Background: an optimization exercise with open tools, aiming at small area. Do not read the settings as production practice. The RTL was checked by simulation tests, not by an equivalence proof against the original design. The series may have gaps, and a smaller design here may also do less where the tests do not look. Power figures rest on the tool's default switching activity, not on a simulated workload.

**Run 1: drive-strength map**

(3 px per um)
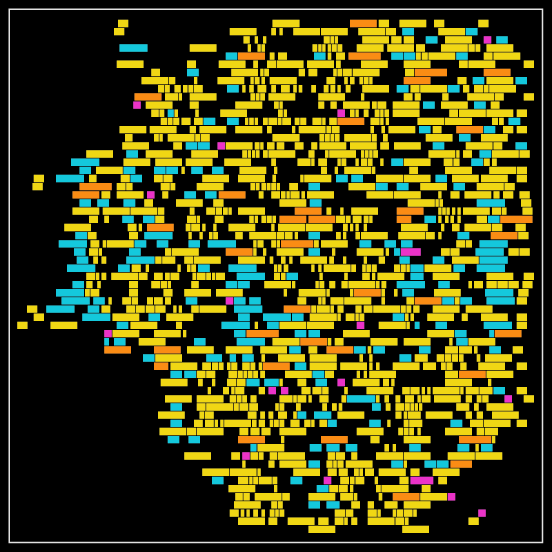
**Run 1: routing congestion**

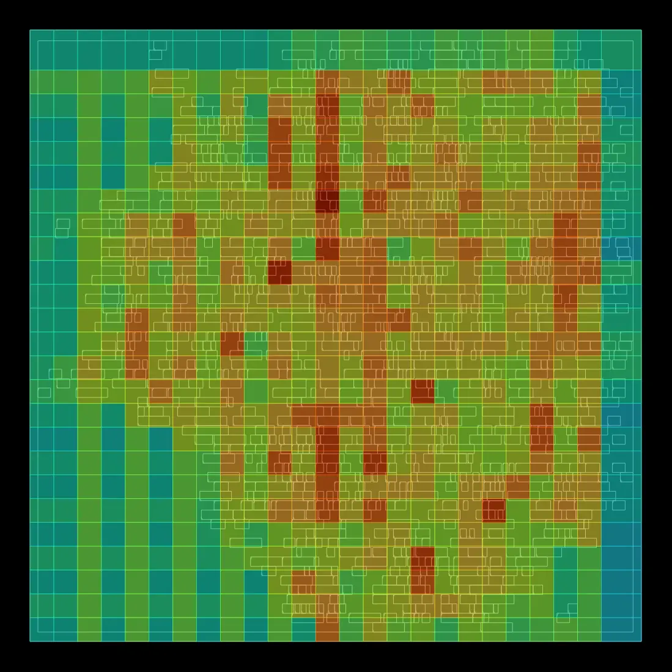
**Run 1: M2 wires**

(4 px per um)
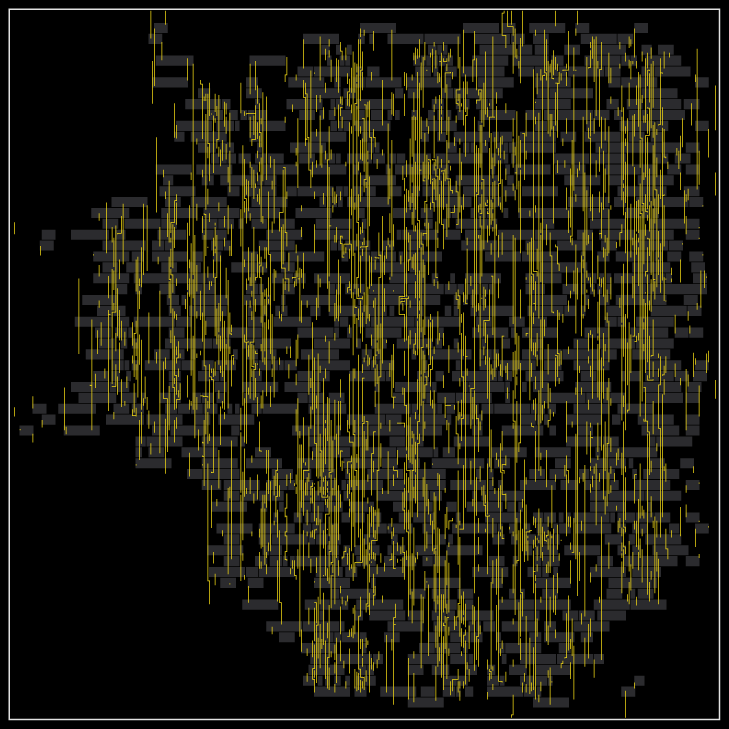
$ cat config.mk
export PLATFORM = sky130hd
export DESIGN_NAME = KF6845
export DESIGN_NICKNAME = KF6845
export VERILOG_FILES = /design/flow/design.v
export SDC_FILE = /design/flow/constraint.sdc
export NUM_CORES = 4
export LEC_CHECK = 0
export CAP_MARGIN = 20
export CORE_MARGIN = 2
export CORE_UTILIZATION = 40
export SLEW_MARGIN = 20
$ cat constraint.sdc
create_clock -name core_clock -period 5.0 [get_ports {clock}]
set_input_delay 1.0000 -clock core_clock [delete_from_list [all_inputs] [get_ports {clock}]]
set_output_delay 1.0000 -clock core_clock [all_outputs]
set_load 0.01 [all_outputs]
$ cat design.v
module KF6845_Bus_Control_Logic (
    input   logic           clock,
    input   logic           reset,
    input   logic           CS_N,
    input   logic           RS,
    input   logic           ENABLE,
    input   logic           R_OR_W,
    input   logic   [7:0]   D_IN,
    output  logic   [7:0]   internal_data_bus,
    output  logic           write_horizontal_total_register,
    output  logic           write_horizontal_displayed_register,
    output  logic           write_horizontal_sync_position_register,
    output  logic           write_horizontal_sync_width_register,
    output  logic           write_vertical_total_register,
    output  logic           write_vertical_total_adjust_register,
    output  logic           write_vertical_displayed_register,
    output  logic           write_vertical_sync_position_register,
    output  logic           write_interlace_mode_register,
    output  logic           write_maximum_scan_line_register,
    output  logic           write_cursor_start_register,
    output  logic           write_cursor_end_register,
    output  logic           write_start_address_h_register,
    output  logic           write_start_address_l_register,
    output  logic           write_cursor_h_register,
    output  logic           write_cursor_l_register,
    output  logic           write_light_pen_h_register,
    output  logic           write_light_pen_l_register,
    output  logic           read_cursor_h_register,
    output  logic           read_cursor_l_register,
    output  logic           read_light_pen_h_register,
    output  logic           read_light_pen_l_register
);
    logic           latch_chip_select_n;
    logic           latch_r_or_s;
    logic           latch_read_or_write;
    logic   [7:0]   latch_data;
    always_ff @(posedge clock, posedge reset) begin
        if (reset) begin
            latch_chip_select_n <= 1'b1;
            latch_r_or_s        <= 1'b1;
            latch_read_or_write <= 1'b1;
            latch_data          <= 8'hFF;
        end
        else begin
            latch_chip_select_n <= CS_N;
            latch_r_or_s        <= RS;
            latch_read_or_write <= R_OR_W;
            latch_data          <= D_IN;
        end
    end
    logic           prev_enable;
    logic           strobe;
    always_ff @(posedge clock, posedge reset) begin
        if (reset)
            prev_enable         <= 1'b0;
        else
            prev_enable         <= ENABLE;
    end
    assign  strobe  = prev_enable & ~ENABLE;
    wire    write   = strobe      & ~latch_chip_select_n & ~latch_read_or_write;
    wire    read    = prev_enable & ~latch_chip_select_n &  latch_read_or_write;
    logic   [4:0]   address;
    always_ff @(posedge clock, posedge reset) begin
        if (reset)
            address             <= 5'h00;
        else if (write & ~latch_r_or_s)
            address             <= latch_data;
        else
            address             <= address;
    end
    assign  internal_data_bus   =  latch_data;
    wire    write_register  = write & latch_r_or_s;
    assign  write_horizontal_total_register         = (write_register & (address == 5'h00));
    assign  write_horizontal_displayed_register     = (write_register & (address == 5'h01));
    assign  write_horizontal_sync_position_register = (write_register & (address == 5'h02));
    assign  write_horizontal_sync_width_register    = (write_register & (address == 5'h03));
    assign  write_vertical_total_register           = (write_register & (address == 5'h04));
    assign  write_vertical_total_adjust_register    = (write_register & (address == 5'h05));
    assign  write_vertical_displayed_register       = (write_register & (address == 5'h06));
    assign  write_vertical_sync_position_register   = (write_register & (address == 5'h07));
    assign  write_interlace_mode_register           = (write_register & (address == 5'h08));
    assign  write_maximum_scan_line_register        = (write_register & (address == 5'h09));
    assign  write_cursor_start_register             = (write_register & (address == 5'h0A));
    assign  write_cursor_end_register               = (write_register & (address == 5'h0B));
    assign  write_start_address_h_register          = (write_register & (address == 5'h0C));
    assign  write_start_address_l_register          = (write_register & (address == 5'h0D));
    assign  write_cursor_h_register                 = (write_register & (address == 5'h0E));
    assign  write_cursor_l_register                 = (write_register & (address == 5'h0F));
    assign  write_light_pen_h_register              = (write_register & (address == 5'h10));
    assign  write_light_pen_l_register              = (write_register & (address == 5'h11));
    wire    read_register   = read & latch_r_or_s;
    assign  read_cursor_h_register                  = (read_register  & (address == 5'h0E));
    assign  read_cursor_l_register                  = (read_register  & (address == 5'h0F));
    assign  read_light_pen_h_register               = (read_register  & (address == 5'h10));
    assign  read_light_pen_l_register               = (read_register  & (address == 5'h11));
endmodule
module KF6845_Horizontal_Control (
    input   logic           clock,
    input   logic           video_clock_enable,
    input   logic           reset,
    input   logic   [7:0]   internal_data_bus,
    input   logic           write_horizontal_total_register,
    input   logic           write_horizontal_displayed_register,
    input   logic           write_horizontal_sync_position_register,
    input   logic           write_horizontal_sync_width_register,
    output  logic           Horizontal,
    output  logic           Horizontal_Half,
    output  logic           Horizontal_End,
    output  logic           H_Display,
    output  logic           HSYNC
);
    logic   [7:0]   horizontal_total;
    always_ff @(posedge clock, posedge reset) begin
        if (reset)
            horizontal_total                    <= 8'h00;
        else if (write_horizontal_total_register)
            horizontal_total                    <= internal_data_bus;
        else
            horizontal_total                    <= horizontal_total;
    end
    logic   [7:0]   horizontal_displayed;
    always_ff @(posedge clock, posedge reset) begin
        if (reset)
            horizontal_displayed                <= 8'h00;
        else if (write_horizontal_displayed_register)
            horizontal_displayed                <= internal_data_bus;
        else
            horizontal_displayed                <= horizontal_displayed;
    end
    logic   [7:0]   horizontal_sync_position;
    always_ff @(posedge clock, posedge reset) begin
        if (reset)
            horizontal_sync_position            <= 8'h00;
        else if (write_horizontal_sync_position_register)
            horizontal_sync_position            <= internal_data_bus;
        else
            horizontal_sync_position            <= horizontal_sync_position;
    end
    logic   [3:0]   horizontal_sync_width;
    always_ff @(posedge clock, posedge reset) begin
        if (reset)
            horizontal_sync_width               <= 4'h0;
        else if (write_horizontal_sync_width_register)
            horizontal_sync_width               <= internal_data_bus;
        else
            horizontal_sync_width               <= horizontal_sync_width;
    end
    logic   [7:0]   horizontal_counter;
    logic   [7:0]   next_horizontal_counter;
    always_comb begin
        if (Horizontal)
            next_horizontal_counter             = 8'h00;
        else
            next_horizontal_counter             = horizontal_counter + 8'h01;
    end
    always_ff @(posedge clock, posedge reset) begin
        if (reset)
            horizontal_counter                  <= 8'hFF;
        else if (video_clock_enable)
            horizontal_counter                  <= next_horizontal_counter;
        else
            horizontal_counter                  <= horizontal_counter;
    end
    logic   [3:0]   horizontal_sync_width_counter;
    logic   [3:0]   next_horizontal_sync_width_counter;
    logic           wire_reset_horizontal_sync_width;
    logic           reset_horizontal_sync_width;
    always_comb begin
        if (reset_horizontal_sync_width)
            next_horizontal_sync_width_counter  = 4'h0;
        else if (HSYNC)
            next_horizontal_sync_width_counter  = horizontal_sync_width_counter + 4'h1;
        else
            next_horizontal_sync_width_counter  = horizontal_sync_width_counter;
    end
    always_ff @(posedge clock, posedge reset) begin
        if (reset)
            horizontal_sync_width_counter       <= 4'h0;
        else if (video_clock_enable)
            horizontal_sync_width_counter       <= next_horizontal_sync_width_counter;
        else
            horizontal_sync_width_counter       <= horizontal_sync_width_counter;
    end
    assign  wire_reset_horizontal_sync_width = (next_horizontal_sync_width_counter == horizontal_sync_width);
    always_ff @(posedge clock, posedge reset) begin
        if (reset)
            reset_horizontal_sync_width         <= 1'b0;
        else if (video_clock_enable)
            reset_horizontal_sync_width         <= wire_reset_horizontal_sync_width;
        else
            reset_horizontal_sync_width         <= reset_horizontal_sync_width;
    end
    wire    wire_Horizontal         = (next_horizontal_counter == horizontal_total);
    wire    wire_Horizontal_Half    = (next_horizontal_counter == {1'b0, horizontal_total[7:1]});
    wire    wire_Horizontal_End     = (next_horizontal_counter == horizontal_displayed);
    always_ff @(posedge clock, posedge reset) begin
        if (reset)
            Horizontal      <= 1'b0;
        else if (video_clock_enable)
            Horizontal      <= wire_Horizontal;
        else
            Horizontal      <= Horizontal;
    end
    always_ff @(posedge clock, posedge reset) begin
        if (reset)
            Horizontal_Half <= 1'b0;
        else if (video_clock_enable)
            Horizontal_Half <= wire_Horizontal_Half;
        else
            Horizontal_Half <= Horizontal_Half;
    end
    always_ff @(posedge clock, posedge reset) begin
        if (reset)
            Horizontal_End  <= 1'b0;
        else if (video_clock_enable)
            Horizontal_End  <= wire_Horizontal_End;
        else
            Horizontal_End  <= Horizontal_End;
    end
    always_ff @(posedge clock, posedge reset) begin
        if (reset)
            H_Display       <= 1'b0;
        else if ((video_clock_enable) && (wire_Horizontal_End))
            H_Display       <= 1'b0;
        else if ((video_clock_enable) && (wire_Horizontal))
            H_Display       <= 1'b1;
        else
            H_Display       <= H_Display;
    end
    always_ff @(posedge clock, posedge reset) begin
        if (reset)
            HSYNC           <= 1'b0;
        else if ((video_clock_enable) && (wire_reset_horizontal_sync_width))
            HSYNC           <= 1'b0;
        else if ((video_clock_enable) && (next_horizontal_counter == horizontal_sync_position))
            HSYNC           <= 1'b1;
        else
            HSYNC           <= HSYNC;
    end
endmodule
module KF6845_Vertical_Control (
    input   logic           clock,
    input   logic           video_clock_enable,
    input   logic           reset,
    input   logic   [7:0]   internal_data_bus,
    input   logic           write_vertical_total_register,
    input   logic           write_vertical_total_adjust_register,
    input   logic           write_vertical_displayed_register,
    input   logic           write_vertical_sync_position_register,
    input   logic           write_interlace_mode_register,
    input   logic           write_maximum_scan_line_register,
    input   logic           Horizontal,
    input   logic           Horizontal_Half,
    output  logic   [1:0]   interlace,
    output  logic           V_total,
    output  logic           V_Display,
    output  logic           Scanline_End,
    output  logic   [4:0]   RA,
    output  logic           VSYNC
);
    logic   [6:0]   vertical_total;
    always_ff @(posedge clock, posedge reset) begin
        if (reset)
            vertical_total              <= 7'h00;
        else if (write_vertical_total_register)
            vertical_total              <= internal_data_bus[6:0];
        else
            vertical_total              <= vertical_total;
    end
    logic   [4:0]   vertical_total_adjust;
    always_ff @(posedge clock, posedge reset) begin
        if (reset)
            vertical_total_adjust       <= 5'h00;
        else if (write_vertical_total_adjust_register)
            vertical_total_adjust       <= internal_data_bus[4:0];
        else
            vertical_total_adjust       <= vertical_total_adjust;
    end
    logic   [6:0]   vertical_displayed;
    always_ff @(posedge clock, posedge reset) begin
        if (reset)
            vertical_displayed          <= 7'h00;
        else if (write_vertical_displayed_register)
            vertical_displayed          <= internal_data_bus[6:0];
        else
            vertical_displayed          <= vertical_displayed;
    end
    logic   [6:0]   vertical_sync_position;
    always_ff @(posedge clock, posedge reset) begin
        if (reset)
            vertical_sync_position      <= 7'h3F;
        else if (write_vertical_sync_position_register)
            vertical_sync_position      <= internal_data_bus[6:0];
        else
            vertical_sync_position      <= vertical_sync_position;
    end
    logic   [1:0]   interlace_mode;
    always_ff @(posedge clock, posedge reset) begin
        if (reset)
            interlace_mode              <= 2'b00;
        else if (write_interlace_mode_register)
            interlace_mode              <= internal_data_bus[1:0];
        else
            interlace_mode              <= interlace_mode;
    end
    logic   [4:0]   maximum_scan_line;
    always_ff @(posedge clock, posedge reset) begin
        if (reset)
            maximum_scan_line           <= 5'h00;
        else if (write_maximum_scan_line_register)
            maximum_scan_line           <= internal_data_bus[4:0];
        else
            maximum_scan_line           <= maximum_scan_line;
    end
    logic   [4:0]   scan_line_counter;
    always_ff @(posedge clock, posedge reset) begin
        if (reset)
            scan_line_counter           <= 5'h00;
        else if ((video_clock_enable) && (Horizontal))
            if (V_total || Scanline_End)
                scan_line_counter       <= 5'h00;
            else
                scan_line_counter       <= scan_line_counter + 5'h01;
        else
            scan_line_counter           <= scan_line_counter;
    end
    assign  Scanline_End    = video_clock_enable & Horizontal & (scan_line_counter == maximum_scan_line);
    logic   [6:0]   next_character_row_counter;
    logic   [6:0]   character_row_counter;
    always_comb begin
        if (V_total)
            next_character_row_counter  = 8'h00;
        else if (Scanline_End)
            next_character_row_counter  = character_row_counter + 8'h01;
        else
            next_character_row_counter  = character_row_counter;
    end
    always_ff @(posedge clock, posedge reset) begin
        if (reset)
            character_row_counter       <= 8'h00;
        else
            character_row_counter       <= next_character_row_counter;
    end
    logic           odd_or_even;
    always_ff @(posedge clock, posedge reset) begin
        if (reset) begin
            interlace                   <= 2'b00;
            odd_or_even                 <= 1'b1;
        end
        else if (V_total) begin
            interlace                   <= interlace_mode[1:0];
            if (~interlace_mode[0])
                odd_or_even             <= 1'b1;
            else
                odd_or_even             <= ~odd_or_even;
        end
        else begin
            interlace                   <= interlace;
            odd_or_even                 <= odd_or_even;
        end
    end
    logic   Vadjust;
    always_ff @(posedge clock, posedge reset) begin
        if (reset)
            Vadjust                     <= 1'b0;
        else if (V_total)
            Vadjust                     <= 1'b0;
        else if (Scanline_End && (character_row_counter == vertical_total))
            Vadjust                     <= 1'b1;
        else
            Vadjust                     <= Vadjust;
    end
    always_comb begin
        if (odd_or_even)     
            if (~|vertical_total_adjust)     
                V_total = (character_row_counter == vertical_total);
            else                             
                V_total = (Vadjust & scan_line_counter == (vertical_total_adjust-5'h01));
        else                 
            V_total = (Vadjust & (scan_line_counter == vertical_total_adjust));
        V_total = video_clock_enable & Horizontal & V_total;
    end
    wire wire_Vertical_End  = (next_character_row_counter == vertical_displayed);
    always_ff @(posedge clock, posedge reset) begin
        if (reset)
            V_Display                   <= 1'b0;
        else if (wire_Vertical_End)
            V_Display                   <= 1'b0;
        else if (V_total)
            V_Display                   <= 1'b1;
        else
            V_Display                   <= V_Display;
    end
    wire    update_ra_timing = video_clock_enable & Horizontal;
    always_ff @(posedge clock, posedge reset) begin
        if (reset)
            RA                          <= 5'h00;
        else if (V_total || Scanline_End)
            if (~interlace[0] || ~interlace[1] || ~odd_or_even)  
                RA                      <= 5'h00;
            else                                                 
                RA                      <= 5'h01;
        else if (update_ra_timing)
            if (~interlace[0] || ~interlace[1])                  
                RA                      <= RA + 5'h01;
            else                                                 
                RA                      <= RA + 5'h02;
        else
            RA                          <= RA;
    end
    logic   [4:0]   Vsync_counter;
    logic   [4:0]   increment_Vsync_counter;
    logic           Vsync_odd;
    logic           Vsync_even;
    assign  increment_Vsync_counter = Vsync_counter + 5'h1;
    always_ff @(posedge clock, posedge reset) begin
        if (reset) begin
            Vsync_odd                   <= 1'b0;
            Vsync_counter               <= 5'h0;
        end
        else if (update_ra_timing)
            if ((Scanline_End) && (next_character_row_counter == vertical_sync_position)) begin
                Vsync_odd               <= 1'b1;
                Vsync_counter           <= 5'h0;
            end
            else if (increment_Vsync_counter == 5'h10) begin
                Vsync_odd               <= 1'b0;
                Vsync_counter           <= 5'h0;
            end
            else begin
                Vsync_odd               <= Vsync_odd;
                Vsync_counter           <= increment_Vsync_counter;
            end
        else begin
            Vsync_odd                   <= Vsync_odd;
            Vsync_counter               <= Vsync_counter;
        end
    end
    always_ff @(posedge clock, posedge reset) begin
        if (reset)
            Vsync_even                  <= 1'b0;
        else if (video_clock_enable & Horizontal_Half)
            Vsync_even                  <= Vsync_odd;
        else
            Vsync_even                  <= Vsync_even;
    end
    assign  VSYNC   = (odd_or_even) ? Vsync_odd : Vsync_even;
endmodule
module KF6845_Linear_Address_Generator (
    input   logic           clock,
    input   logic           video_clock_enable,
    input   logic           reset,
    input   logic   [7:0]   internal_data_bus,
    input   logic           write_start_address_h_register,
    input   logic           write_start_address_l_register,
    input   logic           Horizontal,
    input   logic           Horizontal_End,
    input   logic           V_total,
    input   logic           Scanline_End,
    output  logic   [13:0]  MA
);
    logic   [13:0]  start_address;
    always_ff @(posedge clock, posedge reset) begin
        if (reset)
            start_address   <= 14'h0;
        else if (write_start_address_h_register)
            start_address   <= {internal_data_bus[5:0], start_address[7:0]};
        else if (write_start_address_l_register)
            start_address   <= {start_address[13:8],    internal_data_bus };
        else
            start_address   <= start_address;
    end
    wire    [13:0]  increment_ma = MA + 14'h1;
    logic   [13:0]  retrace_ma;
    logic   [13:0]  next_line_ma;
    always_ff @(posedge clock, posedge reset) begin
        if (reset)
            retrace_ma      <= 14'h0;
        else if (video_clock_enable)
            if (V_total)
                retrace_ma  <= start_address;
            else if (Scanline_End)
                retrace_ma  <= next_line_ma;
            else
                retrace_ma  <= retrace_ma;
        else
            retrace_ma      <= retrace_ma;
    end
    always_ff @(posedge clock, posedge reset) begin
        if (reset)
            next_line_ma    <= 14'h0;
        else if (video_clock_enable && Horizontal_End)
            next_line_ma    <= increment_ma;
        else
            next_line_ma    <= next_line_ma;
    end
    always_ff @(posedge clock, posedge reset) begin
        if (reset)
            MA              <= 14'h0;
        else if (video_clock_enable)
            if (V_total)
                MA          <= start_address;
            else if (Scanline_End)
                MA          <= next_line_ma;
            else if (Horizontal)
                MA          <= retrace_ma;
            else
                MA          <= increment_ma;
        else
            MA              <= MA;
    end
endmodule
module KF6845_Cursor (
    input   logic           clock,
    input   logic           video_clock_enable,
    input   logic           reset,
    input   logic   [7:0]   internal_data_bus_in,
    output  logic   [7:0]   internal_data_bus_out,
    input   logic           write_cursor_start_register,
    input   logic           write_cursor_end_register,
    input   logic           write_cursor_h_register,
    input   logic           write_cursor_l_register,
    input   logic           read_cursor_h_register,
    input   logic           read_cursor_l_register,
    input   logic           V_total,
    input   logic   [4:0]   RA,
    input   logic   [13:0]  MA,
    output  logic           CURSOR
);
    logic   [1:0]   blink_config;
    logic   [4:0]   cursor_start;
    always_ff @(posedge clock, posedge reset) begin
        if (reset) begin
            blink_config            <= 2'h1;
            cursor_start            <= 5'h0;
        end
        else if (write_cursor_start_register) begin
            blink_config            <= internal_data_bus_in[6:5];
            cursor_start            <= internal_data_bus_in[4:0];
        end
        else begin
            blink_config            <= blink_config;
            cursor_start            <= cursor_start;
        end
    end
    logic   [4:0]   cursor_end;
    always_ff @(posedge clock, posedge reset) begin
        if (reset)
            cursor_end              <= 5'h0;
        else if (write_cursor_end_register)
            cursor_end              <= internal_data_bus_in[4:0];
        else
            cursor_end              <= cursor_end;
    end
    logic   [13:0]  cursor_address;
    always_ff @(posedge clock, posedge reset) begin
        if (reset)
            cursor_address          <= 14'h0;
        else if (write_cursor_h_register)
            cursor_address          <= {internal_data_bus_in[5:0], cursor_address[7:0]};
        else if (write_cursor_l_register)
            cursor_address          <= {cursor_address[13:8], internal_data_bus_in};
        else
            cursor_address          <= cursor_address;
    end
    always_comb begin
        if (read_cursor_h_register)
            internal_data_bus_out   = {2'b00, cursor_address[13:8]};
        else if (read_cursor_l_register)
            internal_data_bus_out   = cursor_address[7:0];
        else
            internal_data_bus_out   = 8'hFF;
    end
    logic   [4:0]   field_rate_counter;
    logic           cursor_on;
    always_ff @(posedge clock, posedge reset) begin
        if (reset)
            field_rate_counter      <= 5'h0;
        else if (V_total)
            field_rate_counter      <= field_rate_counter + 5'h1;
        else
            field_rate_counter      <= field_rate_counter;
    end
    always_ff @(posedge clock, posedge reset) begin
        if (reset)
            cursor_on               <= 1'b0;
        else
            casez (blink_config)
                2'b00:  cursor_on   <= 1'b1;
                2'b01:  cursor_on   <= 1'b0;
                2'b10:  if (V_total)
                            cursor_on   <= (~|field_rate_counter[3:0]) ? ~cursor_on : cursor_on;
                        else
                            cursor_on   <= cursor_on;
                2'b11:  if (V_total)
                            cursor_on   <= (~|field_rate_counter[4:0]) ? ~cursor_on : cursor_on;
                        else
                            cursor_on   <= cursor_on;
            endcase
    end
    wire    cursor_character = (cursor_address == MA);
    wire    cursor_scanline  = (cursor_start <= RA) && (RA <= cursor_end);
    assign  CURSOR  = cursor_character & cursor_scanline & cursor_on;
endmodule
module KF6845_Light_Pen (
    input   logic           clock,
    input   logic           video_clock_enable,
    input   logic           reset,
    output  logic   [7:0]   internal_data_bus_out,
    input   logic           read_light_pen_h_register,
    input   logic           read_light_pen_l_register,
    input   logic   [13:0]  MA,
    input   logic           LPSTB
);
    logic   prev_lpstb;
    always_ff @(posedge clock, posedge reset) begin
        if (reset)
            prev_lpstb              <= 1'b1;
        else if (video_clock_enable)
            prev_lpstb              <= LPSTB;
        else
            prev_lpstb              <= prev_lpstb;
    end
    wire    lpstb_edge  = ~prev_lpstb & LPSTB;
    logic   [13:0]  light_pen;
    always_ff @(posedge clock, posedge reset) begin
        if (reset)
            light_pen               <= 14'h0;
        else if (video_clock_enable & lpstb_edge)
            light_pen               <= MA;
        else
            light_pen               <= light_pen;
    end
    always_comb begin
        if (read_light_pen_h_register)
            internal_data_bus_out   = {2'b00, light_pen[13:8]};
        else if (read_light_pen_l_register)
            internal_data_bus_out   = light_pen[7:0];
        else
            internal_data_bus_out   = 8'hFF;
    end
endmodule
module KF6845 (
    input   logic           clock,
    input   logic           video_clock_enable,
    input   logic           reset,
    input   logic           CS_N,
    input   logic           RS,
    input   logic           ENABLE,
    input   logic           R_OR_W,
    input   logic   [7:0]   D_IN,
    output  logic   [7:0]   D_OUT,
    input   logic           LPSTB,
    output  logic           CURSOR,
    output  logic           HSYNC,
    output  logic           VSYNC,
    output  logic   [4:0]   RA,
    output  logic   [13:0]  MA,
    output  logic           DE
);
    logic   [7:0]   internal_data_bus;
    logic   [7:0]   internal_data_bus_out_cursor;
    logic   [7:0]   internal_data_bus_out_light_pen;
    logic           write_horizontal_total_register;
    logic           write_horizontal_displayed_register;
    logic           write_horizontal_sync_position_register;
    logic           write_horizontal_sync_width_register;
    logic           write_vertical_total_register;
    logic           write_vertical_total_adjust_register;
    logic           write_vertical_displayed_register;
    logic           write_vertical_sync_position_register;
    logic           write_interlace_mode_register;
    logic           write_maximum_scan_line_register;
    logic           write_cursor_start_register;
    logic           write_cursor_end_register;
    logic           write_start_address_h_register;
    logic           write_start_address_l_register;
    logic           write_cursor_h_register;
    logic           write_cursor_l_register;
    logic           write_light_pen_h_register;
    logic           write_light_pen_l_register;
    logic           read_cursor_h_register;
    logic           read_cursor_l_register;
    logic           read_light_pen_h_register;
    logic           read_light_pen_l_register;
    logic           Horizontal;
    logic           Horizontal_Half;
    logic           Horizontal_End;
    logic           H_Display;
    logic           V_Display;
    logic   [1:0]   interlace;
    logic           V_total;
    logic           Scanline_End;
    logic           CURSOR_Buffer;
    logic           HSYNC_Buffer;
    logic           VSYNC_Buffer;
    logic   [4:0]   RA_Buffer;
    logic   [13:0]  MA_Buffer;
    logic           DE_Buffer;
    KF6845_Bus_Control_Logic u_Bus_Control_Logic (
        .clock                                      (clock),
        .reset                                      (reset),
        .CS_N                                       (CS_N),
        .RS                                         (RS),
        .ENABLE                                     (ENABLE),
        .R_OR_W                                     (R_OR_W),
        .D_IN                                       (D_IN),
        .internal_data_bus                          (internal_data_bus),
        .write_horizontal_total_register            (write_horizontal_total_register),
        .write_horizontal_displayed_register        (write_horizontal_displayed_register),
        .write_horizontal_sync_position_register    (write_horizontal_sync_position_register),
        .write_horizontal_sync_width_register       (write_horizontal_sync_width_register),
        .write_vertical_total_register              (write_vertical_total_register),
        .write_vertical_total_adjust_register       (write_vertical_total_adjust_register),
        .write_vertical_displayed_register          (write_vertical_displayed_register),
        .write_vertical_sync_position_register      (write_vertical_sync_position_register),
        .write_interlace_mode_register              (write_interlace_mode_register),
        .write_maximum_scan_line_register           (write_maximum_scan_line_register),
        .write_cursor_start_register                (write_cursor_start_register),
        .write_cursor_end_register                  (write_cursor_end_register),
        .write_start_address_h_register             (write_start_address_h_register),
        .write_start_address_l_register             (write_start_address_l_register),
        .write_cursor_h_register                    (write_cursor_h_register),
        .write_cursor_l_register                    (write_cursor_l_register),
        .write_light_pen_h_register                 (write_light_pen_h_register),
        .write_light_pen_l_register                 (write_light_pen_l_register),
        .read_cursor_h_register                     (read_cursor_h_register),
        .read_cursor_l_register                     (read_cursor_l_register),
        .read_light_pen_h_register                  (read_light_pen_h_register),
        .read_light_pen_l_register                  (read_light_pen_l_register)
    );
    KF6845_Horizontal_Control u_Horizontal_Control (
        .clock                                      (clock),
        .video_clock_enable                         (video_clock_enable),
        .reset                                      (reset),
        .internal_data_bus                          (internal_data_bus),
        .write_horizontal_total_register            (write_horizontal_total_register),
        .write_horizontal_displayed_register        (write_horizontal_displayed_register),
        .write_horizontal_sync_position_register    (write_horizontal_sync_position_register),
        .write_horizontal_sync_width_register       (write_horizontal_sync_width_register),
        .Horizontal                                 (Horizontal),
        .Horizontal_Half                            (Horizontal_Half),
        .Horizontal_End                             (Horizontal_End),
        .H_Display                                  (H_Display),
        .HSYNC                                      (HSYNC_Buffer)
    );
    KF6845_Vertical_Control u_Vertical_Control (
        .clock                                      (clock),
        .video_clock_enable                         (video_clock_enable),
        .reset                                      (reset),
        .internal_data_bus                          (internal_data_bus),
        .write_vertical_total_register              (write_vertical_total_register),
        .write_vertical_total_adjust_register       (write_vertical_total_adjust_register),
        .write_vertical_displayed_register          (write_vertical_displayed_register),
        .write_vertical_sync_position_register      (write_vertical_sync_position_register),
        .write_interlace_mode_register              (write_interlace_mode_register),
        .write_maximum_scan_line_register           (write_maximum_scan_line_register),
        .Horizontal                                 (Horizontal),
        .Horizontal_Half                            (Horizontal_Half),
        .interlace                                  (interlace),
        .V_total                                    (V_total),
        .V_Display                                  (V_Display),
        .Scanline_End                               (Scanline_End),
        .RA                                         (RA_Buffer),
        .VSYNC                                      (VSYNC_Buffer)
    );
    assign  DE_Buffer   = H_Display & V_Display;
    KF6845_Linear_Address_Generator u_Linear_Address_Generator (
        .clock                                      (clock),
        .video_clock_enable                         (video_clock_enable),
        .reset                                      (reset),
        .internal_data_bus                          (internal_data_bus),
        .write_start_address_h_register             (write_start_address_h_register),
        .write_start_address_l_register             (write_start_address_l_register),
        .Horizontal                                 (Horizontal),
        .Horizontal_End                             (Horizontal_End),
        .V_total                                    (V_total),
        .Scanline_End                               (Scanline_End),
        .MA                                         (MA_Buffer)
    );
    KF6845_Cursor u_Cursor (
        .clock                                      (clock),
        .video_clock_enable                         (video_clock_enable),
        .reset                                      (reset),
        .internal_data_bus_in                       (internal_data_bus),
        .internal_data_bus_out                      (internal_data_bus_out_cursor),
        .write_cursor_start_register                (write_cursor_start_register),
        .write_cursor_end_register                  (write_cursor_end_register),
        .write_cursor_h_register                    (write_cursor_h_register),
        .write_cursor_l_register                    (write_cursor_l_register),
        .read_cursor_h_register                     (read_cursor_h_register),
        .read_cursor_l_register                     (read_cursor_l_register),
        .V_total                                    (V_total),
        .RA                                         (RA_Buffer),
        .MA                                         (MA_Buffer),
        .CURSOR                                     (CURSOR_Buffer)
    );
    KF6845_Light_Pen u_Light_Pen (
        .clock                                      (clock),
        .video_clock_enable                         (video_clock_enable),
        .reset                                      (reset),
        .internal_data_bus_out                      (internal_data_bus_out_light_pen),
        .read_light_pen_h_register                  (read_light_pen_h_register),
        .read_light_pen_l_register                  (read_light_pen_l_register),
        .MA                                         (MA),
        .LPSTB                                      (LPSTB)
    );
    always_comb begin
        if (read_cursor_h_register)
            D_OUT   = internal_data_bus_out_cursor;
        else if (read_cursor_l_register)
            D_OUT   = internal_data_bus_out_cursor;
        else if (read_light_pen_h_register)
            D_OUT   = internal_data_bus_out_light_pen;
        else if (read_light_pen_l_register)
            D_OUT   = internal_data_bus_out_light_pen;
        else
            D_OUT   = 8'hFF;
    end
    always_ff @(posedge clock, posedge reset) begin
        if (reset) begin
            CURSOR  <= 1'b0;
            HSYNC   <= 1'b0;
            VSYNC   <= 1'b0;
            RA      <= 5'h0;
            MA      <= 14'h0;
            DE      <= 1'b0;
        end
        else begin
            CURSOR  <= CURSOR_Buffer;
            HSYNC   <= HSYNC_Buffer;
            VSYNC   <= VSYNC_Buffer;
            RA      <= RA_Buffer;
            MA      <= MA_Buffer;
            DE      <= DE_Buffer;
        end
    end
endmodule
$ cat run.sh
#!/bin/bash
# synth_recipe.tcl (not shown) runs the flow's synth.tcl, then flattens the netlist and writes it again
# the make line also repeats each setting of config.mk as NAME=value (left out here)
make -C /OpenROAD-flow-scripts/flow DESIGN_CONFIG=/design/flow/config.mk WORK_HOME=/design/flow/orfs CLKGATE_MAP_FILE= SYNTH_SCRIPT=/design/flow/synth_recipe.tcl finish
==> flow_summary.json, run 1 <==
{
  "setup.worst_path.start": "u_Bus_Control_Logic.address[1]",
  "synth.area.mux_share": 0.125,
  "dr_wl_met3_um": 1210,
  "skew_ns": 0.0222,
  "fmax_mhz": 262,
  "ios": 47,
  "final_cell_mix": "223 x dfrtp_1, 132 x mux2_2, 127 x nand2_1, 59 x o21ai_0, 55 x xnor2_1",
  "design.seq.count": 251,
  "cts-root-buf": "clkbuf_16",
  "r2r_slack_ns": 2.07,
  "clk_share": 0.0751,
  "irDropWorstVdd_v": 0.000327,
  "reg2regPathDepth": 10,
  "path_buf_inv": 1,
  "hold_buffers": 0,
  "hold_path.class": "flop to flop",
  "worstMarginPinSlew_ns": 0.977,
  "synth-compound-area-share": 0.0985,
  "multi_input_area_share": 0.385,
  "vias_per_cell": 5.31,
  "async_flop_share": 1.00,
  "h-tree-depth": 1,
  "crit_path_end": "D_OUT[3]",
  "clock_tree.buffer_depth": 3,
  "start_kind": "flop",
  "die-width_um": 177,
  "p_per_area_nw_per_um2": 514,
  "cpPeakStageDelay_ns": 0.53,
  "cts_tree": "done",
  "status": "complete, no violations",
  "cp_num_cells": 5,
  "nNonClkInverters": 37,
  "wl_per_cell_um": 18.1,
  "avgSynthCellArea_um2": 11.1
}
Back to the opening pictures, 'drive-strength map':
legend:
  drive 1 or less:
    colour: yellow
    cells: 906
  drive 2:
    colour: cyan
    cells: 179
  drive 3 to 4:
    colour: magenta
    cells: 18
  drive 6 and up:
    colour: orange
    cells: 39
buffers outside the clock class: 56
Design Area, Final: 13900 um^2

Back to the opening pictures, 'routing congestion':
grt met2 use: 0.288
M1 GR Usage: 0.263
met3 Use GR: 0.0253
busiest grt layer: met2
final core utilization: 0.470

Back to the opening pictures, 'M2 wires':
share of all routed wire: 46%
wire length on this layer: 12900 um
main direction: vertical
nets with wire on the layer: 962
drt total wl: 27800 um
via count: 8141

[run 1: through the flow]
stage          total power [uW]  hold WS, ns  utilization  worst slack (ns)  area (um^2)
6_report                   7140        0.415        0.470              1.18        13900
2_1_floorplan              4280        0.380            -             0.721        12000
3_5_place_dp               4880        0.402        0.434              1.06        12800
4_1_cts                    7200        0.415        0.470              1.14        13900
3_3_place_gp               4840        0.410        0.434              1.10        12800
5_1_grt                    7590        0.438        0.470             0.989        13900
[run 1: cells by family after synthesis]
logic type | count (synthesis)
xor gates and xnor gates | 109
and+or+nand+nor | 296
muxes | 133
adders and majority gates | 21
AOI/OAI and AO/OA | 187
DFF | 251
buffers and inverters | 83
[run 1: sequential cells by signal, indices dropped and copies added, names as in the netlist, 14 cells and up]
register,flops
u_Linear_Address_Generator.retrace_ma,14
u_Cursor.cursor_address,14
u_Linear_Address_Generator.MA,14
u_Linear_Address_Generator.start_address,14
u_Linear_Address_Generator.next_line_ma,14
MA,14
u_Light_Pen.light_pen,14
[run 1: power by group]
part           switching, uW  internal, uW
registers                492          2520
logic                    918           906
clock network            851          1450
**Run 1: ports around the boundary**

(3 px per um) Pins as bars across the die edge, other pins in grey.
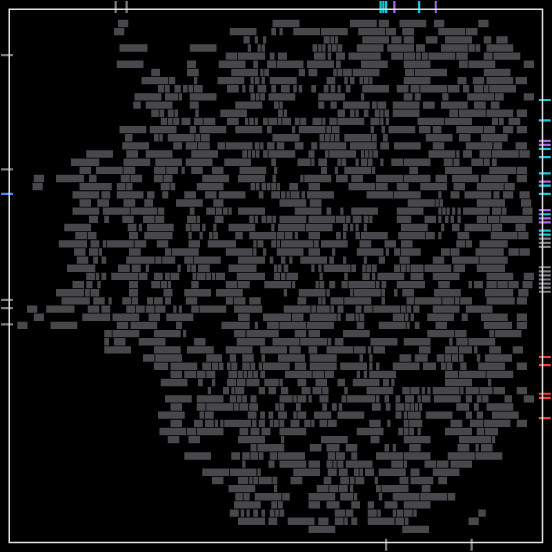

==> run 1 -> run 2 <==
--- a/config.mk
+++ b/config.mk
@@ -5,7 +5,9 @@
 export SDC_FILE = /design/flow/constraint.sdc
 export NUM_CORES = 4
 export LEC_CHECK = 0
+export ABC_AREA = 1
 export CAP_MARGIN = 20
 export CORE_MARGIN = 2
 export CORE_UTILIZATION = 40
+export CTS_BUF_LIST = sky130_fd_sc_hd__clkbuf_4
 export SLEW_MARGIN = 20
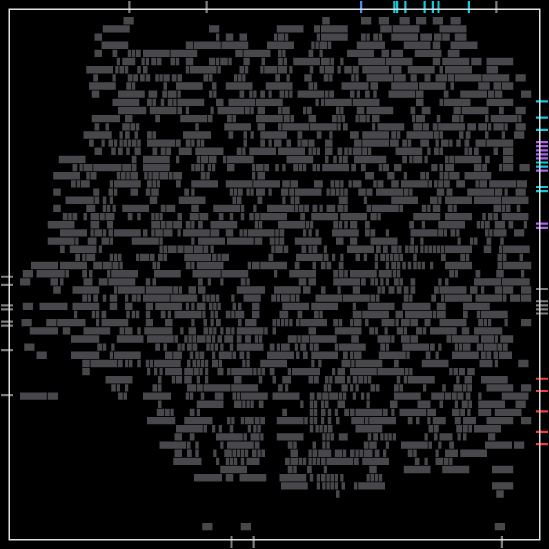
**Above:** run 2 (ports around the boundary).
(3 px per um) Pins as bars across the die edge, other pins in grey.
legend:
  MA:
    colour: cyan
    pins: 14
    direction: output
    edge: 7 right, 7 top
  LPSTB:
    colour: blue
    pins: 1
    direction: input
    edge: top
  D_OUT:
    colour: purple
    pins: 8
    direction: output
    edge: right
  RA:
    colour: red
    pins: 5
    direction: output
    edge: right
all pins by edge: 25 right, 11 top, 8 left, 3 bottom

==> flow_summary.json, run 2 <==
{
  "status": "complete, no violations",
  "start_kind": "flop",
  "wl_per_cell_um": 15.1,
  "total_power_uw": 6350,
  "power_frac_seq": 0.451,
  "hold_path.class": "flop to flop",
  "skew_ns": 0.0390,
  "placed_area_um2": 12700,
  "path_buf_inv": 5,
  "fmax_mhz": 242,
  "p_per_area_nw_per_um2": 466,
  "power_clock_uw": 1910,
  "p_sw_uw": 2150,
  "cpPeakStageDelay_ns": 0.50,
  "switching_share": 0.339,
  "r2r_slack_ns": 1.53,
  "synth-compound-area-share": 0.122,
  "clock_tree.buffer_depth": 3,
  "vias_per_cell": 4.94,
  "cts_buffers": 68,
  "cts_tree": "done",
  "whs_ns": 0.461,
  "reg2regPathDepth": 16,
  "avgSynthCellArea_um2": 8.56,
  "design.seq.count": 251,
  "maxPowerGroup": "registers",
  "via_count": 9432,
  "die-width_um": 176,
  "setup.worst_path.start": "u_Bus_Control_Logic.address[3]",
  "pre_cts_ws_ns": 0.928,
  "async_flop_share": 1.00,
  "routed_wl_um": 28800,
  "grtUsageMet1": 0.271,
  "setup_ws_ns": 0.875,
  "cts-root-buf": "clkbuf_4",
  "pg_seq_uw": 2860,
  "met2_usage": 0.296,
  "worstMarginPinSlew_ns": 1.05,
  "grt_busiest_layer": "met2",
  "p_int_uw": 4190,
  "cp_num_cells": 10,
  "clock_power_share": 0.301,
  "final_cell_mix": "366 x nand2_1, 223 x dfrtp_1, 187 x o21ai_0, 146 x inv_1, 110 x clkbuf_4"
}
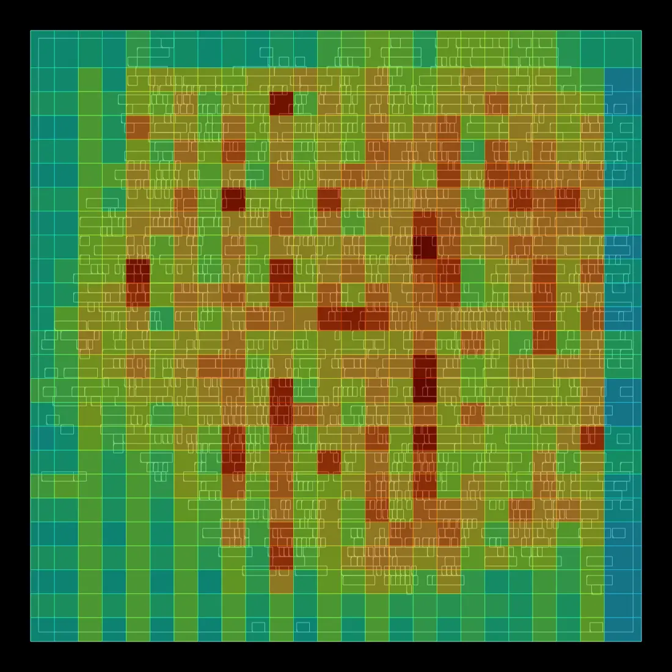
**Above:** run 2 (routing congestion).
met3 Use GR: 0.0342
final core utilization: 0.463
gr usage total: 0.192

==> run 2: cell types whose count changed in the layout (fill, tap and decap cells not counted), moves of 8 or more <==
| cell | previous run | this run |
|---|---|---|
| nand2_1 | 127 | 366 |
| o21ai_0 | 59 | 187 |
| mux2_2 | 132 | 10 |
| clkbuf_4 | 0 | 110 |
| inv_1 | 36 | 146 |
| nor2_1 | 50 | 92 |
| xnor2_1 | 55 | 21 |
| clkbuf_16 | 29 | 0 |
| nand3_1 | 30 | 54 |
| and3_1 | 14 | 0 |
| a21oi_1 | 45 | 34 |
| inv_2 | 0 | 11 |
| a21o_1 | 9 | 1 |
| clkinv_1 | 0 | 8 |
==> run 2: kinds of logic (layout without fill, tap and decap cells) <==
group / count (synthesis) / in the layout
adders and majority gates: 21 / 21
buffers and inverters: 202 / 332
muxes: 10 / 10
and+or+nand+nor: 563 / 563
other: 0 / 1
AOI/OAI and AO/OA: 270 / 270
DFF: 251 / 251
xor gates and xnor gates: 70 / 70
**Run 2: M2 wires**

(4 px per um)
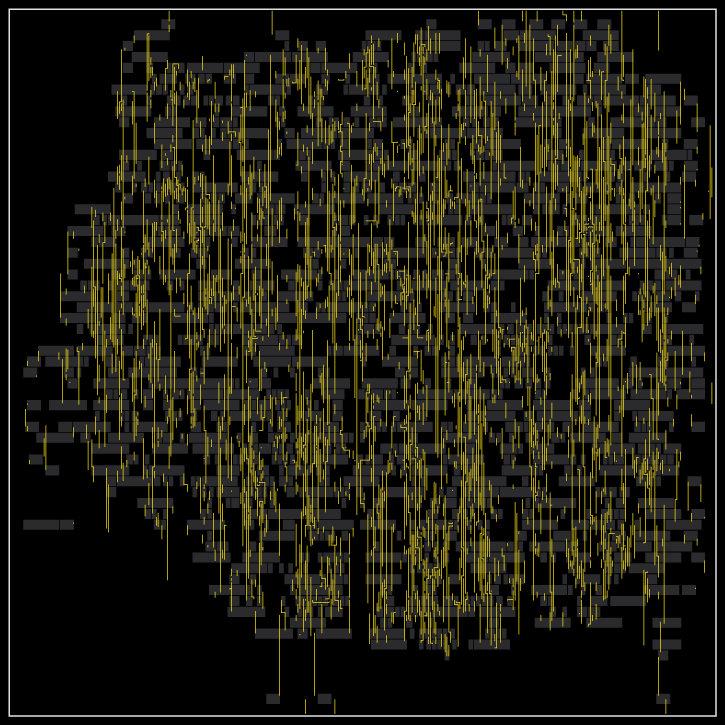

==> run 2 -> run 3 <==
--- a/config.mk
+++ b/config.mk
@@ -8,6 +8,7 @@
 export ABC_AREA = 1
 export CAP_MARGIN = 20
 export CORE_MARGIN = 2
-export CORE_UTILIZATION = 40
-export CTS_BUF_LIST = sky130_fd_sc_hd__clkbuf_4
+export CORE_UTILIZATION = 60
+export CTS_BUF_LIST = sky130_fd_sc_hd__clkbuf_2
+export PLACE_DENSITY = 0.7
 export SLEW_MARGIN = 20
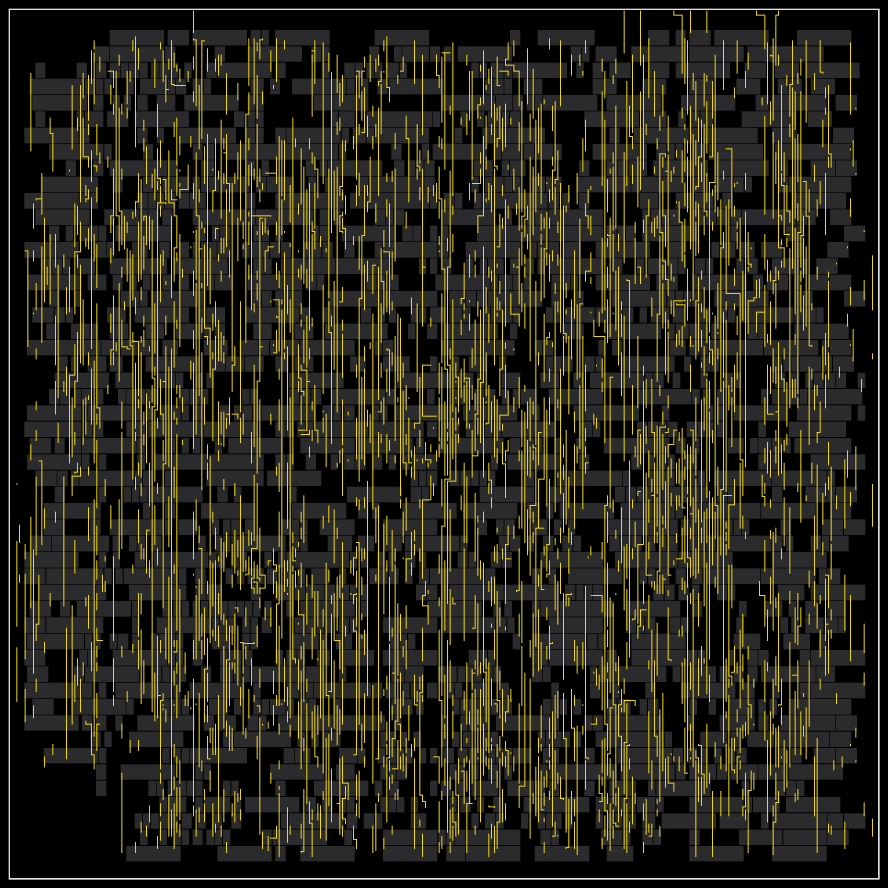
**Above:** run 3 (M2 wires).
(6 px per um)
longest straight run: 74.4 um
wire length on this layer: 12700 um
main direction: vertical
share of all routed wire: 46%
drt total wl: 27400 um
via count: 9447
grt met2 use: 0.435

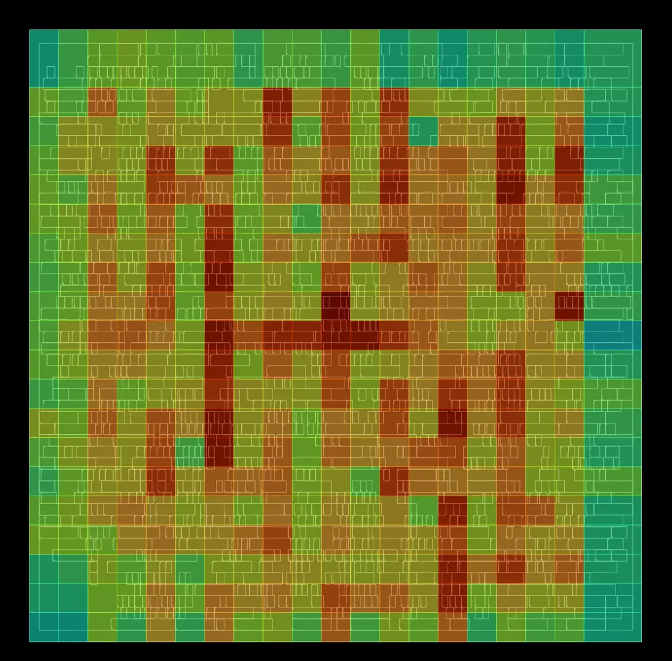
**Above:** run 3 (routing congestion).
M1 GR Usage: 0.387
final core utilization: 0.673
met3 Use GR: 0.0586
gr usage total: 0.277

==> flow_summary.json, run 3 <==
{
  "status": "complete, no violations",
  "cts_tree": "done",
  "vias_per_cell": 5.32,
  "total_power_uw": 5790,
  "design.seq.count": 251,
  "grt_first_pass_wirelength_um": 44700,
  "switching_share": 0.363,
  "p_int_uw": 3690,
  "clock_power_share": 0.234,
  "cts_buffers": 66,
  "p_per_area_nw_per_um2": 442,
  "clock_tree.buffer_depth": 3,
  "worstMarginPinSlew_ns": 0.960,
  "irDropWorstVdd_v": 0.000221,
  "slew_violations": 0,
  "hold_path.class": "flop to flop",
  "maxPowerGroup": "registers",
  "setup_ws_ns": 0.837,
  "wl_per_cell_um": 15.4,
  "combPwrFrac": 0.271,
  "die-width_um": 145,
  "hold_buffers": 0,
  "async_flop_share": 1.00,
  "dr_wl_met3_um": 1530,
  "cts-root-buf": "clkbuf_2",
  "nNonClkInverters": 158,
  "synth.cell_area_um2": 11900,
  "power_frac_seq": 0.495,
  "start_kind": "flop",
  "signal_buffers": 51,
  "die-area_um2": 20900,
  "avgSynthCellArea_um2": 8.56,
  "final_cell_mix": "366 x nand2_1, 223 x dfrtp_1, 187 x o21ai_0, 146 x inv_1, 105 x clkbuf_2",
  "power_clock_uw": 1360,
  "synth-compound-area-share": 0.122,
  "pg_seq_uw": 2860,
  "pre_cts_ws_ns": 0.944,
  "synth.area.mux_share": 0.00948,
  "p_comb_uw": 1570,
  "skew_ns": 0.0572
}
## run 3: worst max-delay path: stages (launching register included)
cell             delay [ns]
dfrtp_1                0.44
inv_1                  0.07
nor3_1                 0.29
inv_1                  0.11
nor2_1                 0.10
inv_1                  0.05
nor2_1                 0.42
inv_1                  0.16
o21ai_0                0.10
o21ai_0                0.13
clkdlybuf4s50_1        0.51
## run 3: cells by family after synthesis
family / after synthesis
XOR/XNOR: 70
AND/OR/NAND/NOR: 563
multiplexers: 10
flip-flops: 251
adder cells (fa/ha/maj): 21
buffers and inverters: 202
AO/OA/AOI/OAI: 270
## run 3: final timing paths
path | cells after the start | startpoint | slack [ns] | endpoint
setup / recovery | 10 | u_Bus_Control_Logic.address[3] | 0.84 | D_OUT[3]
hold / removal | 0 | u_Linear_Address_Generator.MA[3] | 0.44 | MA[3]
setup reg to reg | 16 | u_Horizontal_Control.Horizontal | 1.46 | u_Vertical_Control.Vsync_counter[1]
hold reg to reg | 0 | u_Linear_Address_Generator.MA[3] | 0.44 | MA[3]
max in group asynchronous | 3 | reset | 3.43 | MA[5]
min in group asynchronous | 3 | reset | 0.71 | u_Vertical_Control.RA[1]
**Run 3: selected gate families**

(4 px per um)
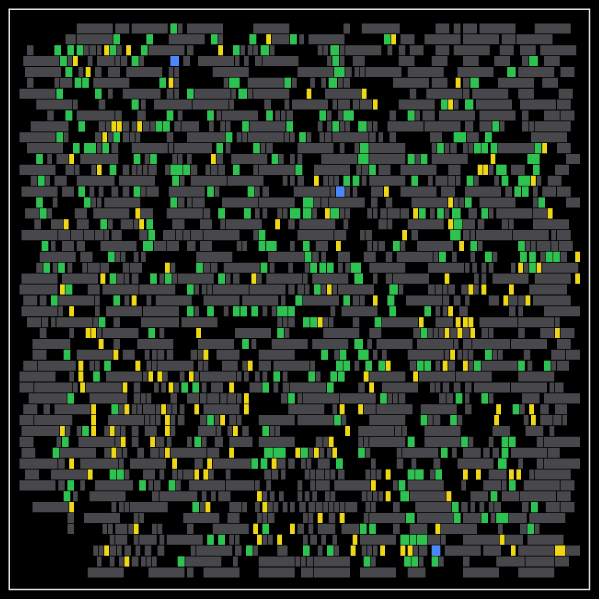

==> run 4: a larger rewrite; changed files in full <==
==> design.v <==
module KF6845 (
    input   logic           clock,
    input   logic           video_clock_enable,
    input   logic           reset,
    input   logic           CS_N,
    input   logic           RS,
    input   logic           ENABLE,
    input   logic           R_OR_W,
    input   logic   [7:0]   D_IN,
    output  logic   [7:0]   D_OUT,
    input   logic           LPSTB,
    output  logic           CURSOR,
    output  logic           HSYNC,
    output  logic           VSYNC,
    output  logic   [4:0]   RA,
    output  logic   [13:0]  MA,
    output  logic           DE
);
    logic   [1:0]   bus_state;
    logic           write_pending;
    logic           write_pending_rs;
    logic   [7:0]   bus_data;
    always_ff @(posedge clock, posedge reset) begin
        if (reset) begin
            bus_state       <= 2'b00;
            write_pending   <= 1'b0;
        end
        else begin
            bus_state[1]    <= ENABLE & ~CS_N & ~R_OR_W;
            bus_state[0]    <= ENABLE & ~CS_N & RS;
            write_pending   <= bus_state[1] & ~ENABLE;
        end
    end
    always_ff @(posedge clock) begin
        write_pending_rs    <= bus_state[0];
        if (ENABLE)
            bus_data        <= D_IN;
    end
    wire    read_cycle      = ~bus_state[1] & bus_state[0];
    logic           vce;
    always_ff @(posedge clock, posedge reset) begin
        if (reset)
            vce             <= 1'b0;
        else
            vce             <= video_clock_enable;
    end
    logic   [4:0]   address;
    always_ff @(posedge clock, posedge reset) begin
        if (reset)
            address         <= 5'h00;
        else if (write_pending & ~write_pending_rs)
            address         <= bus_data[4:0];
    end
    wire    write_register  = write_pending & write_pending_rs;
    wire    wr_h_total      = write_register & (address == 5'h00);
    wire    wr_h_disp       = write_register & (address == 5'h01);
    wire    wr_h_sync_pos   = write_register & (address == 5'h02);
    wire    wr_h_sync_width = write_register & (address == 5'h03);
    wire    wr_v_total      = write_register & (address == 5'h04);
    wire    wr_v_adjust     = write_register & (address == 5'h05);
    wire    wr_v_disp       = write_register & (address == 5'h06);
    wire    wr_v_sync_pos   = write_register & (address == 5'h07);
    wire    wr_interlace    = write_register & (address == 5'h08);
    wire    wr_max_scan     = write_register & (address == 5'h09);
    wire    wr_cursor_start = write_register & (address == 5'h0A);
    wire    wr_cursor_end   = write_register & (address == 5'h0B);
    wire    wr_start_h      = write_register & (address == 5'h0C);
    wire    wr_start_l      = write_register & (address == 5'h0D);
    wire    wr_cursor_h     = write_register & (address == 5'h0E);
    wire    wr_cursor_l     = write_register & (address == 5'h0F);
    logic   [7:0]   horizontal_total;
    logic   [7:0]   horizontal_displayed;
    logic   [7:0]   horizontal_sync_position;
    logic   [3:0]   horizontal_sync_width;
    logic   [6:0]   vertical_total;
    logic   [4:0]   vertical_total_adjust;
    logic   [6:0]   vertical_displayed;
    logic   [6:0]   vertical_sync_position;
    logic   [1:0]   interlace_mode;
    logic   [4:0]   maximum_scan_line;
    logic   [1:0]   blink_config;
    logic   [4:0]   cursor_start;
    logic   [4:0]   cursor_end;
    logic   [13:0]  start_address;
    logic   [13:0]  cursor_address;
    always_ff @(posedge clock, posedge reset) begin
        if (reset) begin
            horizontal_total            <= 8'h00;
            horizontal_displayed        <= 8'h00;
            horizontal_sync_position    <= 8'h00;
            horizontal_sync_width       <= 4'h0;
            vertical_total              <= 7'h00;
            vertical_total_adjust       <= 5'h00;
            vertical_displayed          <= 7'h00;
            vertical_sync_position      <= 7'h3F;
            interlace_mode              <= 2'b00;
            maximum_scan_line           <= 5'h00;
            blink_config                <= 2'h1;
            cursor_start                <= 5'h00;
            cursor_end                  <= 5'h00;
            start_address               <= 14'h0000;
            cursor_address              <= 14'h0000;
        end
        else begin
            if (wr_h_total)         horizontal_total            <= bus_data;
            if (wr_h_disp)          horizontal_displayed        <= bus_data;
            if (wr_h_sync_pos)      horizontal_sync_position    <= bus_data;
            if (wr_h_sync_width)    horizontal_sync_width       <= bus_data[3:0];
            if (wr_v_total)         vertical_total              <= bus_data[6:0];
            if (wr_v_adjust)        vertical_total_adjust       <= bus_data[4:0];
            if (wr_v_disp)          vertical_displayed          <= bus_data[6:0];
            if (wr_v_sync_pos)      vertical_sync_position      <= bus_data[6:0];
            if (wr_interlace)       interlace_mode              <= bus_data[1:0];
            if (wr_max_scan)        maximum_scan_line           <= bus_data[4:0];
            if (wr_cursor_start) begin
                blink_config        <= bus_data[6:5];
                cursor_start        <= bus_data[4:0];
            end
            if (wr_cursor_end)      cursor_end                  <= bus_data[4:0];
            if (wr_start_h)         start_address[13:8]         <= bus_data[5:0];
            if (wr_start_l)         start_address[7:0]          <= bus_data;
            if (wr_cursor_h)        cursor_address[13:8]        <= bus_data[5:0];
            if (wr_cursor_l)        cursor_address[7:0]         <= bus_data;
        end
    end
    logic   [7:0]   horizontal_counter;
    logic   [3:0]   horizontal_sync_width_counter;
    logic           reset_horizontal_sync_width;
    logic           Horizontal;
    logic           Horizontal_Half;
    logic           Horizontal_End;
    logic           H_Display;
    wire    [7:0]   next_horizontal_counter = Horizontal ? 8'h00 : horizontal_counter + 8'h01;
    wire    [3:0]   next_horizontal_sync_width_counter =
                        reset_horizontal_sync_width ? 4'h0 :
                        HSYNC ? horizontal_sync_width_counter + 4'h1 : horizontal_sync_width_counter;
    wire            wire_reset_horizontal_sync_width = (next_horizontal_sync_width_counter == horizontal_sync_width);
    wire            wire_Horizontal         = (next_horizontal_counter == horizontal_total);
    wire            wire_Horizontal_Half    = (next_horizontal_counter == {1'b0, horizontal_total[7:1]});
    wire            wire_Horizontal_End     = (next_horizontal_counter == horizontal_displayed);
    wire            wire_HSYNC_start        = (next_horizontal_counter == horizontal_sync_position);
    always_ff @(posedge clock, posedge reset) begin
        if (reset) begin
            horizontal_counter              <= 8'hFF;
            horizontal_sync_width_counter   <= 4'h0;
            reset_horizontal_sync_width     <= 1'b0;
            Horizontal                      <= 1'b0;
            Horizontal_Half                 <= 1'b0;
            Horizontal_End                  <= 1'b0;
            H_Display                       <= 1'b0;
            HSYNC                           <= 1'b0;
        end
        else if (vce) begin
            horizontal_counter              <= next_horizontal_counter;
            horizontal_sync_width_counter   <= next_horizontal_sync_width_counter;
            reset_horizontal_sync_width     <= wire_reset_horizontal_sync_width;
            Horizontal                      <= wire_Horizontal;
            Horizontal_Half                 <= wire_Horizontal_Half;
            Horizontal_End                  <= wire_Horizontal_End;
            if (wire_Horizontal_End)
                H_Display                   <= 1'b0;
            else if (wire_Horizontal)
                H_Display                   <= 1'b1;
            if (wire_reset_horizontal_sync_width)
                HSYNC                       <= 1'b0;
            else if (wire_HSYNC_start)
                HSYNC                       <= 1'b1;
        end
    end
    logic   [4:0]   scan_line_counter;
    logic   [6:0]   character_row_counter;
    logic           interlace_video;
    logic           odd_or_even;
    logic           Vadjust;
    logic           V_Display;
    logic   [3:0]   Vsync_counter;
    logic           Vsync_odd;
    logic           Vsync_even;
    logic           V_total;
    wire            line_end        = vce & Horizontal;
    wire    [4:0]   next_scan_line  = scan_line_counter + 5'h01;
    wire            Scanline_End    = line_end & (scan_line_counter == maximum_scan_line);
    always_comb begin
        if (odd_or_even)
            if (~|vertical_total_adjust)
                V_total = (character_row_counter == vertical_total);
            else
                V_total = Vadjust & (next_scan_line == vertical_total_adjust);
        else
            V_total = (Vadjust & (scan_line_counter == vertical_total_adjust));
        V_total = line_end & V_total;
    end
    wire    [6:0]   next_character_row_counter =
                        V_total ? 7'h00 : Scanline_End ? character_row_counter + 7'h01 : character_row_counter;
    always_ff @(posedge clock, posedge reset) begin
        if (reset) begin
            scan_line_counter       <= 5'h00;
            character_row_counter   <= 7'h00;
            interlace_video         <= 1'b0;
            odd_or_even             <= 1'b1;
            Vadjust                 <= 1'b0;
            V_Display               <= 1'b0;
            RA                      <= 5'h00;
            Vsync_odd               <= 1'b0;
            Vsync_even              <= 1'b0;
        end
        else begin
            if (line_end)
                scan_line_counter   <= (V_total | Scanline_End) ? 5'h00 : next_scan_line;
            character_row_counter   <= next_character_row_counter;
            if (V_total) begin
                interlace_video     <= &interlace_mode;
                odd_or_even         <= ~interlace_mode[0] | ~odd_or_even;
            end
            if (V_total)
                Vadjust             <= 1'b0;
            else if (Scanline_End && (character_row_counter == vertical_total))
                Vadjust             <= 1'b1;
            if (next_character_row_counter == vertical_displayed)
                V_Display           <= 1'b0;
            else if (V_total)
                V_Display           <= 1'b1;
            if (V_total | Scanline_End)
                RA                  <= {4'h0, interlace_video & odd_or_even};
            else if (line_end)
                RA                  <= RA + {3'h0, interlace_video, ~interlace_video};
            if (line_end) begin
                if (Scanline_End && (next_character_row_counter == vertical_sync_position))
                    Vsync_odd       <= 1'b1;
                else if (&Vsync_counter)
                    Vsync_odd       <= 1'b0;
            end
            if (vce & Horizontal_Half)
                Vsync_even          <= Vsync_odd;
        end
    end
    always_ff @(posedge clock) begin
        if (line_end)
            Vsync_counter   <= (Scanline_End && (next_character_row_counter == vertical_sync_position)) ? 4'h0 : Vsync_counter + 4'h1;
    end
    assign  VSYNC   = odd_or_even ? Vsync_odd : Vsync_even;
    assign  DE      = H_Display & V_Display;
    logic   [13:0]  retrace_ma;
    logic   [13:0]  next_line_ma;
    wire    [13:0]  increment_ma = MA + 14'h1;
    wire    [13:0]  next_retrace_ma = V_total ? start_address : Scanline_End ? next_line_ma : retrace_ma;
    always_ff @(posedge clock, posedge reset) begin
        if (reset) begin
            retrace_ma      <= 14'h0;
            next_line_ma    <= 14'h0;
            MA              <= 14'h0;
        end
        else if (vce) begin
            retrace_ma      <= next_retrace_ma;
            MA              <= Horizontal ? next_retrace_ma : increment_ma;
            if (Horizontal_End)
                next_line_ma <= increment_ma;
        end
    end
    logic   [4:0]   field_rate_counter;
    logic           cursor_on;
    always_ff @(posedge clock, posedge reset) begin
        if (reset) begin
            field_rate_counter      <= 5'h0;
            cursor_on               <= 1'b0;
        end
        else begin
            if (V_total)
                field_rate_counter  <= field_rate_counter + 5'h1;
            case (blink_config)
                2'b00:  cursor_on   <= 1'b1;
                2'b01:  cursor_on   <= 1'b0;
                2'b10:  if (V_total & ~|field_rate_counter[3:0]) cursor_on <= ~cursor_on;
                2'b11:  if (V_total & ~|field_rate_counter[4:0]) cursor_on <= ~cursor_on;
            endcase
        end
    end
    assign  CURSOR  = (cursor_address == MA) & (cursor_start <= RA) & (RA <= cursor_end) & cursor_on;
    logic           prev_lpstb;
    logic   [13:0]  light_pen;
    always_ff @(posedge clock, posedge reset) begin
        if (reset) begin
            prev_lpstb      <= 1'b1;
            light_pen       <= 14'h0;
        end
        else if (video_clock_enable) begin
            prev_lpstb      <= LPSTB;
            if (LPSTB & ~prev_lpstb)
                light_pen   <= MA;
        end
    end
    always_comb begin
        if (read_cycle && (address == 5'h0E))
            D_OUT   = {2'b00, cursor_address[13:8]};
        else if (read_cycle && (address == 5'h0F))
            D_OUT   = cursor_address[7:0];
        else if (read_cycle && (address == 5'h10))
            D_OUT   = {2'b00, light_pen[13:8]};
        else if (read_cycle && (address == 5'h11))
            D_OUT   = light_pen[7:0];
        else
            D_OUT   = 8'hFF;
    end
endmodule
==> config.mk <==
export PLATFORM = sky130hd
export DESIGN_NAME = KF6845
export DESIGN_NICKNAME = KF6845
export VERILOG_FILES = /design/flow/design.v
export SDC_FILE = /design/flow/constraint.sdc
export NUM_CORES = 4
export LEC_CHECK = 0
export ABC_AREA = 1
export CAP_MARGIN = 20
export CORE_MARGIN = 2
export CORE_UTILIZATION = 60
export CTS_BUF_LIST = sky130_fd_sc_hd__clkbuf_4
export CTS_CLUSTER_DIAMETER = 40
export CTS_CLUSTER_SIZE = 10
export PLACE_DENSITY = 0.7
export SLEW_MARGIN = 20
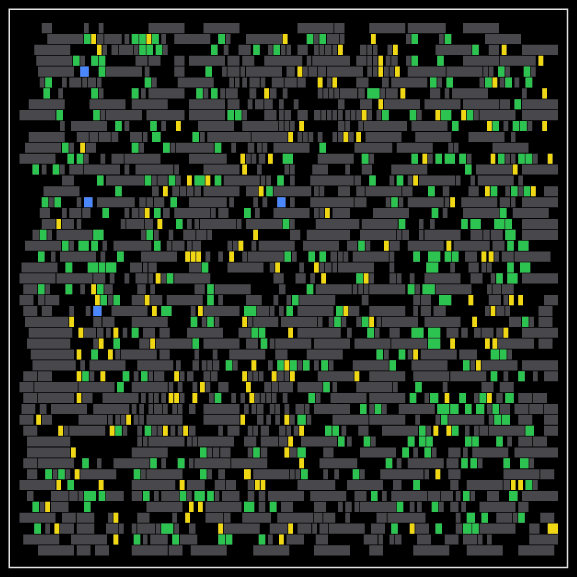
**Above:** run 4 (selected gate families).
(4 px per um)
legend:
  inverters:
    colour: yellow
    cells: 147
    where: widely spread
  AND and OR gates:
    colour: blue
    cells: 4
  inverting AOI/OAI gates:
    colour: green
    cells: 271
    where: widely spread
Layout Cells excl Fill: 1581
most common cell after layout, fill and taps aside: nand2_1
multi-input combinational area share: 0.368

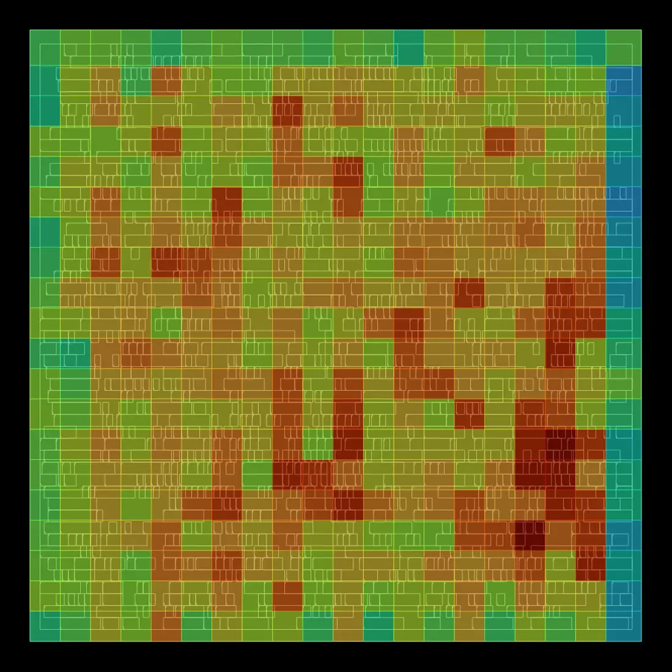
**Above:** run 4 (routing congestion).
grt met2 use: 0.442
WL/cell: 16.7 um
met3 Use GR: 0.0435
final core utilization: 0.676
gr usage total: 0.282

==> flow_summary.json, run 4 <==
{
  "status": "complete, no violations",
  "clock_tree.buffer_depth": 3,
  "grtUsageMet1": 0.402,
  "p_comb_uw": 1470,
  "pre_cts_ws_ns": 1.40,
  "r2r-end": "Vsync_counter[0]",
  "die-width_um": 139,
  "pg_seq_uw": 2510,
  "crit_path_end": "D_OUT[5]",
  "synth.cell_area_um2": 11000,
  "fmax_mhz": 255,
  "ios": 47,
  "clock_power_share": 0.264,
  "start_kind": "flop",
  "async_flop_share": 0.943,
  "cts-root-buf": "clkbuf_4",
  "avgSynthCellArea_um2": 8.58,
  "r2r_slack_ns": 1.37,
  "h-tree-depth": 2,
  "power_frac_seq": 0.464,
  "reg2reg_from": "vce",
  "setup_ws_ns": 1.08,
  "p_sw_uw": 1900,
  "clk_share": 0.0471,
  "design.seq.count": 227,
  "grt_first_pass_wirelength_um": 43500,
  "slew_violations": 0,
  "setup.worst_path.start": "address[0]",
  "hold_path.class": "flop to flop"
}
## run 4: changes by cell type after synthesis, sizes merged, moves of 6 or more
cell	change
nand2	-44
dfrtp	-26
o21ai	+22
nor2	-19
a21oi	-18
a31oi	-12
edfxtp	+12
dfstp	-11
inv	-10
mux2	-9
xor2	-7
o211ai	-6
o221ai	+6
## run 4: worst max-delay path, cell delays in order (launching register included)
cell and delay [ns]:
dfrtp_1 0.44, nor2_1 0.24, nand2_1 0.11, nor3_1 0.40
inv_1 0.25, o22ai_1 0.24, o22ai_1 0.13, clkdlybuf4s50_1 0.50
## run 4: per-stage QoR
step,power (uW),util,cell area [um^2],hold slack [ns]
floorplan,3450,-,11000,0.368
global placement,3970,0.644,11600,0.403
detailed placement,3990,0.644,11600,0.406
CTS,5430,0.676,12100,0.430
global route,5740,0.676,12100,0.449
finish,5400,0.676,12100,0.434
## run 4: cells by family (layout without fill, tap and decap cells)
family,count (synthesis),count (layout),share of synthesized area
AOI/OAI and AO/OA,273,273,0.135
xor gates and xnor gates,67,67,0.0535
adders and majority gates,21,21,0.0247
buffers and inverters,185,259,0.0673
DFF,227,227,0.525
muxes,1,1,0.00103
other,0,1,0
and+or+nand+nor,503,503,0.193
**Run 4: M2 wires**

(6 px per um)
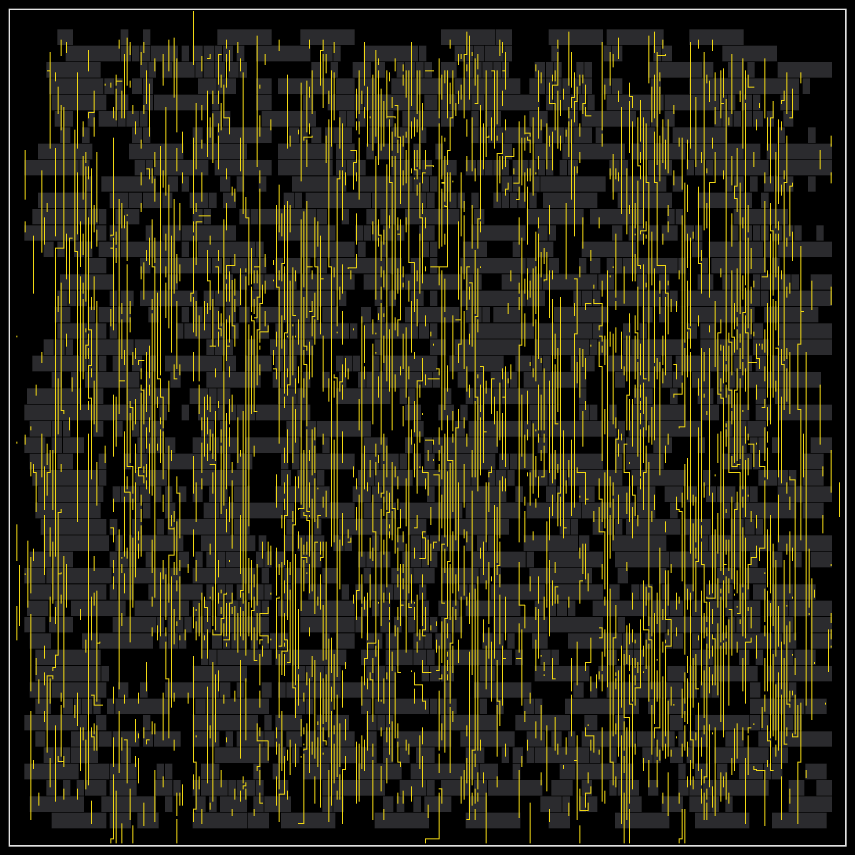

==> run 4 -> run 5 <==
--- a/config.mk
+++ b/config.mk
@@ -9,8 +9,8 @@
 export CAP_MARGIN = 20
 export CORE_MARGIN = 2
 export CORE_UTILIZATION = 60
-export CTS_BUF_LIST = sky130_fd_sc_hd__clkbuf_4
-export CTS_CLUSTER_DIAMETER = 40
-export CTS_CLUSTER_SIZE = 10
+export CTS_BUF_LIST = sky130_fd_sc_hd__clkbuf_8
+export CTS_CLUSTER_DIAMETER = 60
+export CTS_CLUSTER_SIZE = 20
 export PLACE_DENSITY = 0.7
 export SLEW_MARGIN = 20
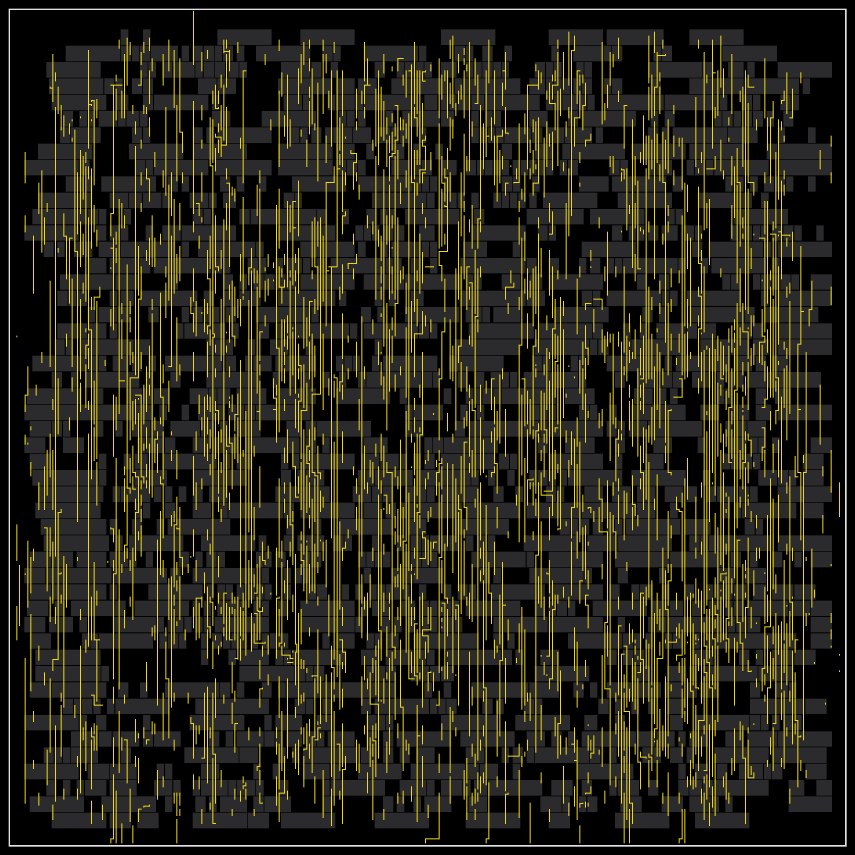
**Above:** run 5 (M2 wires).
(6 px per um)
nets with wire on the layer: 1024
wire length on this layer: 11800 um
longest straight run: 74.8 um
main direction: vertical

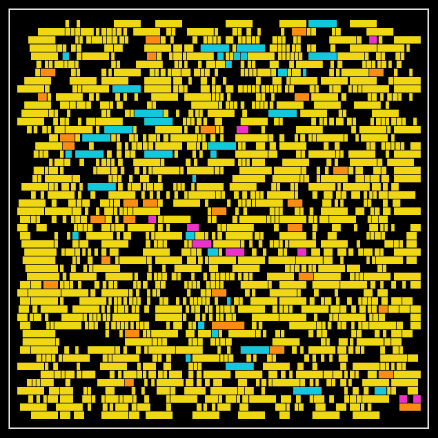
**Above:** run 5 (drive-strength map).
(3 px per um)
legend:
  drive 1 or less:
    colour: yellow
    cells: 1247
  drive 2:
    colour: cyan
    cells: 35
  drive 6 and up:
    colour: orange
    cells: 29
  drive 3 to 4:
    colour: magenta
    cells: 9
buffers outside the clock class: 49
synthesis-to-finish area growth: 9.08%

==> flow_summary.json, run 5 <==
{
  "cts_tree": "done",
  "layout_commonest_cell": "nand2_1",
  "skew_ns": 0.0245,
  "cp_slowest_cell": "clkdlybuf4s50_1",
  "final_util": 0.666,
  "crit_family": "simple AND/OR/NAND/NOR gates",
  "status": "complete, no violations",
  "p_per_area_nw_per_um2": 426,
  "die-area_um2": 19400,
  "grt_first_pass_wirelength_um": 42600,
  "routed_wl_um": 25900,
  "max-cap-violations": 0,
  "grt_max_degree": 170,
  "globalRouteTotalUtil": 0.275,
  "synth.cell_area_um2": 11000,
  "fmax_mhz": 263,
  "pre_cts_ws_ns": 1.40,
  "start_kind": "flop",
  "path_buf_inv": 2,
  "reg2regPathDepth": 15,
  "worstMarginPinSlew_ns": 0.947,
  "grtUsageMet1": 0.399,
  "via_count": 8619,
  "final_nets": 1345,
  "min_to": "write_pending_rs",
  "netlist_top_cells_area": "dfrtp_1 45%, nand2_1 11%, o21ai_0 9.0%",
  "final_cells": 1549,
  "wl_per_cell_um": 16.7,
  "cts-root-buf": "clkbuf_8",
  "r2r-end": "Vsync_counter[0]",
  "hold_buffers": 0,
  "r2r_slack_ns": 1.40,
  "crit_chain": "nor2_1 > nand2_1 > nor3_1 > inv_1 > o22ai_1 > o21ai_0 > clkdlybuf4s50_1",
  "design.seq.count": 227,
  "reg2reg_from": "vce",
  "use_met3": 0.0380,
  "ys_ff_latch": 227,
  "dr_wl_met3_um": 1520,
  "avgSynthCellArea_um2": 8.58,
  "vias_per_cell": 5.56,
  "h-tree-depth": 1,
  "nNonClkInverters": 147,
  "irDropWorstVdd_v": 0.000376,
  "met2_usage": 0.438,
  "clk_share": 0.0331,
  "whs_ns": 0.434,
  "hold_viol_final": 0,
  "async_flop_share": 0.943,
  "placed_area_um2": 11600,
  "hp-start": "bus_state[0]",
  "cts_buffers": 18,
  "clock_tree.buffer_depth": 3,
  "multi_input_area_share": 0.374,
  "setup_ws_ns": 1.20,
  "total_power_uw": 5090,
  "hold_depth": 0,
  "hold_path.class": "flop to flop",
  "cpPeakStageDelay_ns": 0.48,
  "slew_violations": 0,
  "ios": 47
}
[run 5: cell counts after synthesis]
No cell type changed its count.
[run 5: worst max-delay path by stage]
stage / startpoint / cells after the start / slack [ns] / to
5_1_grt: address[0] / 7 / 0.92 / D_OUT[5]
3_5_place_dp: vce / 15 / 1.40 / Vsync_counter[0]
3_3_place_gp: vce / 15 / 1.53 / Vsync_counter[2]
2_1_floorplan: reset / 1 / 1.23 / HSYNC
6_report: address[0] / 7 / 1.20 / D_OUT[3]
4_1_cts: address[0] / 7 / 1.20 / D_OUT[3]
[run 5: kinds of logic (layout without fill, tap and decap cells)]
| group | count (synthesis) | in the layout | share of synthesized area |
|---|---|---|---|
| compound gates | 273 | 273 | 0.135 |
| xor+xnor | 67 | 67 | 0.0535 |
| fa+ha+maj | 21 | 21 | 0.0247 |
| buf+inv | 185 | 228 | 0.0673 |
| flops | 227 | 227 | 0.525 |
| mux | 1 | 1 | 0.00103 |
| simple gates | 503 | 503 | 0.193 |
[run 5: where the power goes]
group / switching [uW] / leakage (uW) / internal (uW) / total [uW]
Combinational: 886 / 0.00236 / 581 / 1470
Clock: 663 / 0.000208 / 454 / 1120
Sequential: 312 / 0.00295 / 2190 / 2500
**Run 5: selected gate families**

(4 px per um)
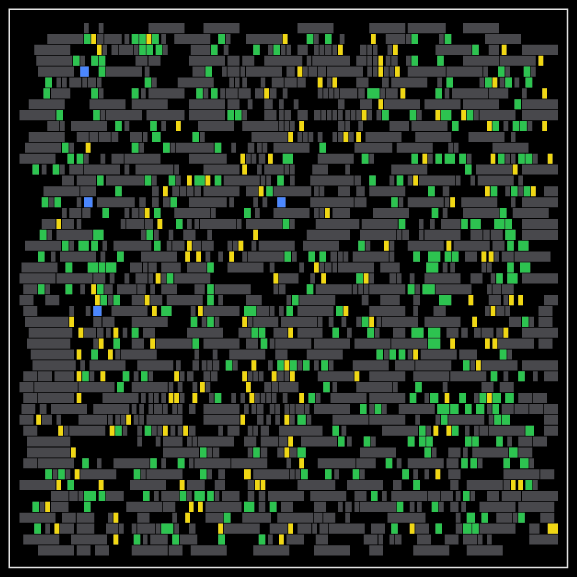

==> run 5 -> run 6 <==
==> flow/run.sh (new file) <==
#!/bin/bash
# Own layout flow: the standard flow (standard.sh's make command and
# settings), with
#  - synthesis mapping the logic with an area-oriented abc script
#    (flow/abc_area.script, through flow/mysynth.tcl),
#  - the port buffers made of the smallest buffer cell,
#  - clock tree synthesis without dummy loads.
# Each step's full output is in orfs/logs/...; make's output is in make.log.
set -euo pipefail
HERE=$(pwd)
export MY_ABC_SCRIPT=$HERE/flow/abc_area.script
export BUFFER_PORTS_ARGS="-buffer_cell sky130_fd_sc_hd__buf_1"
export CTS_ARGS="-sink_clustering_enable -repair_clock_nets -sink_clustering_size 20 -sink_clustering_max_diameter 60 -buf_list sky130_fd_sc_hd__clkbuf_8 -dont_use_dummy_load"
sed "s#SYNTH_SCRIPT=[^ ]*#SYNTH_SCRIPT=$HERE/flow/mysynth.tcl#" standard.sh > my_standard.sh
grep -q "SYNTH_SCRIPT=$HERE/flow/mysynth.tcl" my_standard.sh
bash my_standard.sh finish > make.log 2>&1
test -f out/final.def
==> flow/abc_area.script (new file) <==
strash
dch -f
amap
topo
==> flow/mysynth.tcl (new file) <==
# The standard synthesis (synth_recipe.tcl), with one change: abc maps the
# combinational logic with the script in MY_ABC_SCRIPT instead of ORFS's.
# Flip-flop mapping, register names, flattening and renaming are unchanged.
proc synth {args} { yosys synth -nofsm -noshare {*}$args }
proc abc {args} {
  set i [lsearch -exact $args -script]
  if { $i >= 0 } { set args [lreplace $args $i [expr {$i+1}] -script $::env(MY_ABC_SCRIPT)] }
  set j [lsearch -exact $args -D]
  if { $j >= 0 } { set args [lreplace $args $j [expr {$j+1}]] }
  yosys abc {*}$args
}
source $::env(SCRIPTS_DIR)/synth.tcl
# left out here: clear keep_hierarchy, flatten, clean up, hide names made inside functions, write 1_2_yosys.v
==> standard.sh (new file) <==
#!/bin/bash
# synth_recipe.tcl (not shown) runs the flow's synth.tcl, then flattens the netlist and writes it again
# the make line also repeats each setting of config.mk as NAME=value (left out here)
make -C /OpenROAD-flow-scripts/flow DESIGN_CONFIG=/design/flow/config.mk WORK_HOME=/design/flow/orfs CLKGATE_MAP_FILE= SYNTH_SCRIPT=/design/flow/synth_recipe.tcl "${@:-finish}"
--- a/config.mk
+++ b/config.mk
@@ -9,8 +9,6 @@
 export CAP_MARGIN = 20
 export CORE_MARGIN = 2
 export CORE_UTILIZATION = 60
-export CTS_BUF_LIST = sky130_fd_sc_hd__clkbuf_8
-export CTS_CLUSTER_DIAMETER = 60
-export CTS_CLUSTER_SIZE = 20
+export GPL_TIMING_DRIVEN = 0
 export PLACE_DENSITY = 0.7
 export SLEW_MARGIN = 20
removed: run.sh
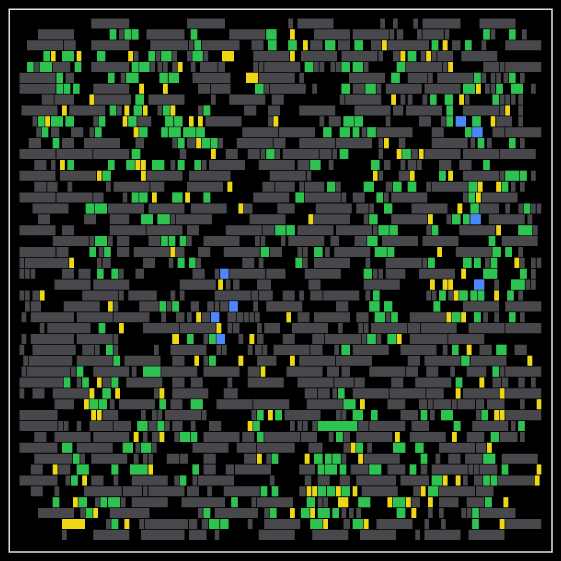
**Above:** run 6 (selected gate families).
(4 px per um)
legend:
  inverting AOI/OAI gates:
    colour: green
    cells: 275
    where: widely spread
  inverters:
    colour: yellow
    cells: 136
    where: widely spread
  AND and OR gates:
    colour: blue
    cells: 8
most common cell after layout, fill and taps aside: dfrtp_1
Layout Cells excl Fill: 1361
multi-input combinational area share: 0.368

==> flow_summary.json, run 6 <==
{
  "dr_wl_met3_um": 1660,
  "h-tree-depth": 1,
  "slew_violations": 0,
  "ys_ff_latch": 227,
  "maxPowerGroup": "registers",
  "final_cell_mix": "195 x dfrtp_1, 163 x nor2_1, 131 x clkinv_1, 105 x a21oi_1, 80 x o22a_1",
  "pg_seq_uw": 2300,
  "area_growth_pct": 9.00,
  "wl_per_cell_um": 19.0,
  "combPwrFrac": 0.224,
  "final_nets": 1175,
  "grt_first_pass_wirelength_um": 41200,
  "vias_per_cell": 6.11,
  "fmax_mhz": 216,
  "p_per_area_nw_per_um2": 363,
  "cts_buffers": 17,
  "crit_family": "simple AND/OR/NAND/NOR gates",
  "path_buf_inv": 4,
  "pre_cts_ws_ns": -2.57,
  "cts-root-buf": "clkbuf_8",
  "placed_area_um2": 10900,
  "cp_slowest_cell": "dfrtp_4",
  "clock_tree.buffer_depth": 3,
  "power_clock_uw": 869,
  "grt_max_degree": 109,
  "ios": 47,
  "use_met3": 0.0468,
  "hold_path.class": "flop to flop",
  "met2_usage": 0.469,
  "status": "complete, no violations",
  "final_util": 0.661,
  "synth.cell_area_um2": 10300,
  "skew_ns": 0.0460,
  "grt_busiest_layer": "met2",
  "hold_buffers": 0,
  "p_int_uw": 2750,
  "globalRouteTotalUtil": 0.288,
  "avgSynthCellArea_um2": 9.74,
  "irDropWorstVdd_v": 0.000363,
  "routed_wl_um": 25900,
  "crit_chain": "clkinv_4 > nor2_4 > clkinvlp_4 > a2111oi_4 > nand4_1 > buf_4 > clkinv_2 > nand2_1 > nor4_1 > nor2_1 > a211oi_2 > a21oi_1 > a2111o_1 > nor3_4 > a31oi_1 > o21ai_0 > nand2b_1",
  "total_power_uw": 4090,
  "worstMarginPinSlew_ns": 1.06,
  "post-route-cell-area_um2": 11300,
  "netlist_top_cells_area": "dfrtp_1 48%, o22a_1 6.8%, nor2_1 6.0%",
  "synth.area.mux_share": 0
}
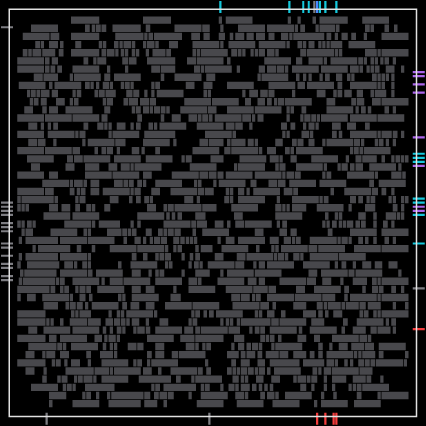
**Above:** run 6 (ports around the boundary).
(3 px per um) Pins as bars across the die edge, other pins in grey.
legend:
  MA:
    colour: cyan
    pins: 14
    direction: output
    edge: 7 right, 7 top
  D_OUT:
    colour: purple
    pins: 8
    direction: output
    edge: right
  LPSTB:
    colour: blue
    pins: 1
    direction: input
    edge: top
  RA:
    colour: red
    pins: 5
    direction: output
    edge: 4 bottom, 1 right
Die Span Y: 135 um
number of port buffers: 46
Die Wd: 135 um

[run 6: cell types whose count changed after synthesis, moves of 24 or more]
cell | previous run | this run
nand2_1 | 322 | 75
o21ai_0 | 197 | 34
inv_1 | 142 | 0
clkinv_1 | 1 | 136
nor2_1 | 73 | 166
a21oi_1 | 18 | 105
o22a_1 | 0 | 80
nand3_1 | 54 | 11
o22ai_1 | 14 | 57
xor2_1 | 42 | 4
clkbuf_1 | 27 | 0
xnor2_1 | 25 | 1
[run 6: final cells by class]
type | instances | area share
clock buffers | 17 | 0.0208
inverters | 136 | 0.0477
multi-input cells | 700 | 0.368
flip-flops and latches | 227 | 0.511
well taps | 225 | 0.0250
repair buffers | 56 | 0.0272
[run 6: final timing paths]
| path | from | end | slack, ns | cells past startpoint |
|---|---|---|---|---|
| min reg2reg | bus_state[0] | write_pending_rs | 0.38 | 0 |
| max | vce | Vsync_odd | 0.37 | 17 |
| min | bus_state[0] | write_pending_rs | 0.38 | 0 |
| min in group asynchronous | reset | vertical_displayed[2] | 0.56 | 2 |
| max in group asynchronous | reset | light_pen[7] | 3.50 | 3 |
| max reg2reg | vce | Vsync_odd | 0.37 | 17 |
**Run 6: M2 wires**

(6 px per um)
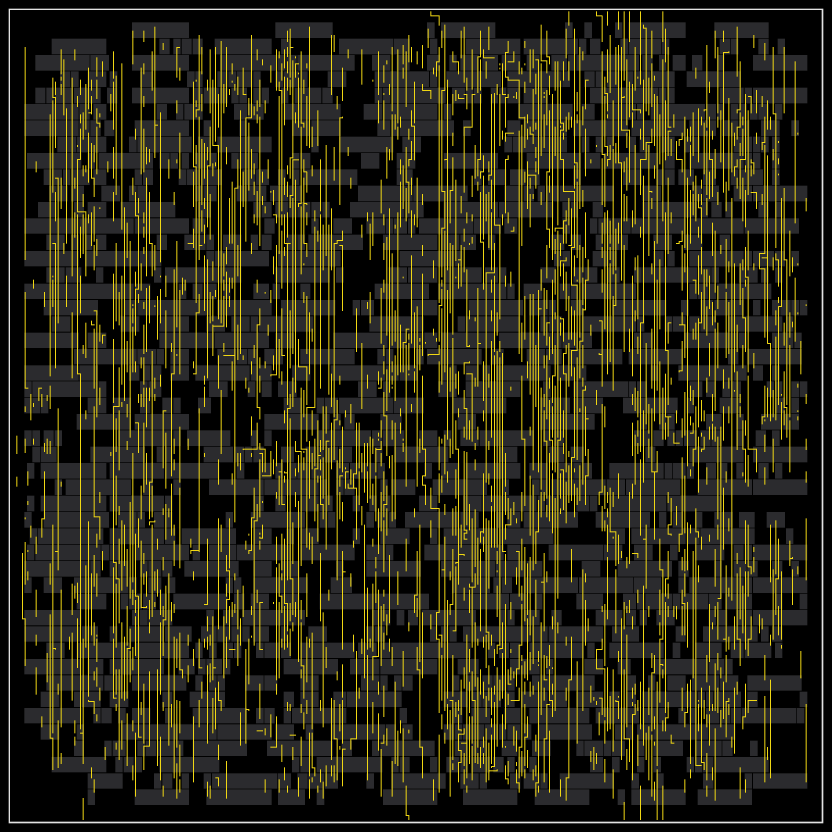

==> run 6 -> run 7 <==
==> flow/abc_area.script (replaced) <==
strash
dc2
dch -f
amap
strash
dc2
dch -f
amap
topo
--- a/config.mk
+++ b/config.mk
@@ -9,6 +9,5 @@
 export CAP_MARGIN = 20
 export CORE_MARGIN = 2
 export CORE_UTILIZATION = 60
-export GPL_TIMING_DRIVEN = 0
 export PLACE_DENSITY = 0.7
 export SLEW_MARGIN = 20
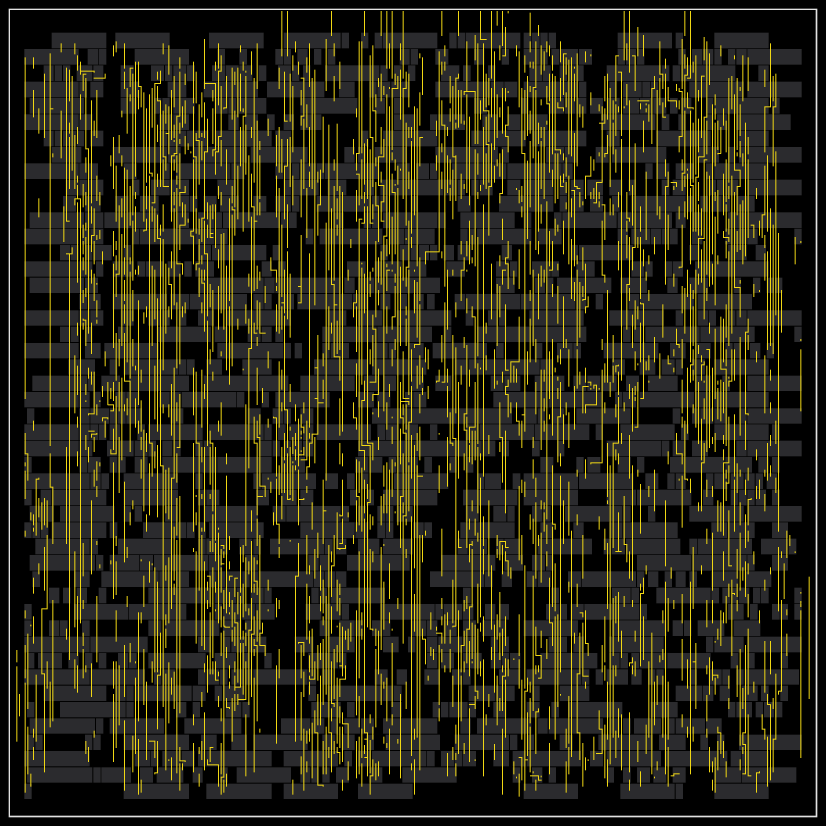
**Above:** run 7 (M2 wires).
(6 px per um)
share of all routed wire: 46%
nets with wire on the layer: 970
main direction: vertical
longest straight run: 70.7 um
via count: 8284
grt met2 use: 0.469
drt total wl: 25800 um

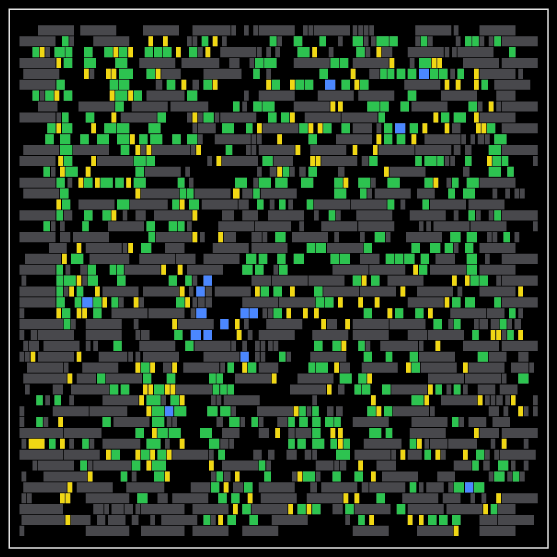
**Above:** run 7 (selected gate families).
(4 px per um)
legend:
  inverters:
    colour: yellow
    cells: 196
    where: widely spread
  AND and OR gates:
    colour: blue
    cells: 15
  inverting AOI/OAI gates:
    colour: green
    cells: 365
    where: widely spread
Layout Cells excl Fill: 1349
multi-input combinational area share: 0.336

==> flow_summary.json, run 7 <==
{
  "path_buf_inv": 6,
  "whs_ns": 0.385,
  "async_flop_share": 0.943,
  "use_met3": 0.0450,
  "grt_busiest_layer": "met2",
  "status": "complete, no violations",
  "irDropWorstVdd_v": 0.000279,
  "cp_num_cells": 17,
  "grt_first_pass_wirelength_um": 42200,
  "wl_per_cell_um": 19.1,
  "fmax_mhz": 221,
  "setup_ws_ns": 0.467,
  "ys_ff_latch": 227,
  "reg2regPathDepth": 17,
  "total_power_uw": 4140,
  "final_util": 0.663,
  "skew_ns": 0.0475,
  "layout_commonest_cell": "dfrtp_1",
  "crit_chain": "clkinv_1 > nor2_4 > o21ai_0 > a221oi_1 > nand3_1 > buf_4 > clkinv_1 > buf_4 > nand4_1 > a211oi_1 > clkinv_1 > a2111oi_0 > o221ai_1 > or3_1 > a2111oi_1 > buf_4 > a211oi_1",
  "crit_family": "compound AO/OA/AOI/OAI gates",
  "grtUsageMet1": 0.433,
  "area_growth_pct": 8.02,
  "dr_wl_met3_um": 1550,
  "h-tree-depth": 1,
  "portBuffers": 46,
  "start_kind": "flop",
  "die_h_um": 134,
  "worstMarginPinSlew_ns": 0.899,
  "clock_tree.buffer_depth": 3
}
==> run 7: worst paths after layout <==
check                              from          endpoint  slack, ns
min                        bus_state[0]  write_pending_rs       0.39
max in group asynchronous         reset   cursor_start[4]       3.67
max                          Horizontal  Vsync_counter[2]       0.47
max reg2reg                  Horizontal  Vsync_counter[2]       0.47
min in group asynchronous         reset         V_Display       0.47
min reg2reg                bus_state[0]  write_pending_rs       0.39
==> run 7: power breakdown <==
part           internal (uW)  leakage (uW)  switching, uW
registers               2070       0.00297            183
logic                    361       0.00136            656
clock network            308      0.000122            557
total                   2740       0.00445           1400
==> run 7: kinds of logic (layout without fill, tap and decap cells) <==
family / after synthesis / in the layout / share of synthesized area
compound gates: 376 / 376 / 0.238
xor+xnor: 1 / 1 / 0.000860
fa+ha+maj: 21 / 21 / 0.0265
buf+inv: 196 / 272 / 0.0722
flops: 227 / 227 / 0.565
simple gates: 232 / 232 / 0.0968
==> run 7: layout make-up <==
cell class                 count  area share
sequential                   227       0.523
multi-input combinational    630       0.336
inverter                     196      0.0677
timing repair buffer          59      0.0264
tap                          220      0.0250
clock buffer                  17      0.0213
**Run 7: routing congestion**

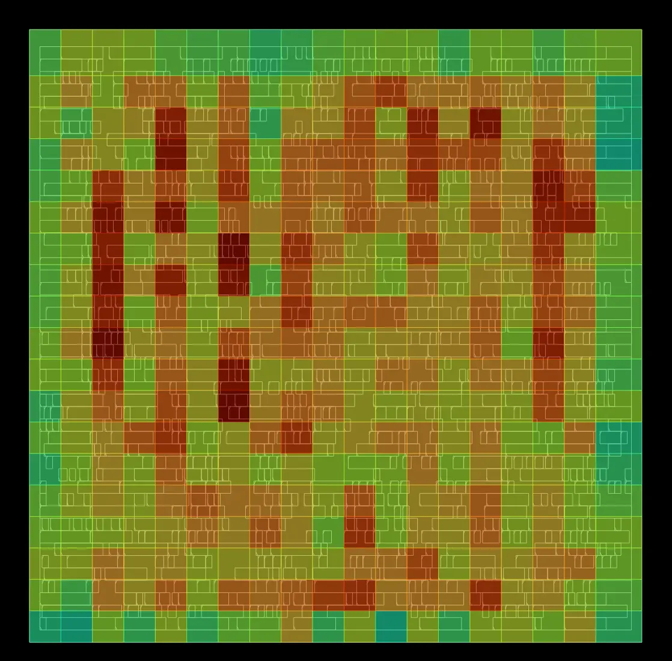

==> run 7 -> run 8 <==
==> flow/abc_area.script (replaced) <==
strash
dch -f
amap
topo
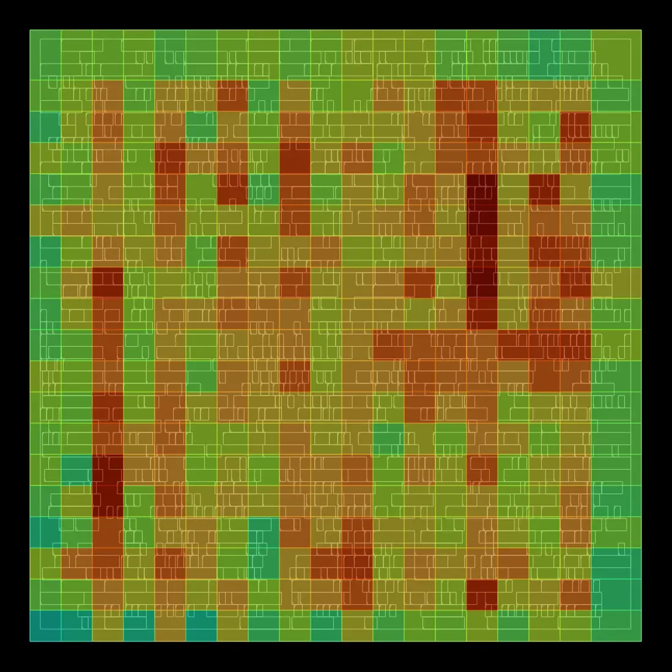
**Above:** run 8 (routing congestion).
M1 GR Usage: 0.420
WL/cell: 18.8 um
grt met2 use: 0.452
gr usage total: 0.285

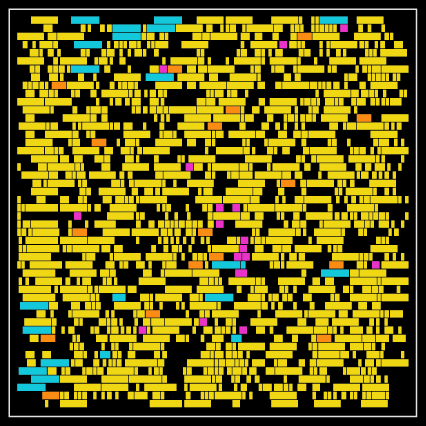
**Above:** run 8 (drive-strength map).
(3 px per um)
legend:
  drive 1 or less:
    colour: yellow
    cells: 1084
  drive 3 to 4:
    colour: magenta
    cells: 17
  drive 6 and up:
    colour: orange
    cells: 17
  drive 2:
    colour: cyan
    cells: 22

==> flow_summary.json, run 8 <==
{
  "vias_per_cell": 6.15,
  "crit_chain": "clkinv_1 > nor2_4 > clkinv_1 > a2111oi_0 > nand4_1 > clkinv_1 > nand2_1 > nor4_1 > nor2_1 > a211oi_2 > a21oi_1 > a2111o_1 > nor3_2 > a31oi_1 > o21ai_0 > nand2b_1",
  "routed_wl_um": 25600,
  "crit_family": "simple AND/OR/NAND/NOR gates",
  "grt_first_pass_wirelength_um": 41200,
  "worstMarginPinSlew_ns": 1.06,
  "p_per_area_nw_per_um2": 362,
  "area_growth_pct": 8.05,
  "pre_cts_ws_ns": 0.423,
  "slew_violations": 0,
  "layout_commonest_cell": "dfrtp_1",
  "portBuffers": 46,
  "cts-root-buf": "clkbuf_8",
  "reg2reg_from": "Horizontal",
  "cp_slowest_cell": "a2111oi_0",
  "start_kind": "flop",
  "status": "complete, no violations",
  "cts_tree": "done",
  "cp_num_cells": 16,
  "path_buf_inv": 3,
  "post-route-cell-area_um2": 11200,
  "total_power_uw": 4050,
  "die_h_um": 135,
  "cpPeakStageDelay_ns": 0.52,
  "setup.worst_path.start": "Horizontal",
  "die-area_um2": 18300,
  "netlist_top_cells_area": "dfrtp_1 48%, o22a_1 6.8%, nor2_1 6.0%",
  "final_nets": 1179,
  "r2r-end": "Vsync_odd",
  "hold_buffers": 0,
  "ys_ff_latch": 227,
  "irDropWorstVdd_v": 0.000257,
  "crit_path_frequent_cell": "clkinv_1",
  "avgSynthCellArea_um2": 9.74,
  "whs_ns": 0.396,
  "hold_viol_final": 0
}
run 8: worst min path at each step:
stage,startpoint,to,slack (ns),depth (start not counted)
floorplan,bus_state[0],write_pending_rs,0.35,0
global placement,bus_state[0],write_pending_rs,0.36,0
detailed placement,bus_state[0],write_pending_rs,0.37,0
CTS,bus_state[0],write_pending_rs,0.39,0
global route,bus_state[0],write_pending_rs,0.42,0
finish,bus_state[0],write_pending_rs,0.40,0
run 8: cells by family after synthesis:
logic type / after synthesis / synth area share
AOI/OAI and AO/OA: 366 / 0.239
xor gates and xnor gates: 5 / 0.00423
adders and majority gates: 21 / 0.0261
buffers and inverters: 136 / 0.0494
DFF: 227 / 0.557
and+or+nand+nor: 307 / 0.125
run 8: area by class of cell:
cell class              instances  area share
clock buffers                  16      0.0197
well taps                     225      0.0252
repair buffers                 62      0.0262
inverters                     136      0.0469
flip-flops and latches        227       0.515
multi-input cells             699       0.367
run 8: power by group:
group	switching, uW	internal (uW)
registers	207	2090
logic	556	351
clock network	550	291
total	1310	2730
run 8: per-layer routing:
layer | GRT usage | wire [um]
met4 | 0.0799 | 608
met5 | 0 | 13
met2 | 0.452 | 11800
met3 | 0.0363 | 1310
met1 | 0.420 | 11900
**Run 8: selected gate families**

(4 px per um)
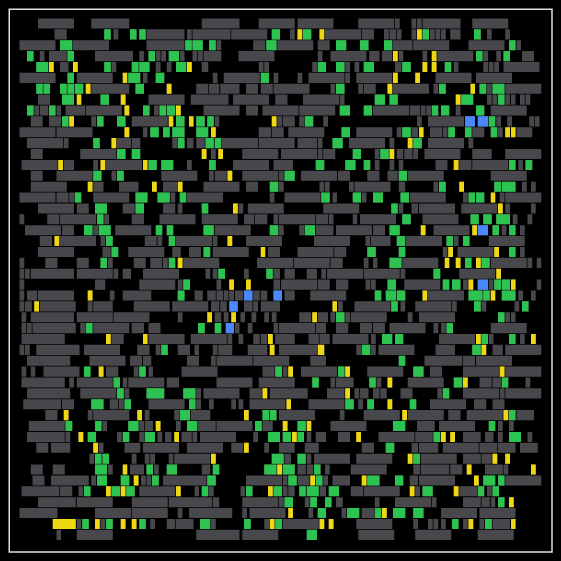

==> run 8 -> run 9 <==
--- a/config.mk
+++ b/config.mk
@@ -8,6 +8,7 @@
 export ABC_AREA = 1
 export CAP_MARGIN = 20
 export CORE_MARGIN = 2
-export CORE_UTILIZATION = 60
-export PLACE_DENSITY = 0.7
+export CORE_UTILIZATION = 70
+export GPL_TIMING_DRIVEN = 0
+export PLACE_DENSITY = 0.8
 export SLEW_MARGIN = 20
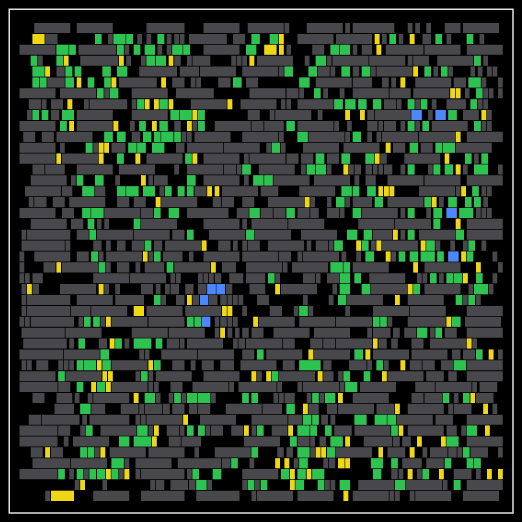
**Above:** run 9 (selected gate families).
(4 px per um)
legend:
  inverters:
    colour: yellow
    cells: 136
    where: widely spread
  inverting AOI/OAI gates:
    colour: green
    cells: 275
    where: widely spread
  AND and OR gates:
    colour: blue
    cells: 8
multi-input combinational area share: 0.371
Layout Cells excl Fill: 1317

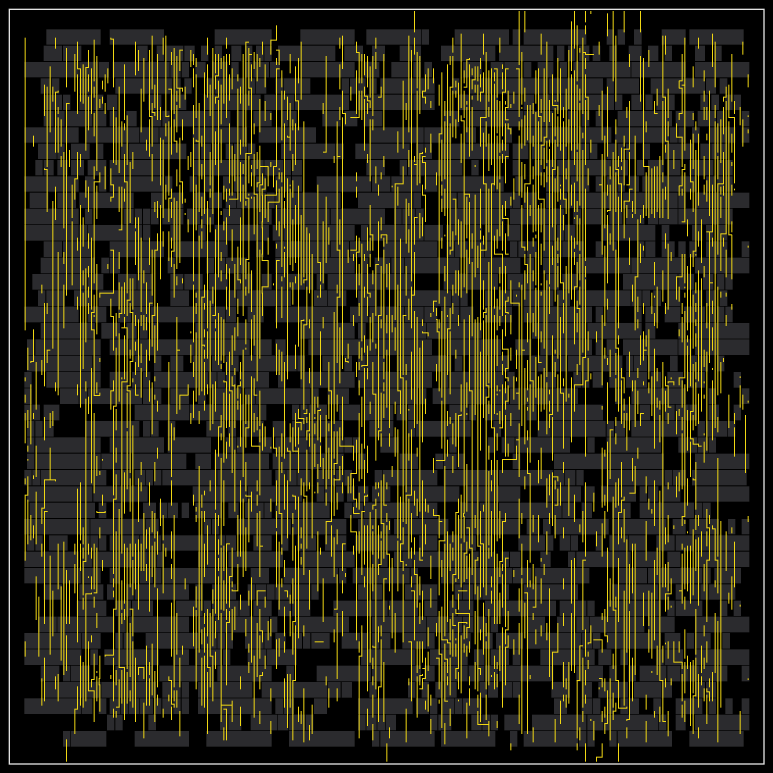
**Above:** run 9 (M2 wires).
(6 px per um)
share of all routed wire: 46%
main direction: vertical
longest straight run: 51.0 um
wire length on this layer: 11700 um
nets with wire on the layer: 980

==> flow_summary.json, run 9 <==
{
  "final_cell_mix": "195 x dfrtp_1, 163 x nor2_1, 131 x clkinv_1, 105 x a21oi_1, 80 x o22a_1",
  "synth.cell_area_um2": 10300,
  "hold_viol_final": 0,
  "wl_per_cell_um": 19.3,
  "status": "complete, no violations",
  "grt_max_degree": 126,
  "layout_commonest_cell": "dfrtp_1",
  "die_h_um": 126,
  "fmax_mhz": 216,
  "min_to": "write_pending_rs",
  "setup.worst_path.start": "vce",
  "synthXorXnorAreaFrac": 0.00423,
  "cts-root-buf": "clkbuf_8",
  "synthSimpleGateAreaFrac": 0.125,
  "max-cap-violations": 0,
  "ys_ff_latch": 227,
  "cp_num_cells": 17,
  "clock_power_share": 0.207,
  "die-width_um": 126,
  "cp_slowest_cell": "dfrtp_4",
  "power_frac_seq": 0.566,
  "final_util": 0.771,
  "hp-start": "bus_state[0]",
  "cts_buffers": 16,
  "cpPeakStageDelay_ns": 0.62,
  "cts_tree": "done",
  "worstMarginPinSlew_ns": 1.04,
  "avgSynthCellArea_um2": 9.74,
  "vias_per_cell": 6.49,
  "final_nets": 1172,
  "crit_chain": "clkinv_4 > nor2_4 > clkinv_2 > a2111oi_2 > nand4_1 > buf_4 > clkinvlp_4 > nand2_1 > nor2_1 > nand2_1 > a211oi_2 > a21oi_1 > a2111o_1 > nor3_2 > a31oi_1 > o21ai_0 > nand2b_1",
  "hold_path.class": "flop to flop",
  "ios": 47,
  "crit_path_end": "Vsync_odd",
  "area_growth_pct": 7.88,
  "p_sw_uw": 1320,
  "via_count": 8545
}
run 9: final cells by class:
type / instances / area, um^2 / share of cell area
multi-input combinational: 700 / 4140 / 0.371
inverter: 136 / 538 / 0.0482
timing repair buffer: 54 / 268 / 0.0240
tap: 184 / 230 / 0.0206
sequential: 227 / 5760 / 0.517
clock buffer: 16 / 220 / 0.0197
run 9: per-stage QoR:
step / hold slack [ns] / total power (uW) / area, um^2 / std cells
after detailed placement: 0.354 / 3220 / 10800 / 1295
final: 0.379 / 4060 / 11200 / 1317
after global placement: 0.353 / 3180 / 10800 / 1292
after global routing: 0.411 / 4270 / 11200 / 1317
after floorplan: 0.347 / 2940 / 10400 / 1062
after CTS: 0.380 / 4050 / 11100 / 1316
run 9: what timing repair did:
action / in CTS / in global routing
resized for setup: 11 / 3
hold endpoints to repair: 0 / 0
cloned: 1 / 0
hold buffers: 0 / 0
setup endpoints to repair: 51 / 5
buffers inserted: 4 / 1
pin swaps: 2 / 0
run 9: routing by layer:
metal	track usage	part of all wire	wire, um
met5	0	0	0
met2	0.503	0.46	11700
met1	0.473	0.43	11000
met3	0.0501	0.071	1800
met4	0.120	0.032	812
**Run 9: routing congestion**

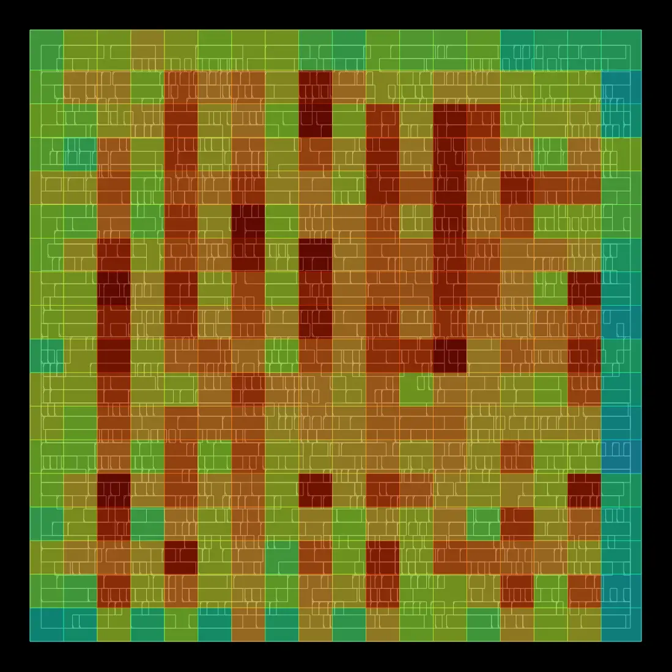

==> run 9 -> run 10 <==
--- a/flow/run.sh
+++ b/flow/run.sh
@@ -10,7 +10,7 @@
 HERE=$(pwd)
 export MY_ABC_SCRIPT=$HERE/flow/abc_area.script
 export BUFFER_PORTS_ARGS="-buffer_cell sky130_fd_sc_hd__buf_1"
-export CTS_ARGS="-sink_clustering_enable -repair_clock_nets -sink_clustering_size 20 -sink_clustering_max_diameter 60 -buf_list sky130_fd_sc_hd__clkbuf_8 -dont_use_dummy_load"
+export CTS_ARGS="-sink_clustering_enable -repair_clock_nets -sink_clustering_size 30 -sink_clustering_max_diameter 80 -buf_list sky130_fd_sc_hd__clkbuf_16 -dont_use_dummy_load"
 sed "s#SYNTH_SCRIPT=[^ ]*#SYNTH_SCRIPT=$HERE/flow/mysynth.tcl#" standard.sh > my_standard.sh
 grep -q "SYNTH_SCRIPT=$HERE/flow/mysynth.tcl" my_standard.sh
 bash my_standard.sh finish > make.log 2>&1
==> flow/abc_area.script (replaced) <==
strash
dc2
dch -f
amap
strash
dc2
dch -f
amap
topo
--- a/config.mk
+++ b/config.mk
@@ -8,7 +8,6 @@
 export ABC_AREA = 1
 export CAP_MARGIN = 20
 export CORE_MARGIN = 2
-export CORE_UTILIZATION = 70
-export GPL_TIMING_DRIVEN = 0
-export PLACE_DENSITY = 0.8
+export CORE_UTILIZATION = 60
+export PLACE_DENSITY = 0.7
 export SLEW_MARGIN = 20
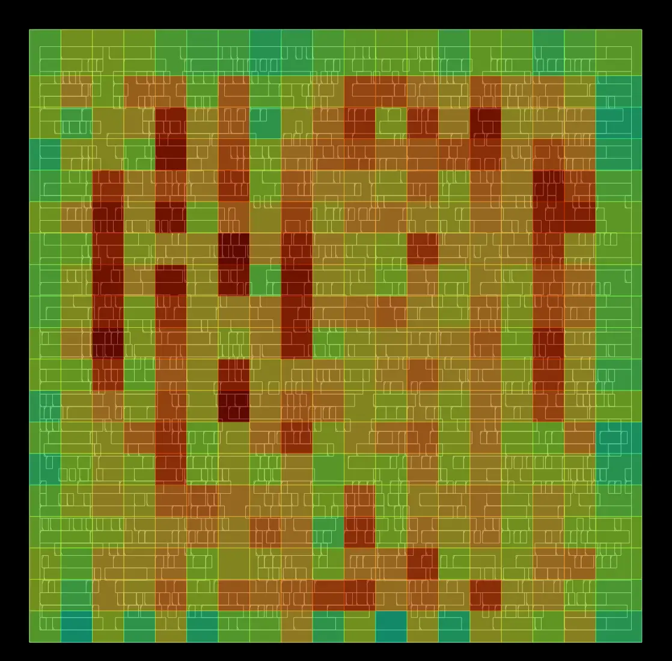
**Above:** run 10 (routing congestion).
grt met2 use: 0.472
final core utilization: 0.669
met3 Use GR: 0.0423
M1 GR Usage: 0.438
gr usage total: 0.298

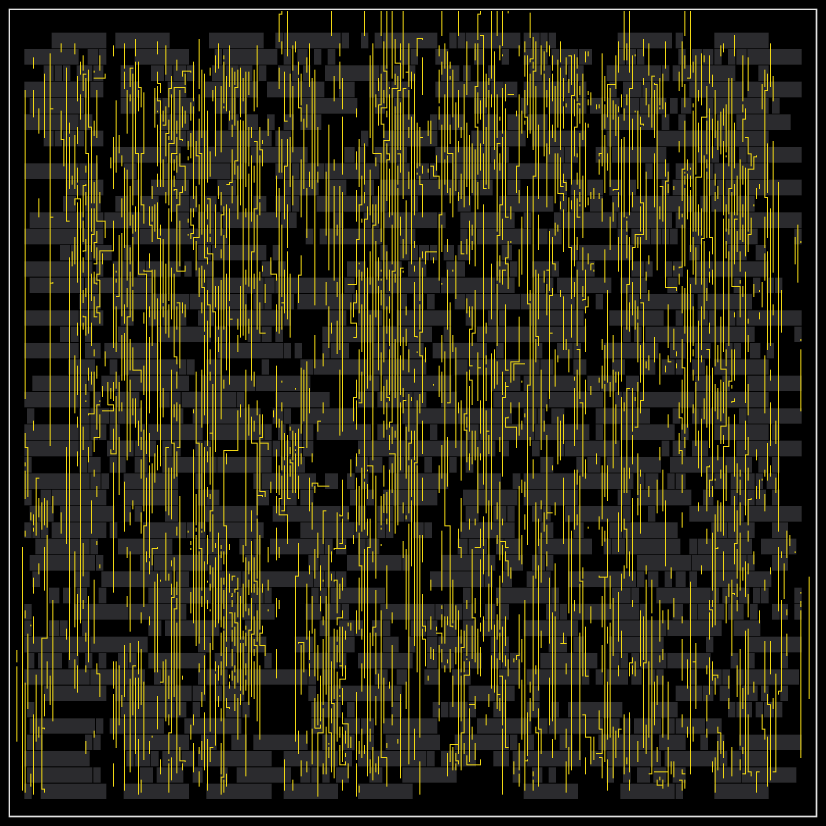
**Above:** run 10 (M2 wires).
(6 px per um)
longest straight run: 70.7 um
wire length on this layer: 12000 um
via count: 8311
drt total wl: 25800 um

==> flow_summary.json, run 10 <==
{
  "wl_met2_um": 12000,
  "r2r_slack_ns": 0.47,
  "p_comb_uw": 1020,
  "cts_buffers": 13,
  "reg2reg_from": "Horizontal",
  "power_frac_seq": 0.524,
  "crit_path_end": "Vsync_counter[2]",
  "switching_share": 0.327,
  "synthAdderAreaFrac": 0.0265,
  "avgSynthCellArea_um2": 9.67,
  "final_nets": 1164,
  "final_cell_mix": "197 x dfrtp_1, 194 x clkinv_1, 161 x o22ai_1, 89 x nor2_1, 85 x nand2_1",
  "h-tree-depth": 1,
  "cts_setup_buffers": 0,
  "power_clock_uw": 1030,
  "hold_buffers": 0,
  "synth_top_family_by_area": "compound AO/OA/AOI/OAI gates",
  "p_int_uw": 2900,
  "total_power_uw": 4310,
  "combPwrFrac": 0.236,
  "async_flop_share": 0.943,
  "grt_max_degree": 145,
  "wl_per_cell_um": 19.2,
  "r2r-end": "Vsync_counter[2]",
  "synthXorXnorAreaFrac": 0.000860,
  "crit_family": "compound AO/OA/AOI/OAI gates",
  "cts-root-buf": "clkbuf_16",
  "layout_commonest_cell": "dfrtp_1",
  "die_h_um": 134,
  "cts_tree": "done",
  "status": "complete, no violations",
  "worstMarginPinSlew_ns": 0.900,
  "hold_path.class": "flop to flop",
  "synth.area.mux_share": 0,
  "clock_power_share": 0.240,
  "synth-compound-area-share": 0.238,
  "min_to": "write_pending_rs",
  "die-area_um2": 18000
}
-- run 10: cell types whose count changed after synthesis, sizes merged, moves of 31 or more --
cell and change:
o21ai +31, clkinv +60, a21oi -61, nor2 -76, o22ai +104, o22a -79
-- run 10: metrics by stage --
stage	util	TNS, ns	std cells	hold WS, ns
3_5_place_dp	0.648	0	1331	0.360
6_report	0.669	0	1345	0.387
4_1_cts	0.667	0	1344	0.386
2_1_floorplan	-	-0.608	1053	0.347
5_1_grt	0.669	0	1345	0.405
3_3_place_gp	0.648	0	1331	0.355
-- run 10: worst register-to-register path: stages (launching register included) --
cell,delay [ns]
dfrtp_1,0.41
clkinv_1,0.33
nor2_4,0.23
o21ai_0,0.11
a221oi_1,0.25
nand3_1,0.12
buf_4,0.22
clkinv_1,0.06
buf_4,0.27
nand4_1,0.16
a211oi_1,0.39
clkinv_1,0.21
a2111oi_0,0.45
o221ai_1,0.18
or3_1,0.35
a2111oi_1,0.30
buf_4,0.21
a211oi_1,0.04
-- run 10: final cells by class --
cell class                      count  area, um^2
Tap cell                          220         275
Clock buffer                       13         325
Sequential cell                   227        5760
Timing Repair Buffer               59         290
Multi-Input combinational cell    630        3700
Fill cell                        1380        5490
Inverter                          196         744
**Run 10: ports around the boundary**

(4 px per um) Pins as bars across the die edge, other pins in grey.
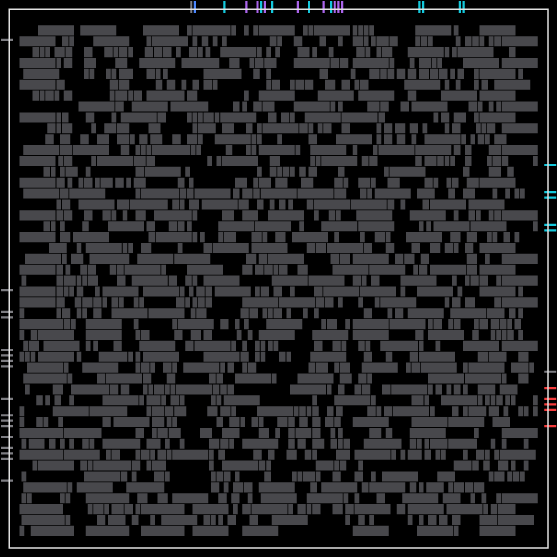

==> run 10 -> run 11 <==
--- a/design.v
+++ b/design.v
@@ -123,7 +123,8 @@
             if (wr_cursor_l)        cursor_address[7:0]         <= bus_data;
         end
     end
-    logic   [7:0]   horizontal_counter;
+    logic   [7:0]   horizontal_counter_n;
+    wire    [7:0]   horizontal_counter = ~horizontal_counter_n;
     logic   [3:0]   horizontal_sync_width_counter;
     logic           reset_horizontal_sync_width;
     logic           Horizontal;
@@ -141,21 +142,17 @@
     wire            wire_HSYNC_start        = (next_horizontal_counter == horizontal_sync_position);
     always_ff @(posedge clock, posedge reset) begin
         if (reset) begin
-            horizontal_counter              <= 8'hFF;
+            horizontal_counter_n            <= 8'h00;
             horizontal_sync_width_counter   <= 4'h0;
-            reset_horizontal_sync_width     <= 1'b0;
             Horizontal                      <= 1'b0;
-            Horizontal_Half                 <= 1'b0;
             Horizontal_End                  <= 1'b0;
             H_Display                       <= 1'b0;
             HSYNC                           <= 1'b0;
         end
         else if (vce) begin
-            horizontal_counter              <= next_horizontal_counter;
+            horizontal_counter_n            <= ~next_horizontal_counter;
             horizontal_sync_width_counter   <= next_horizontal_sync_width_counter;
-            reset_horizontal_sync_width     <= wire_reset_horizontal_sync_width;
             Horizontal                      <= wire_Horizontal;
-            Horizontal_Half                 <= wire_Horizontal_Half;
             Horizontal_End                  <= wire_Horizontal_End;
             if (wire_Horizontal_End)
                 H_Display                   <= 1'b0;
@@ -167,6 +164,12 @@
                 HSYNC                       <= 1'b1;
         end
     end
+    always_ff @(posedge clock) begin
+        if (vce) begin
+            reset_horizontal_sync_width     <= wire_reset_horizontal_sync_width;
+            Horizontal_Half                 <= wire_Horizontal_Half;
+        end
+    end
     logic   [4:0]   scan_line_counter;
     logic   [6:0]   character_row_counter;
     logic           interlace_video;
--- a/flow/run.sh
+++ b/flow/run.sh
@@ -10,7 +10,7 @@
 HERE=$(pwd)
 export MY_ABC_SCRIPT=$HERE/flow/abc_area.script
 export BUFFER_PORTS_ARGS="-buffer_cell sky130_fd_sc_hd__buf_1"
-export CTS_ARGS="-sink_clustering_enable -repair_clock_nets -sink_clustering_size 30 -sink_clustering_max_diameter 80 -buf_list sky130_fd_sc_hd__clkbuf_16 -dont_use_dummy_load"
+export CTS_ARGS="-sink_clustering_enable -repair_clock_nets -sink_clustering_size 20 -sink_clustering_max_diameter 45 -buf_list sky130_fd_sc_hd__clkbuf_8 -dont_use_dummy_load"
 sed "s#SYNTH_SCRIPT=[^ ]*#SYNTH_SCRIPT=$HERE/flow/mysynth.tcl#" standard.sh > my_standard.sh
 grep -q "SYNTH_SCRIPT=$HERE/flow/mysynth.tcl" my_standard.sh
 bash my_standard.sh finish > make.log 2>&1
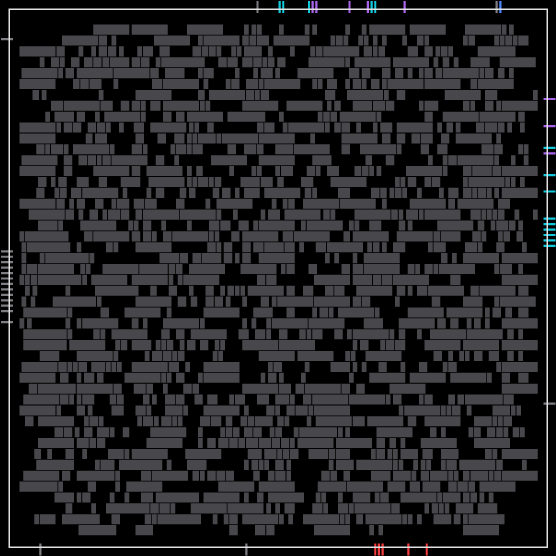
**Above:** run 11 (ports around the boundary).
(4 px per um) Pins as bars across the die edge, other pins in grey.
legend:
  RA:
    colour: red
    pins: 5
    direction: output
    edge: bottom
  MA:
    colour: cyan
    pins: 14
    direction: output
    edge: 9 right, 5 top
  LPSTB:
    colour: blue
    pins: 1
    direction: input
    edge: top
  D_OUT:
    colour: purple
    pins: 8
    direction: output
    edge: 5 top, 3 right
all pins by edge: 14 left, 13 right, 13 top, 7 bottom

==> flow_summary.json, run 11 <==
{
  "status": "complete, no violations",
  "met2_usage": 0.450,
  "worstMarginPinSlew_ns": 0.976,
  "p_sw_uw": 1200,
  "crit_path_end": "Vsync_counter[1]",
  "dr_wl_met3_um": 1260,
  "hp-start": "bus_state[0]",
  "post_cts_resized": 0,
  "grtUsageMet1": 0.436,
  "fmax_mhz": 231,
  "grt_first_pass_wirelength_um": 41600,
  "cts-root-buf": "clkbuf_8",
  "dp.cells": 1323,
  "pre_cts_ws_ns": 0.666,
  "slew_violations": 0,
  "wl_met2_um": 11500,
  "power_frac_seq": 0.538,
  "routed_wl_um": 25500,
  "fill_cells": 1380,
  "tns_ns": 0,
  "combPwrFrac": 0.189,
  "clock_tree.buffer_depth": 3,
  "hold_viol_final": 0,
  "whs_ns": 0.411,
  "cts_setup_buffers": 0,
  "reg2reg_from": "Horizontal",
  "globalRouteTotalUtil": 0.292,
  "start_kind": "flop",
  "avgSynthCellArea_um2": 9.73,
  "p_int_uw": 2690,
  "clock_power_share": 0.273,
  "h-tree-depth": 1,
  "area_growth_pct": 9.08,
  "switching_share": 0.308,
  "relSlewSlack": 0.348,
  "netlist_top_cells_area": "dfrtp_1 50%, o22ai_1 11%, clkinv_1 7.5%",
  "hold_path.class": "flop to flop",
  "final_nets": 1168,
  "irDropWorstVdd_v": 0.000271,
  "ys_ff_latch": 227,
  "die_h_um": 134,
  "r2r_slack_ns": 0.67,
  "ios": 47,
  "min_to": "write_pending_rs",
  "vias_per_cell": 6.15,
  "final_util": 0.668,
  "cts_tree": "done",
  "placed_area_um2": 10700,
  "reg2regPathDepth": 14,
  "grt_busiest_layer": "met2",
  "worstSetupPathType": "flop to flop",
  "cts_buffers": 26,
  "skew_ns": 0.0673,
  "grt_max_degree": 121,
  "die-width_um": 134,
  "top_layer": "met4",
  "wl_per_cell_um": 18.9,
  "total_power_uw": 3880,
  "multiInputGateArea_um2": 3640
}
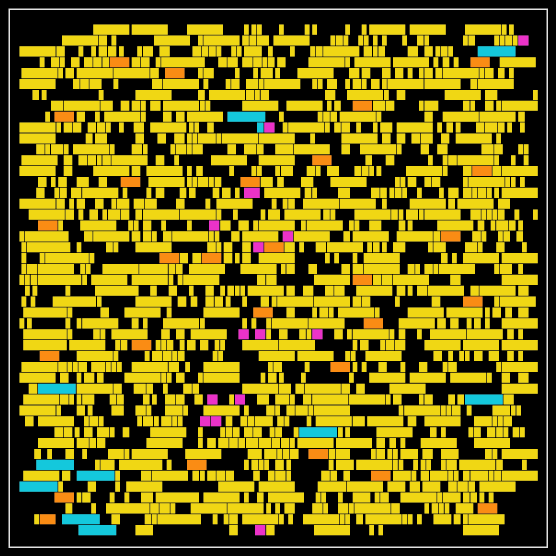
**Above:** run 11 (drive-strength map).
(4 px per um)
legend:
  drive 6 and up:
    colour: orange
    cells: 27
  drive 1 or less:
    colour: yellow
    cells: 1077
  drive 3 to 4:
    colour: magenta
    cells: 14
  drive 2:
    colour: cyan
    cells: 11
fin worst setup slack: 0.672 ns
Design Area, Final: 11100 um^2

## run 11: logic make-up after synthesis
| family | synth area share |
|---|---|
| AOI/OAI and AO/OA | 0.237 |
| xor gates and xnor gates | 0.000862 |
| adders and majority gates | 0.0266 |
| buffers and inverters | 0.0754 |
| DFF | 0.567 |
| and+or+nand+nor | 0.0930 |
## run 11: layout make-up
cell class,count,area share
inverter,204,0.0699
multi-input combinational,613,0.329
tap,220,0.0248
sequential,227,0.520
timing repair buffer,59,0.0244
clock buffer,26,0.0323
## run 11: critical path, cell delays in order (launching register included)
cell       delay (ns)
dfrtp_1          0.39
clkinv_1         0.30
nor2_4           0.23
clkinv_1         0.22
a221oi_1         0.28
o2111ai_1        0.19
clkinv_1         0.15
nand4_1          0.13
nor2_1           0.20
a21oi_1          0.09
a311oi_1         0.42
o22ai_1          0.16
a2111o_1         0.35
a2111oi_1        0.84
nor2b_1          0.10
## run 11: power by group through the flow
stage / Sequential [uW] / Clock (uW) / Combinational [uW]
global route: 2110 / 1140 / 823
finish: 2090 / 1060 / 733
global placement: 2120 / 0 / 716
floorplan: 2110 / 0 / 507
detailed placement: 2120 / 0 / 724
CTS: 2090 / 1070 / 728

==> notes/layouts.md <==
Pictures saved along the way, in no particular order.

Selected gate families.
shot_01.png
(3 px per um)
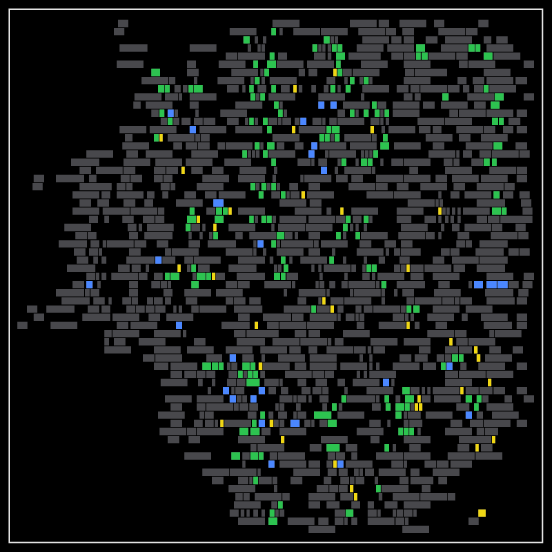
shot_02.png
(4 px per um)
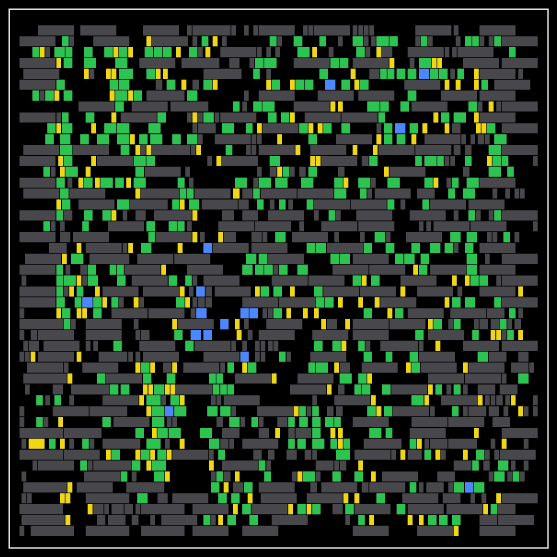
shot_03.png
(4 px per um)
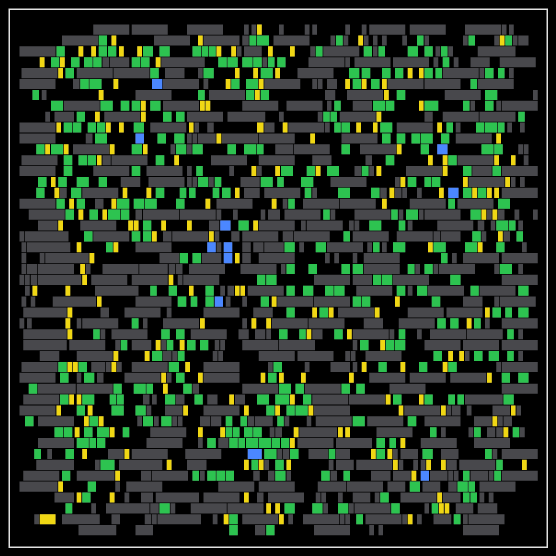
shot_04.png
(3 px per um)
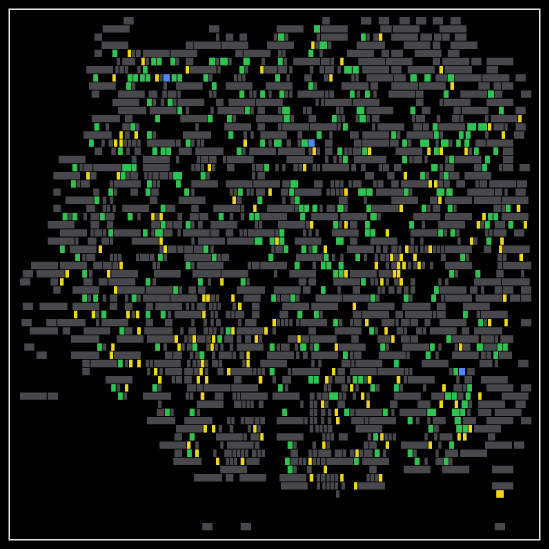
Of these, most cells: shot_04.png
| picture | from |
|---|---|
| shot_02.png | run 10 |
| shot_03.png | run 11 |
| shot_04.png | run 2 |
| shot_01.png | run 1 |

Key to shot_02.png:
legend:
  inverters:
    colour: yellow
    cells: 196
    where: widely spread
  AND and OR gates:
    colour: blue
    cells: 15
  inverting AOI/OAI gates:
    colour: green
    cells: 365
    where: widely spread

-- afterwards: timing with drivers on the ports --
No port has a modelled driver above. Below, the same layouts with a new extraction and two added sets of constraints.
Step 1 sets driving cells, clkbuf_16 on the clock port and buf_2 on the other inputs (assumed; they add their load-dependent delay and slew).
Step 2 also shifts input and output timing later by t, the mid clock arrival at the registers, as if the neighbouring blocks saw the same clock.
Three values: ideal ports, drivers, drivers and shift; two values: the first two.
run	t (ns)	setup WS [ns]	hold WS [ns]	worst slew at a driven data input, ns	cell pins on the clock port's net
run 1	0.573	1.179 / 1.134 / 1.028	0.415 / 0.415 / 0.415	0.04	1
run 2	0.695	0.875 / 0.829 / 0.884	0.461 / 0.461 / 0.461	0.03	1
run 3	0.831	0.837 / 0.792 / 0.894	0.440 / 0.440 / 0.440	0.04	1
run 4	0.659	1.075 / 1.034 / 1.366	0.434 / 0.434 / 0.434	0.04	1
run 5	0.559	1.199 / 1.159 / 1.399	0.434 / 0.434 / 0.434	0.04	1
run 6	0.545	0.371 / 0.371 / 0.371	0.377 / 0.377 / 0.377	0.03	1
run 7	0.539	0.467 / 0.467 / 0.467	0.385 / 0.385 / 0.385	0.04	1
run 8	0.538	0.499 / 0.499 / 0.499	0.396 / 0.396 / 0.396	0.03	1
run 9	0.544	0.362 / 0.362 / 0.362	0.379 / 0.379 / 0.379	0.04	1
run 10	0.504	0.470 / 0.470 / 0.470	0.387 / 0.387 / 0.387	0.04	1
run 11	0.587	0.672 / 0.672 / 0.672	0.411 / 0.411 / 0.411	0.03	1
After both steps setup and hold are still met in every run listed. For run 1, which loses most, drivers alone change the setup slack by -0.045 ns; drivers and shift together by -0.151 ns.
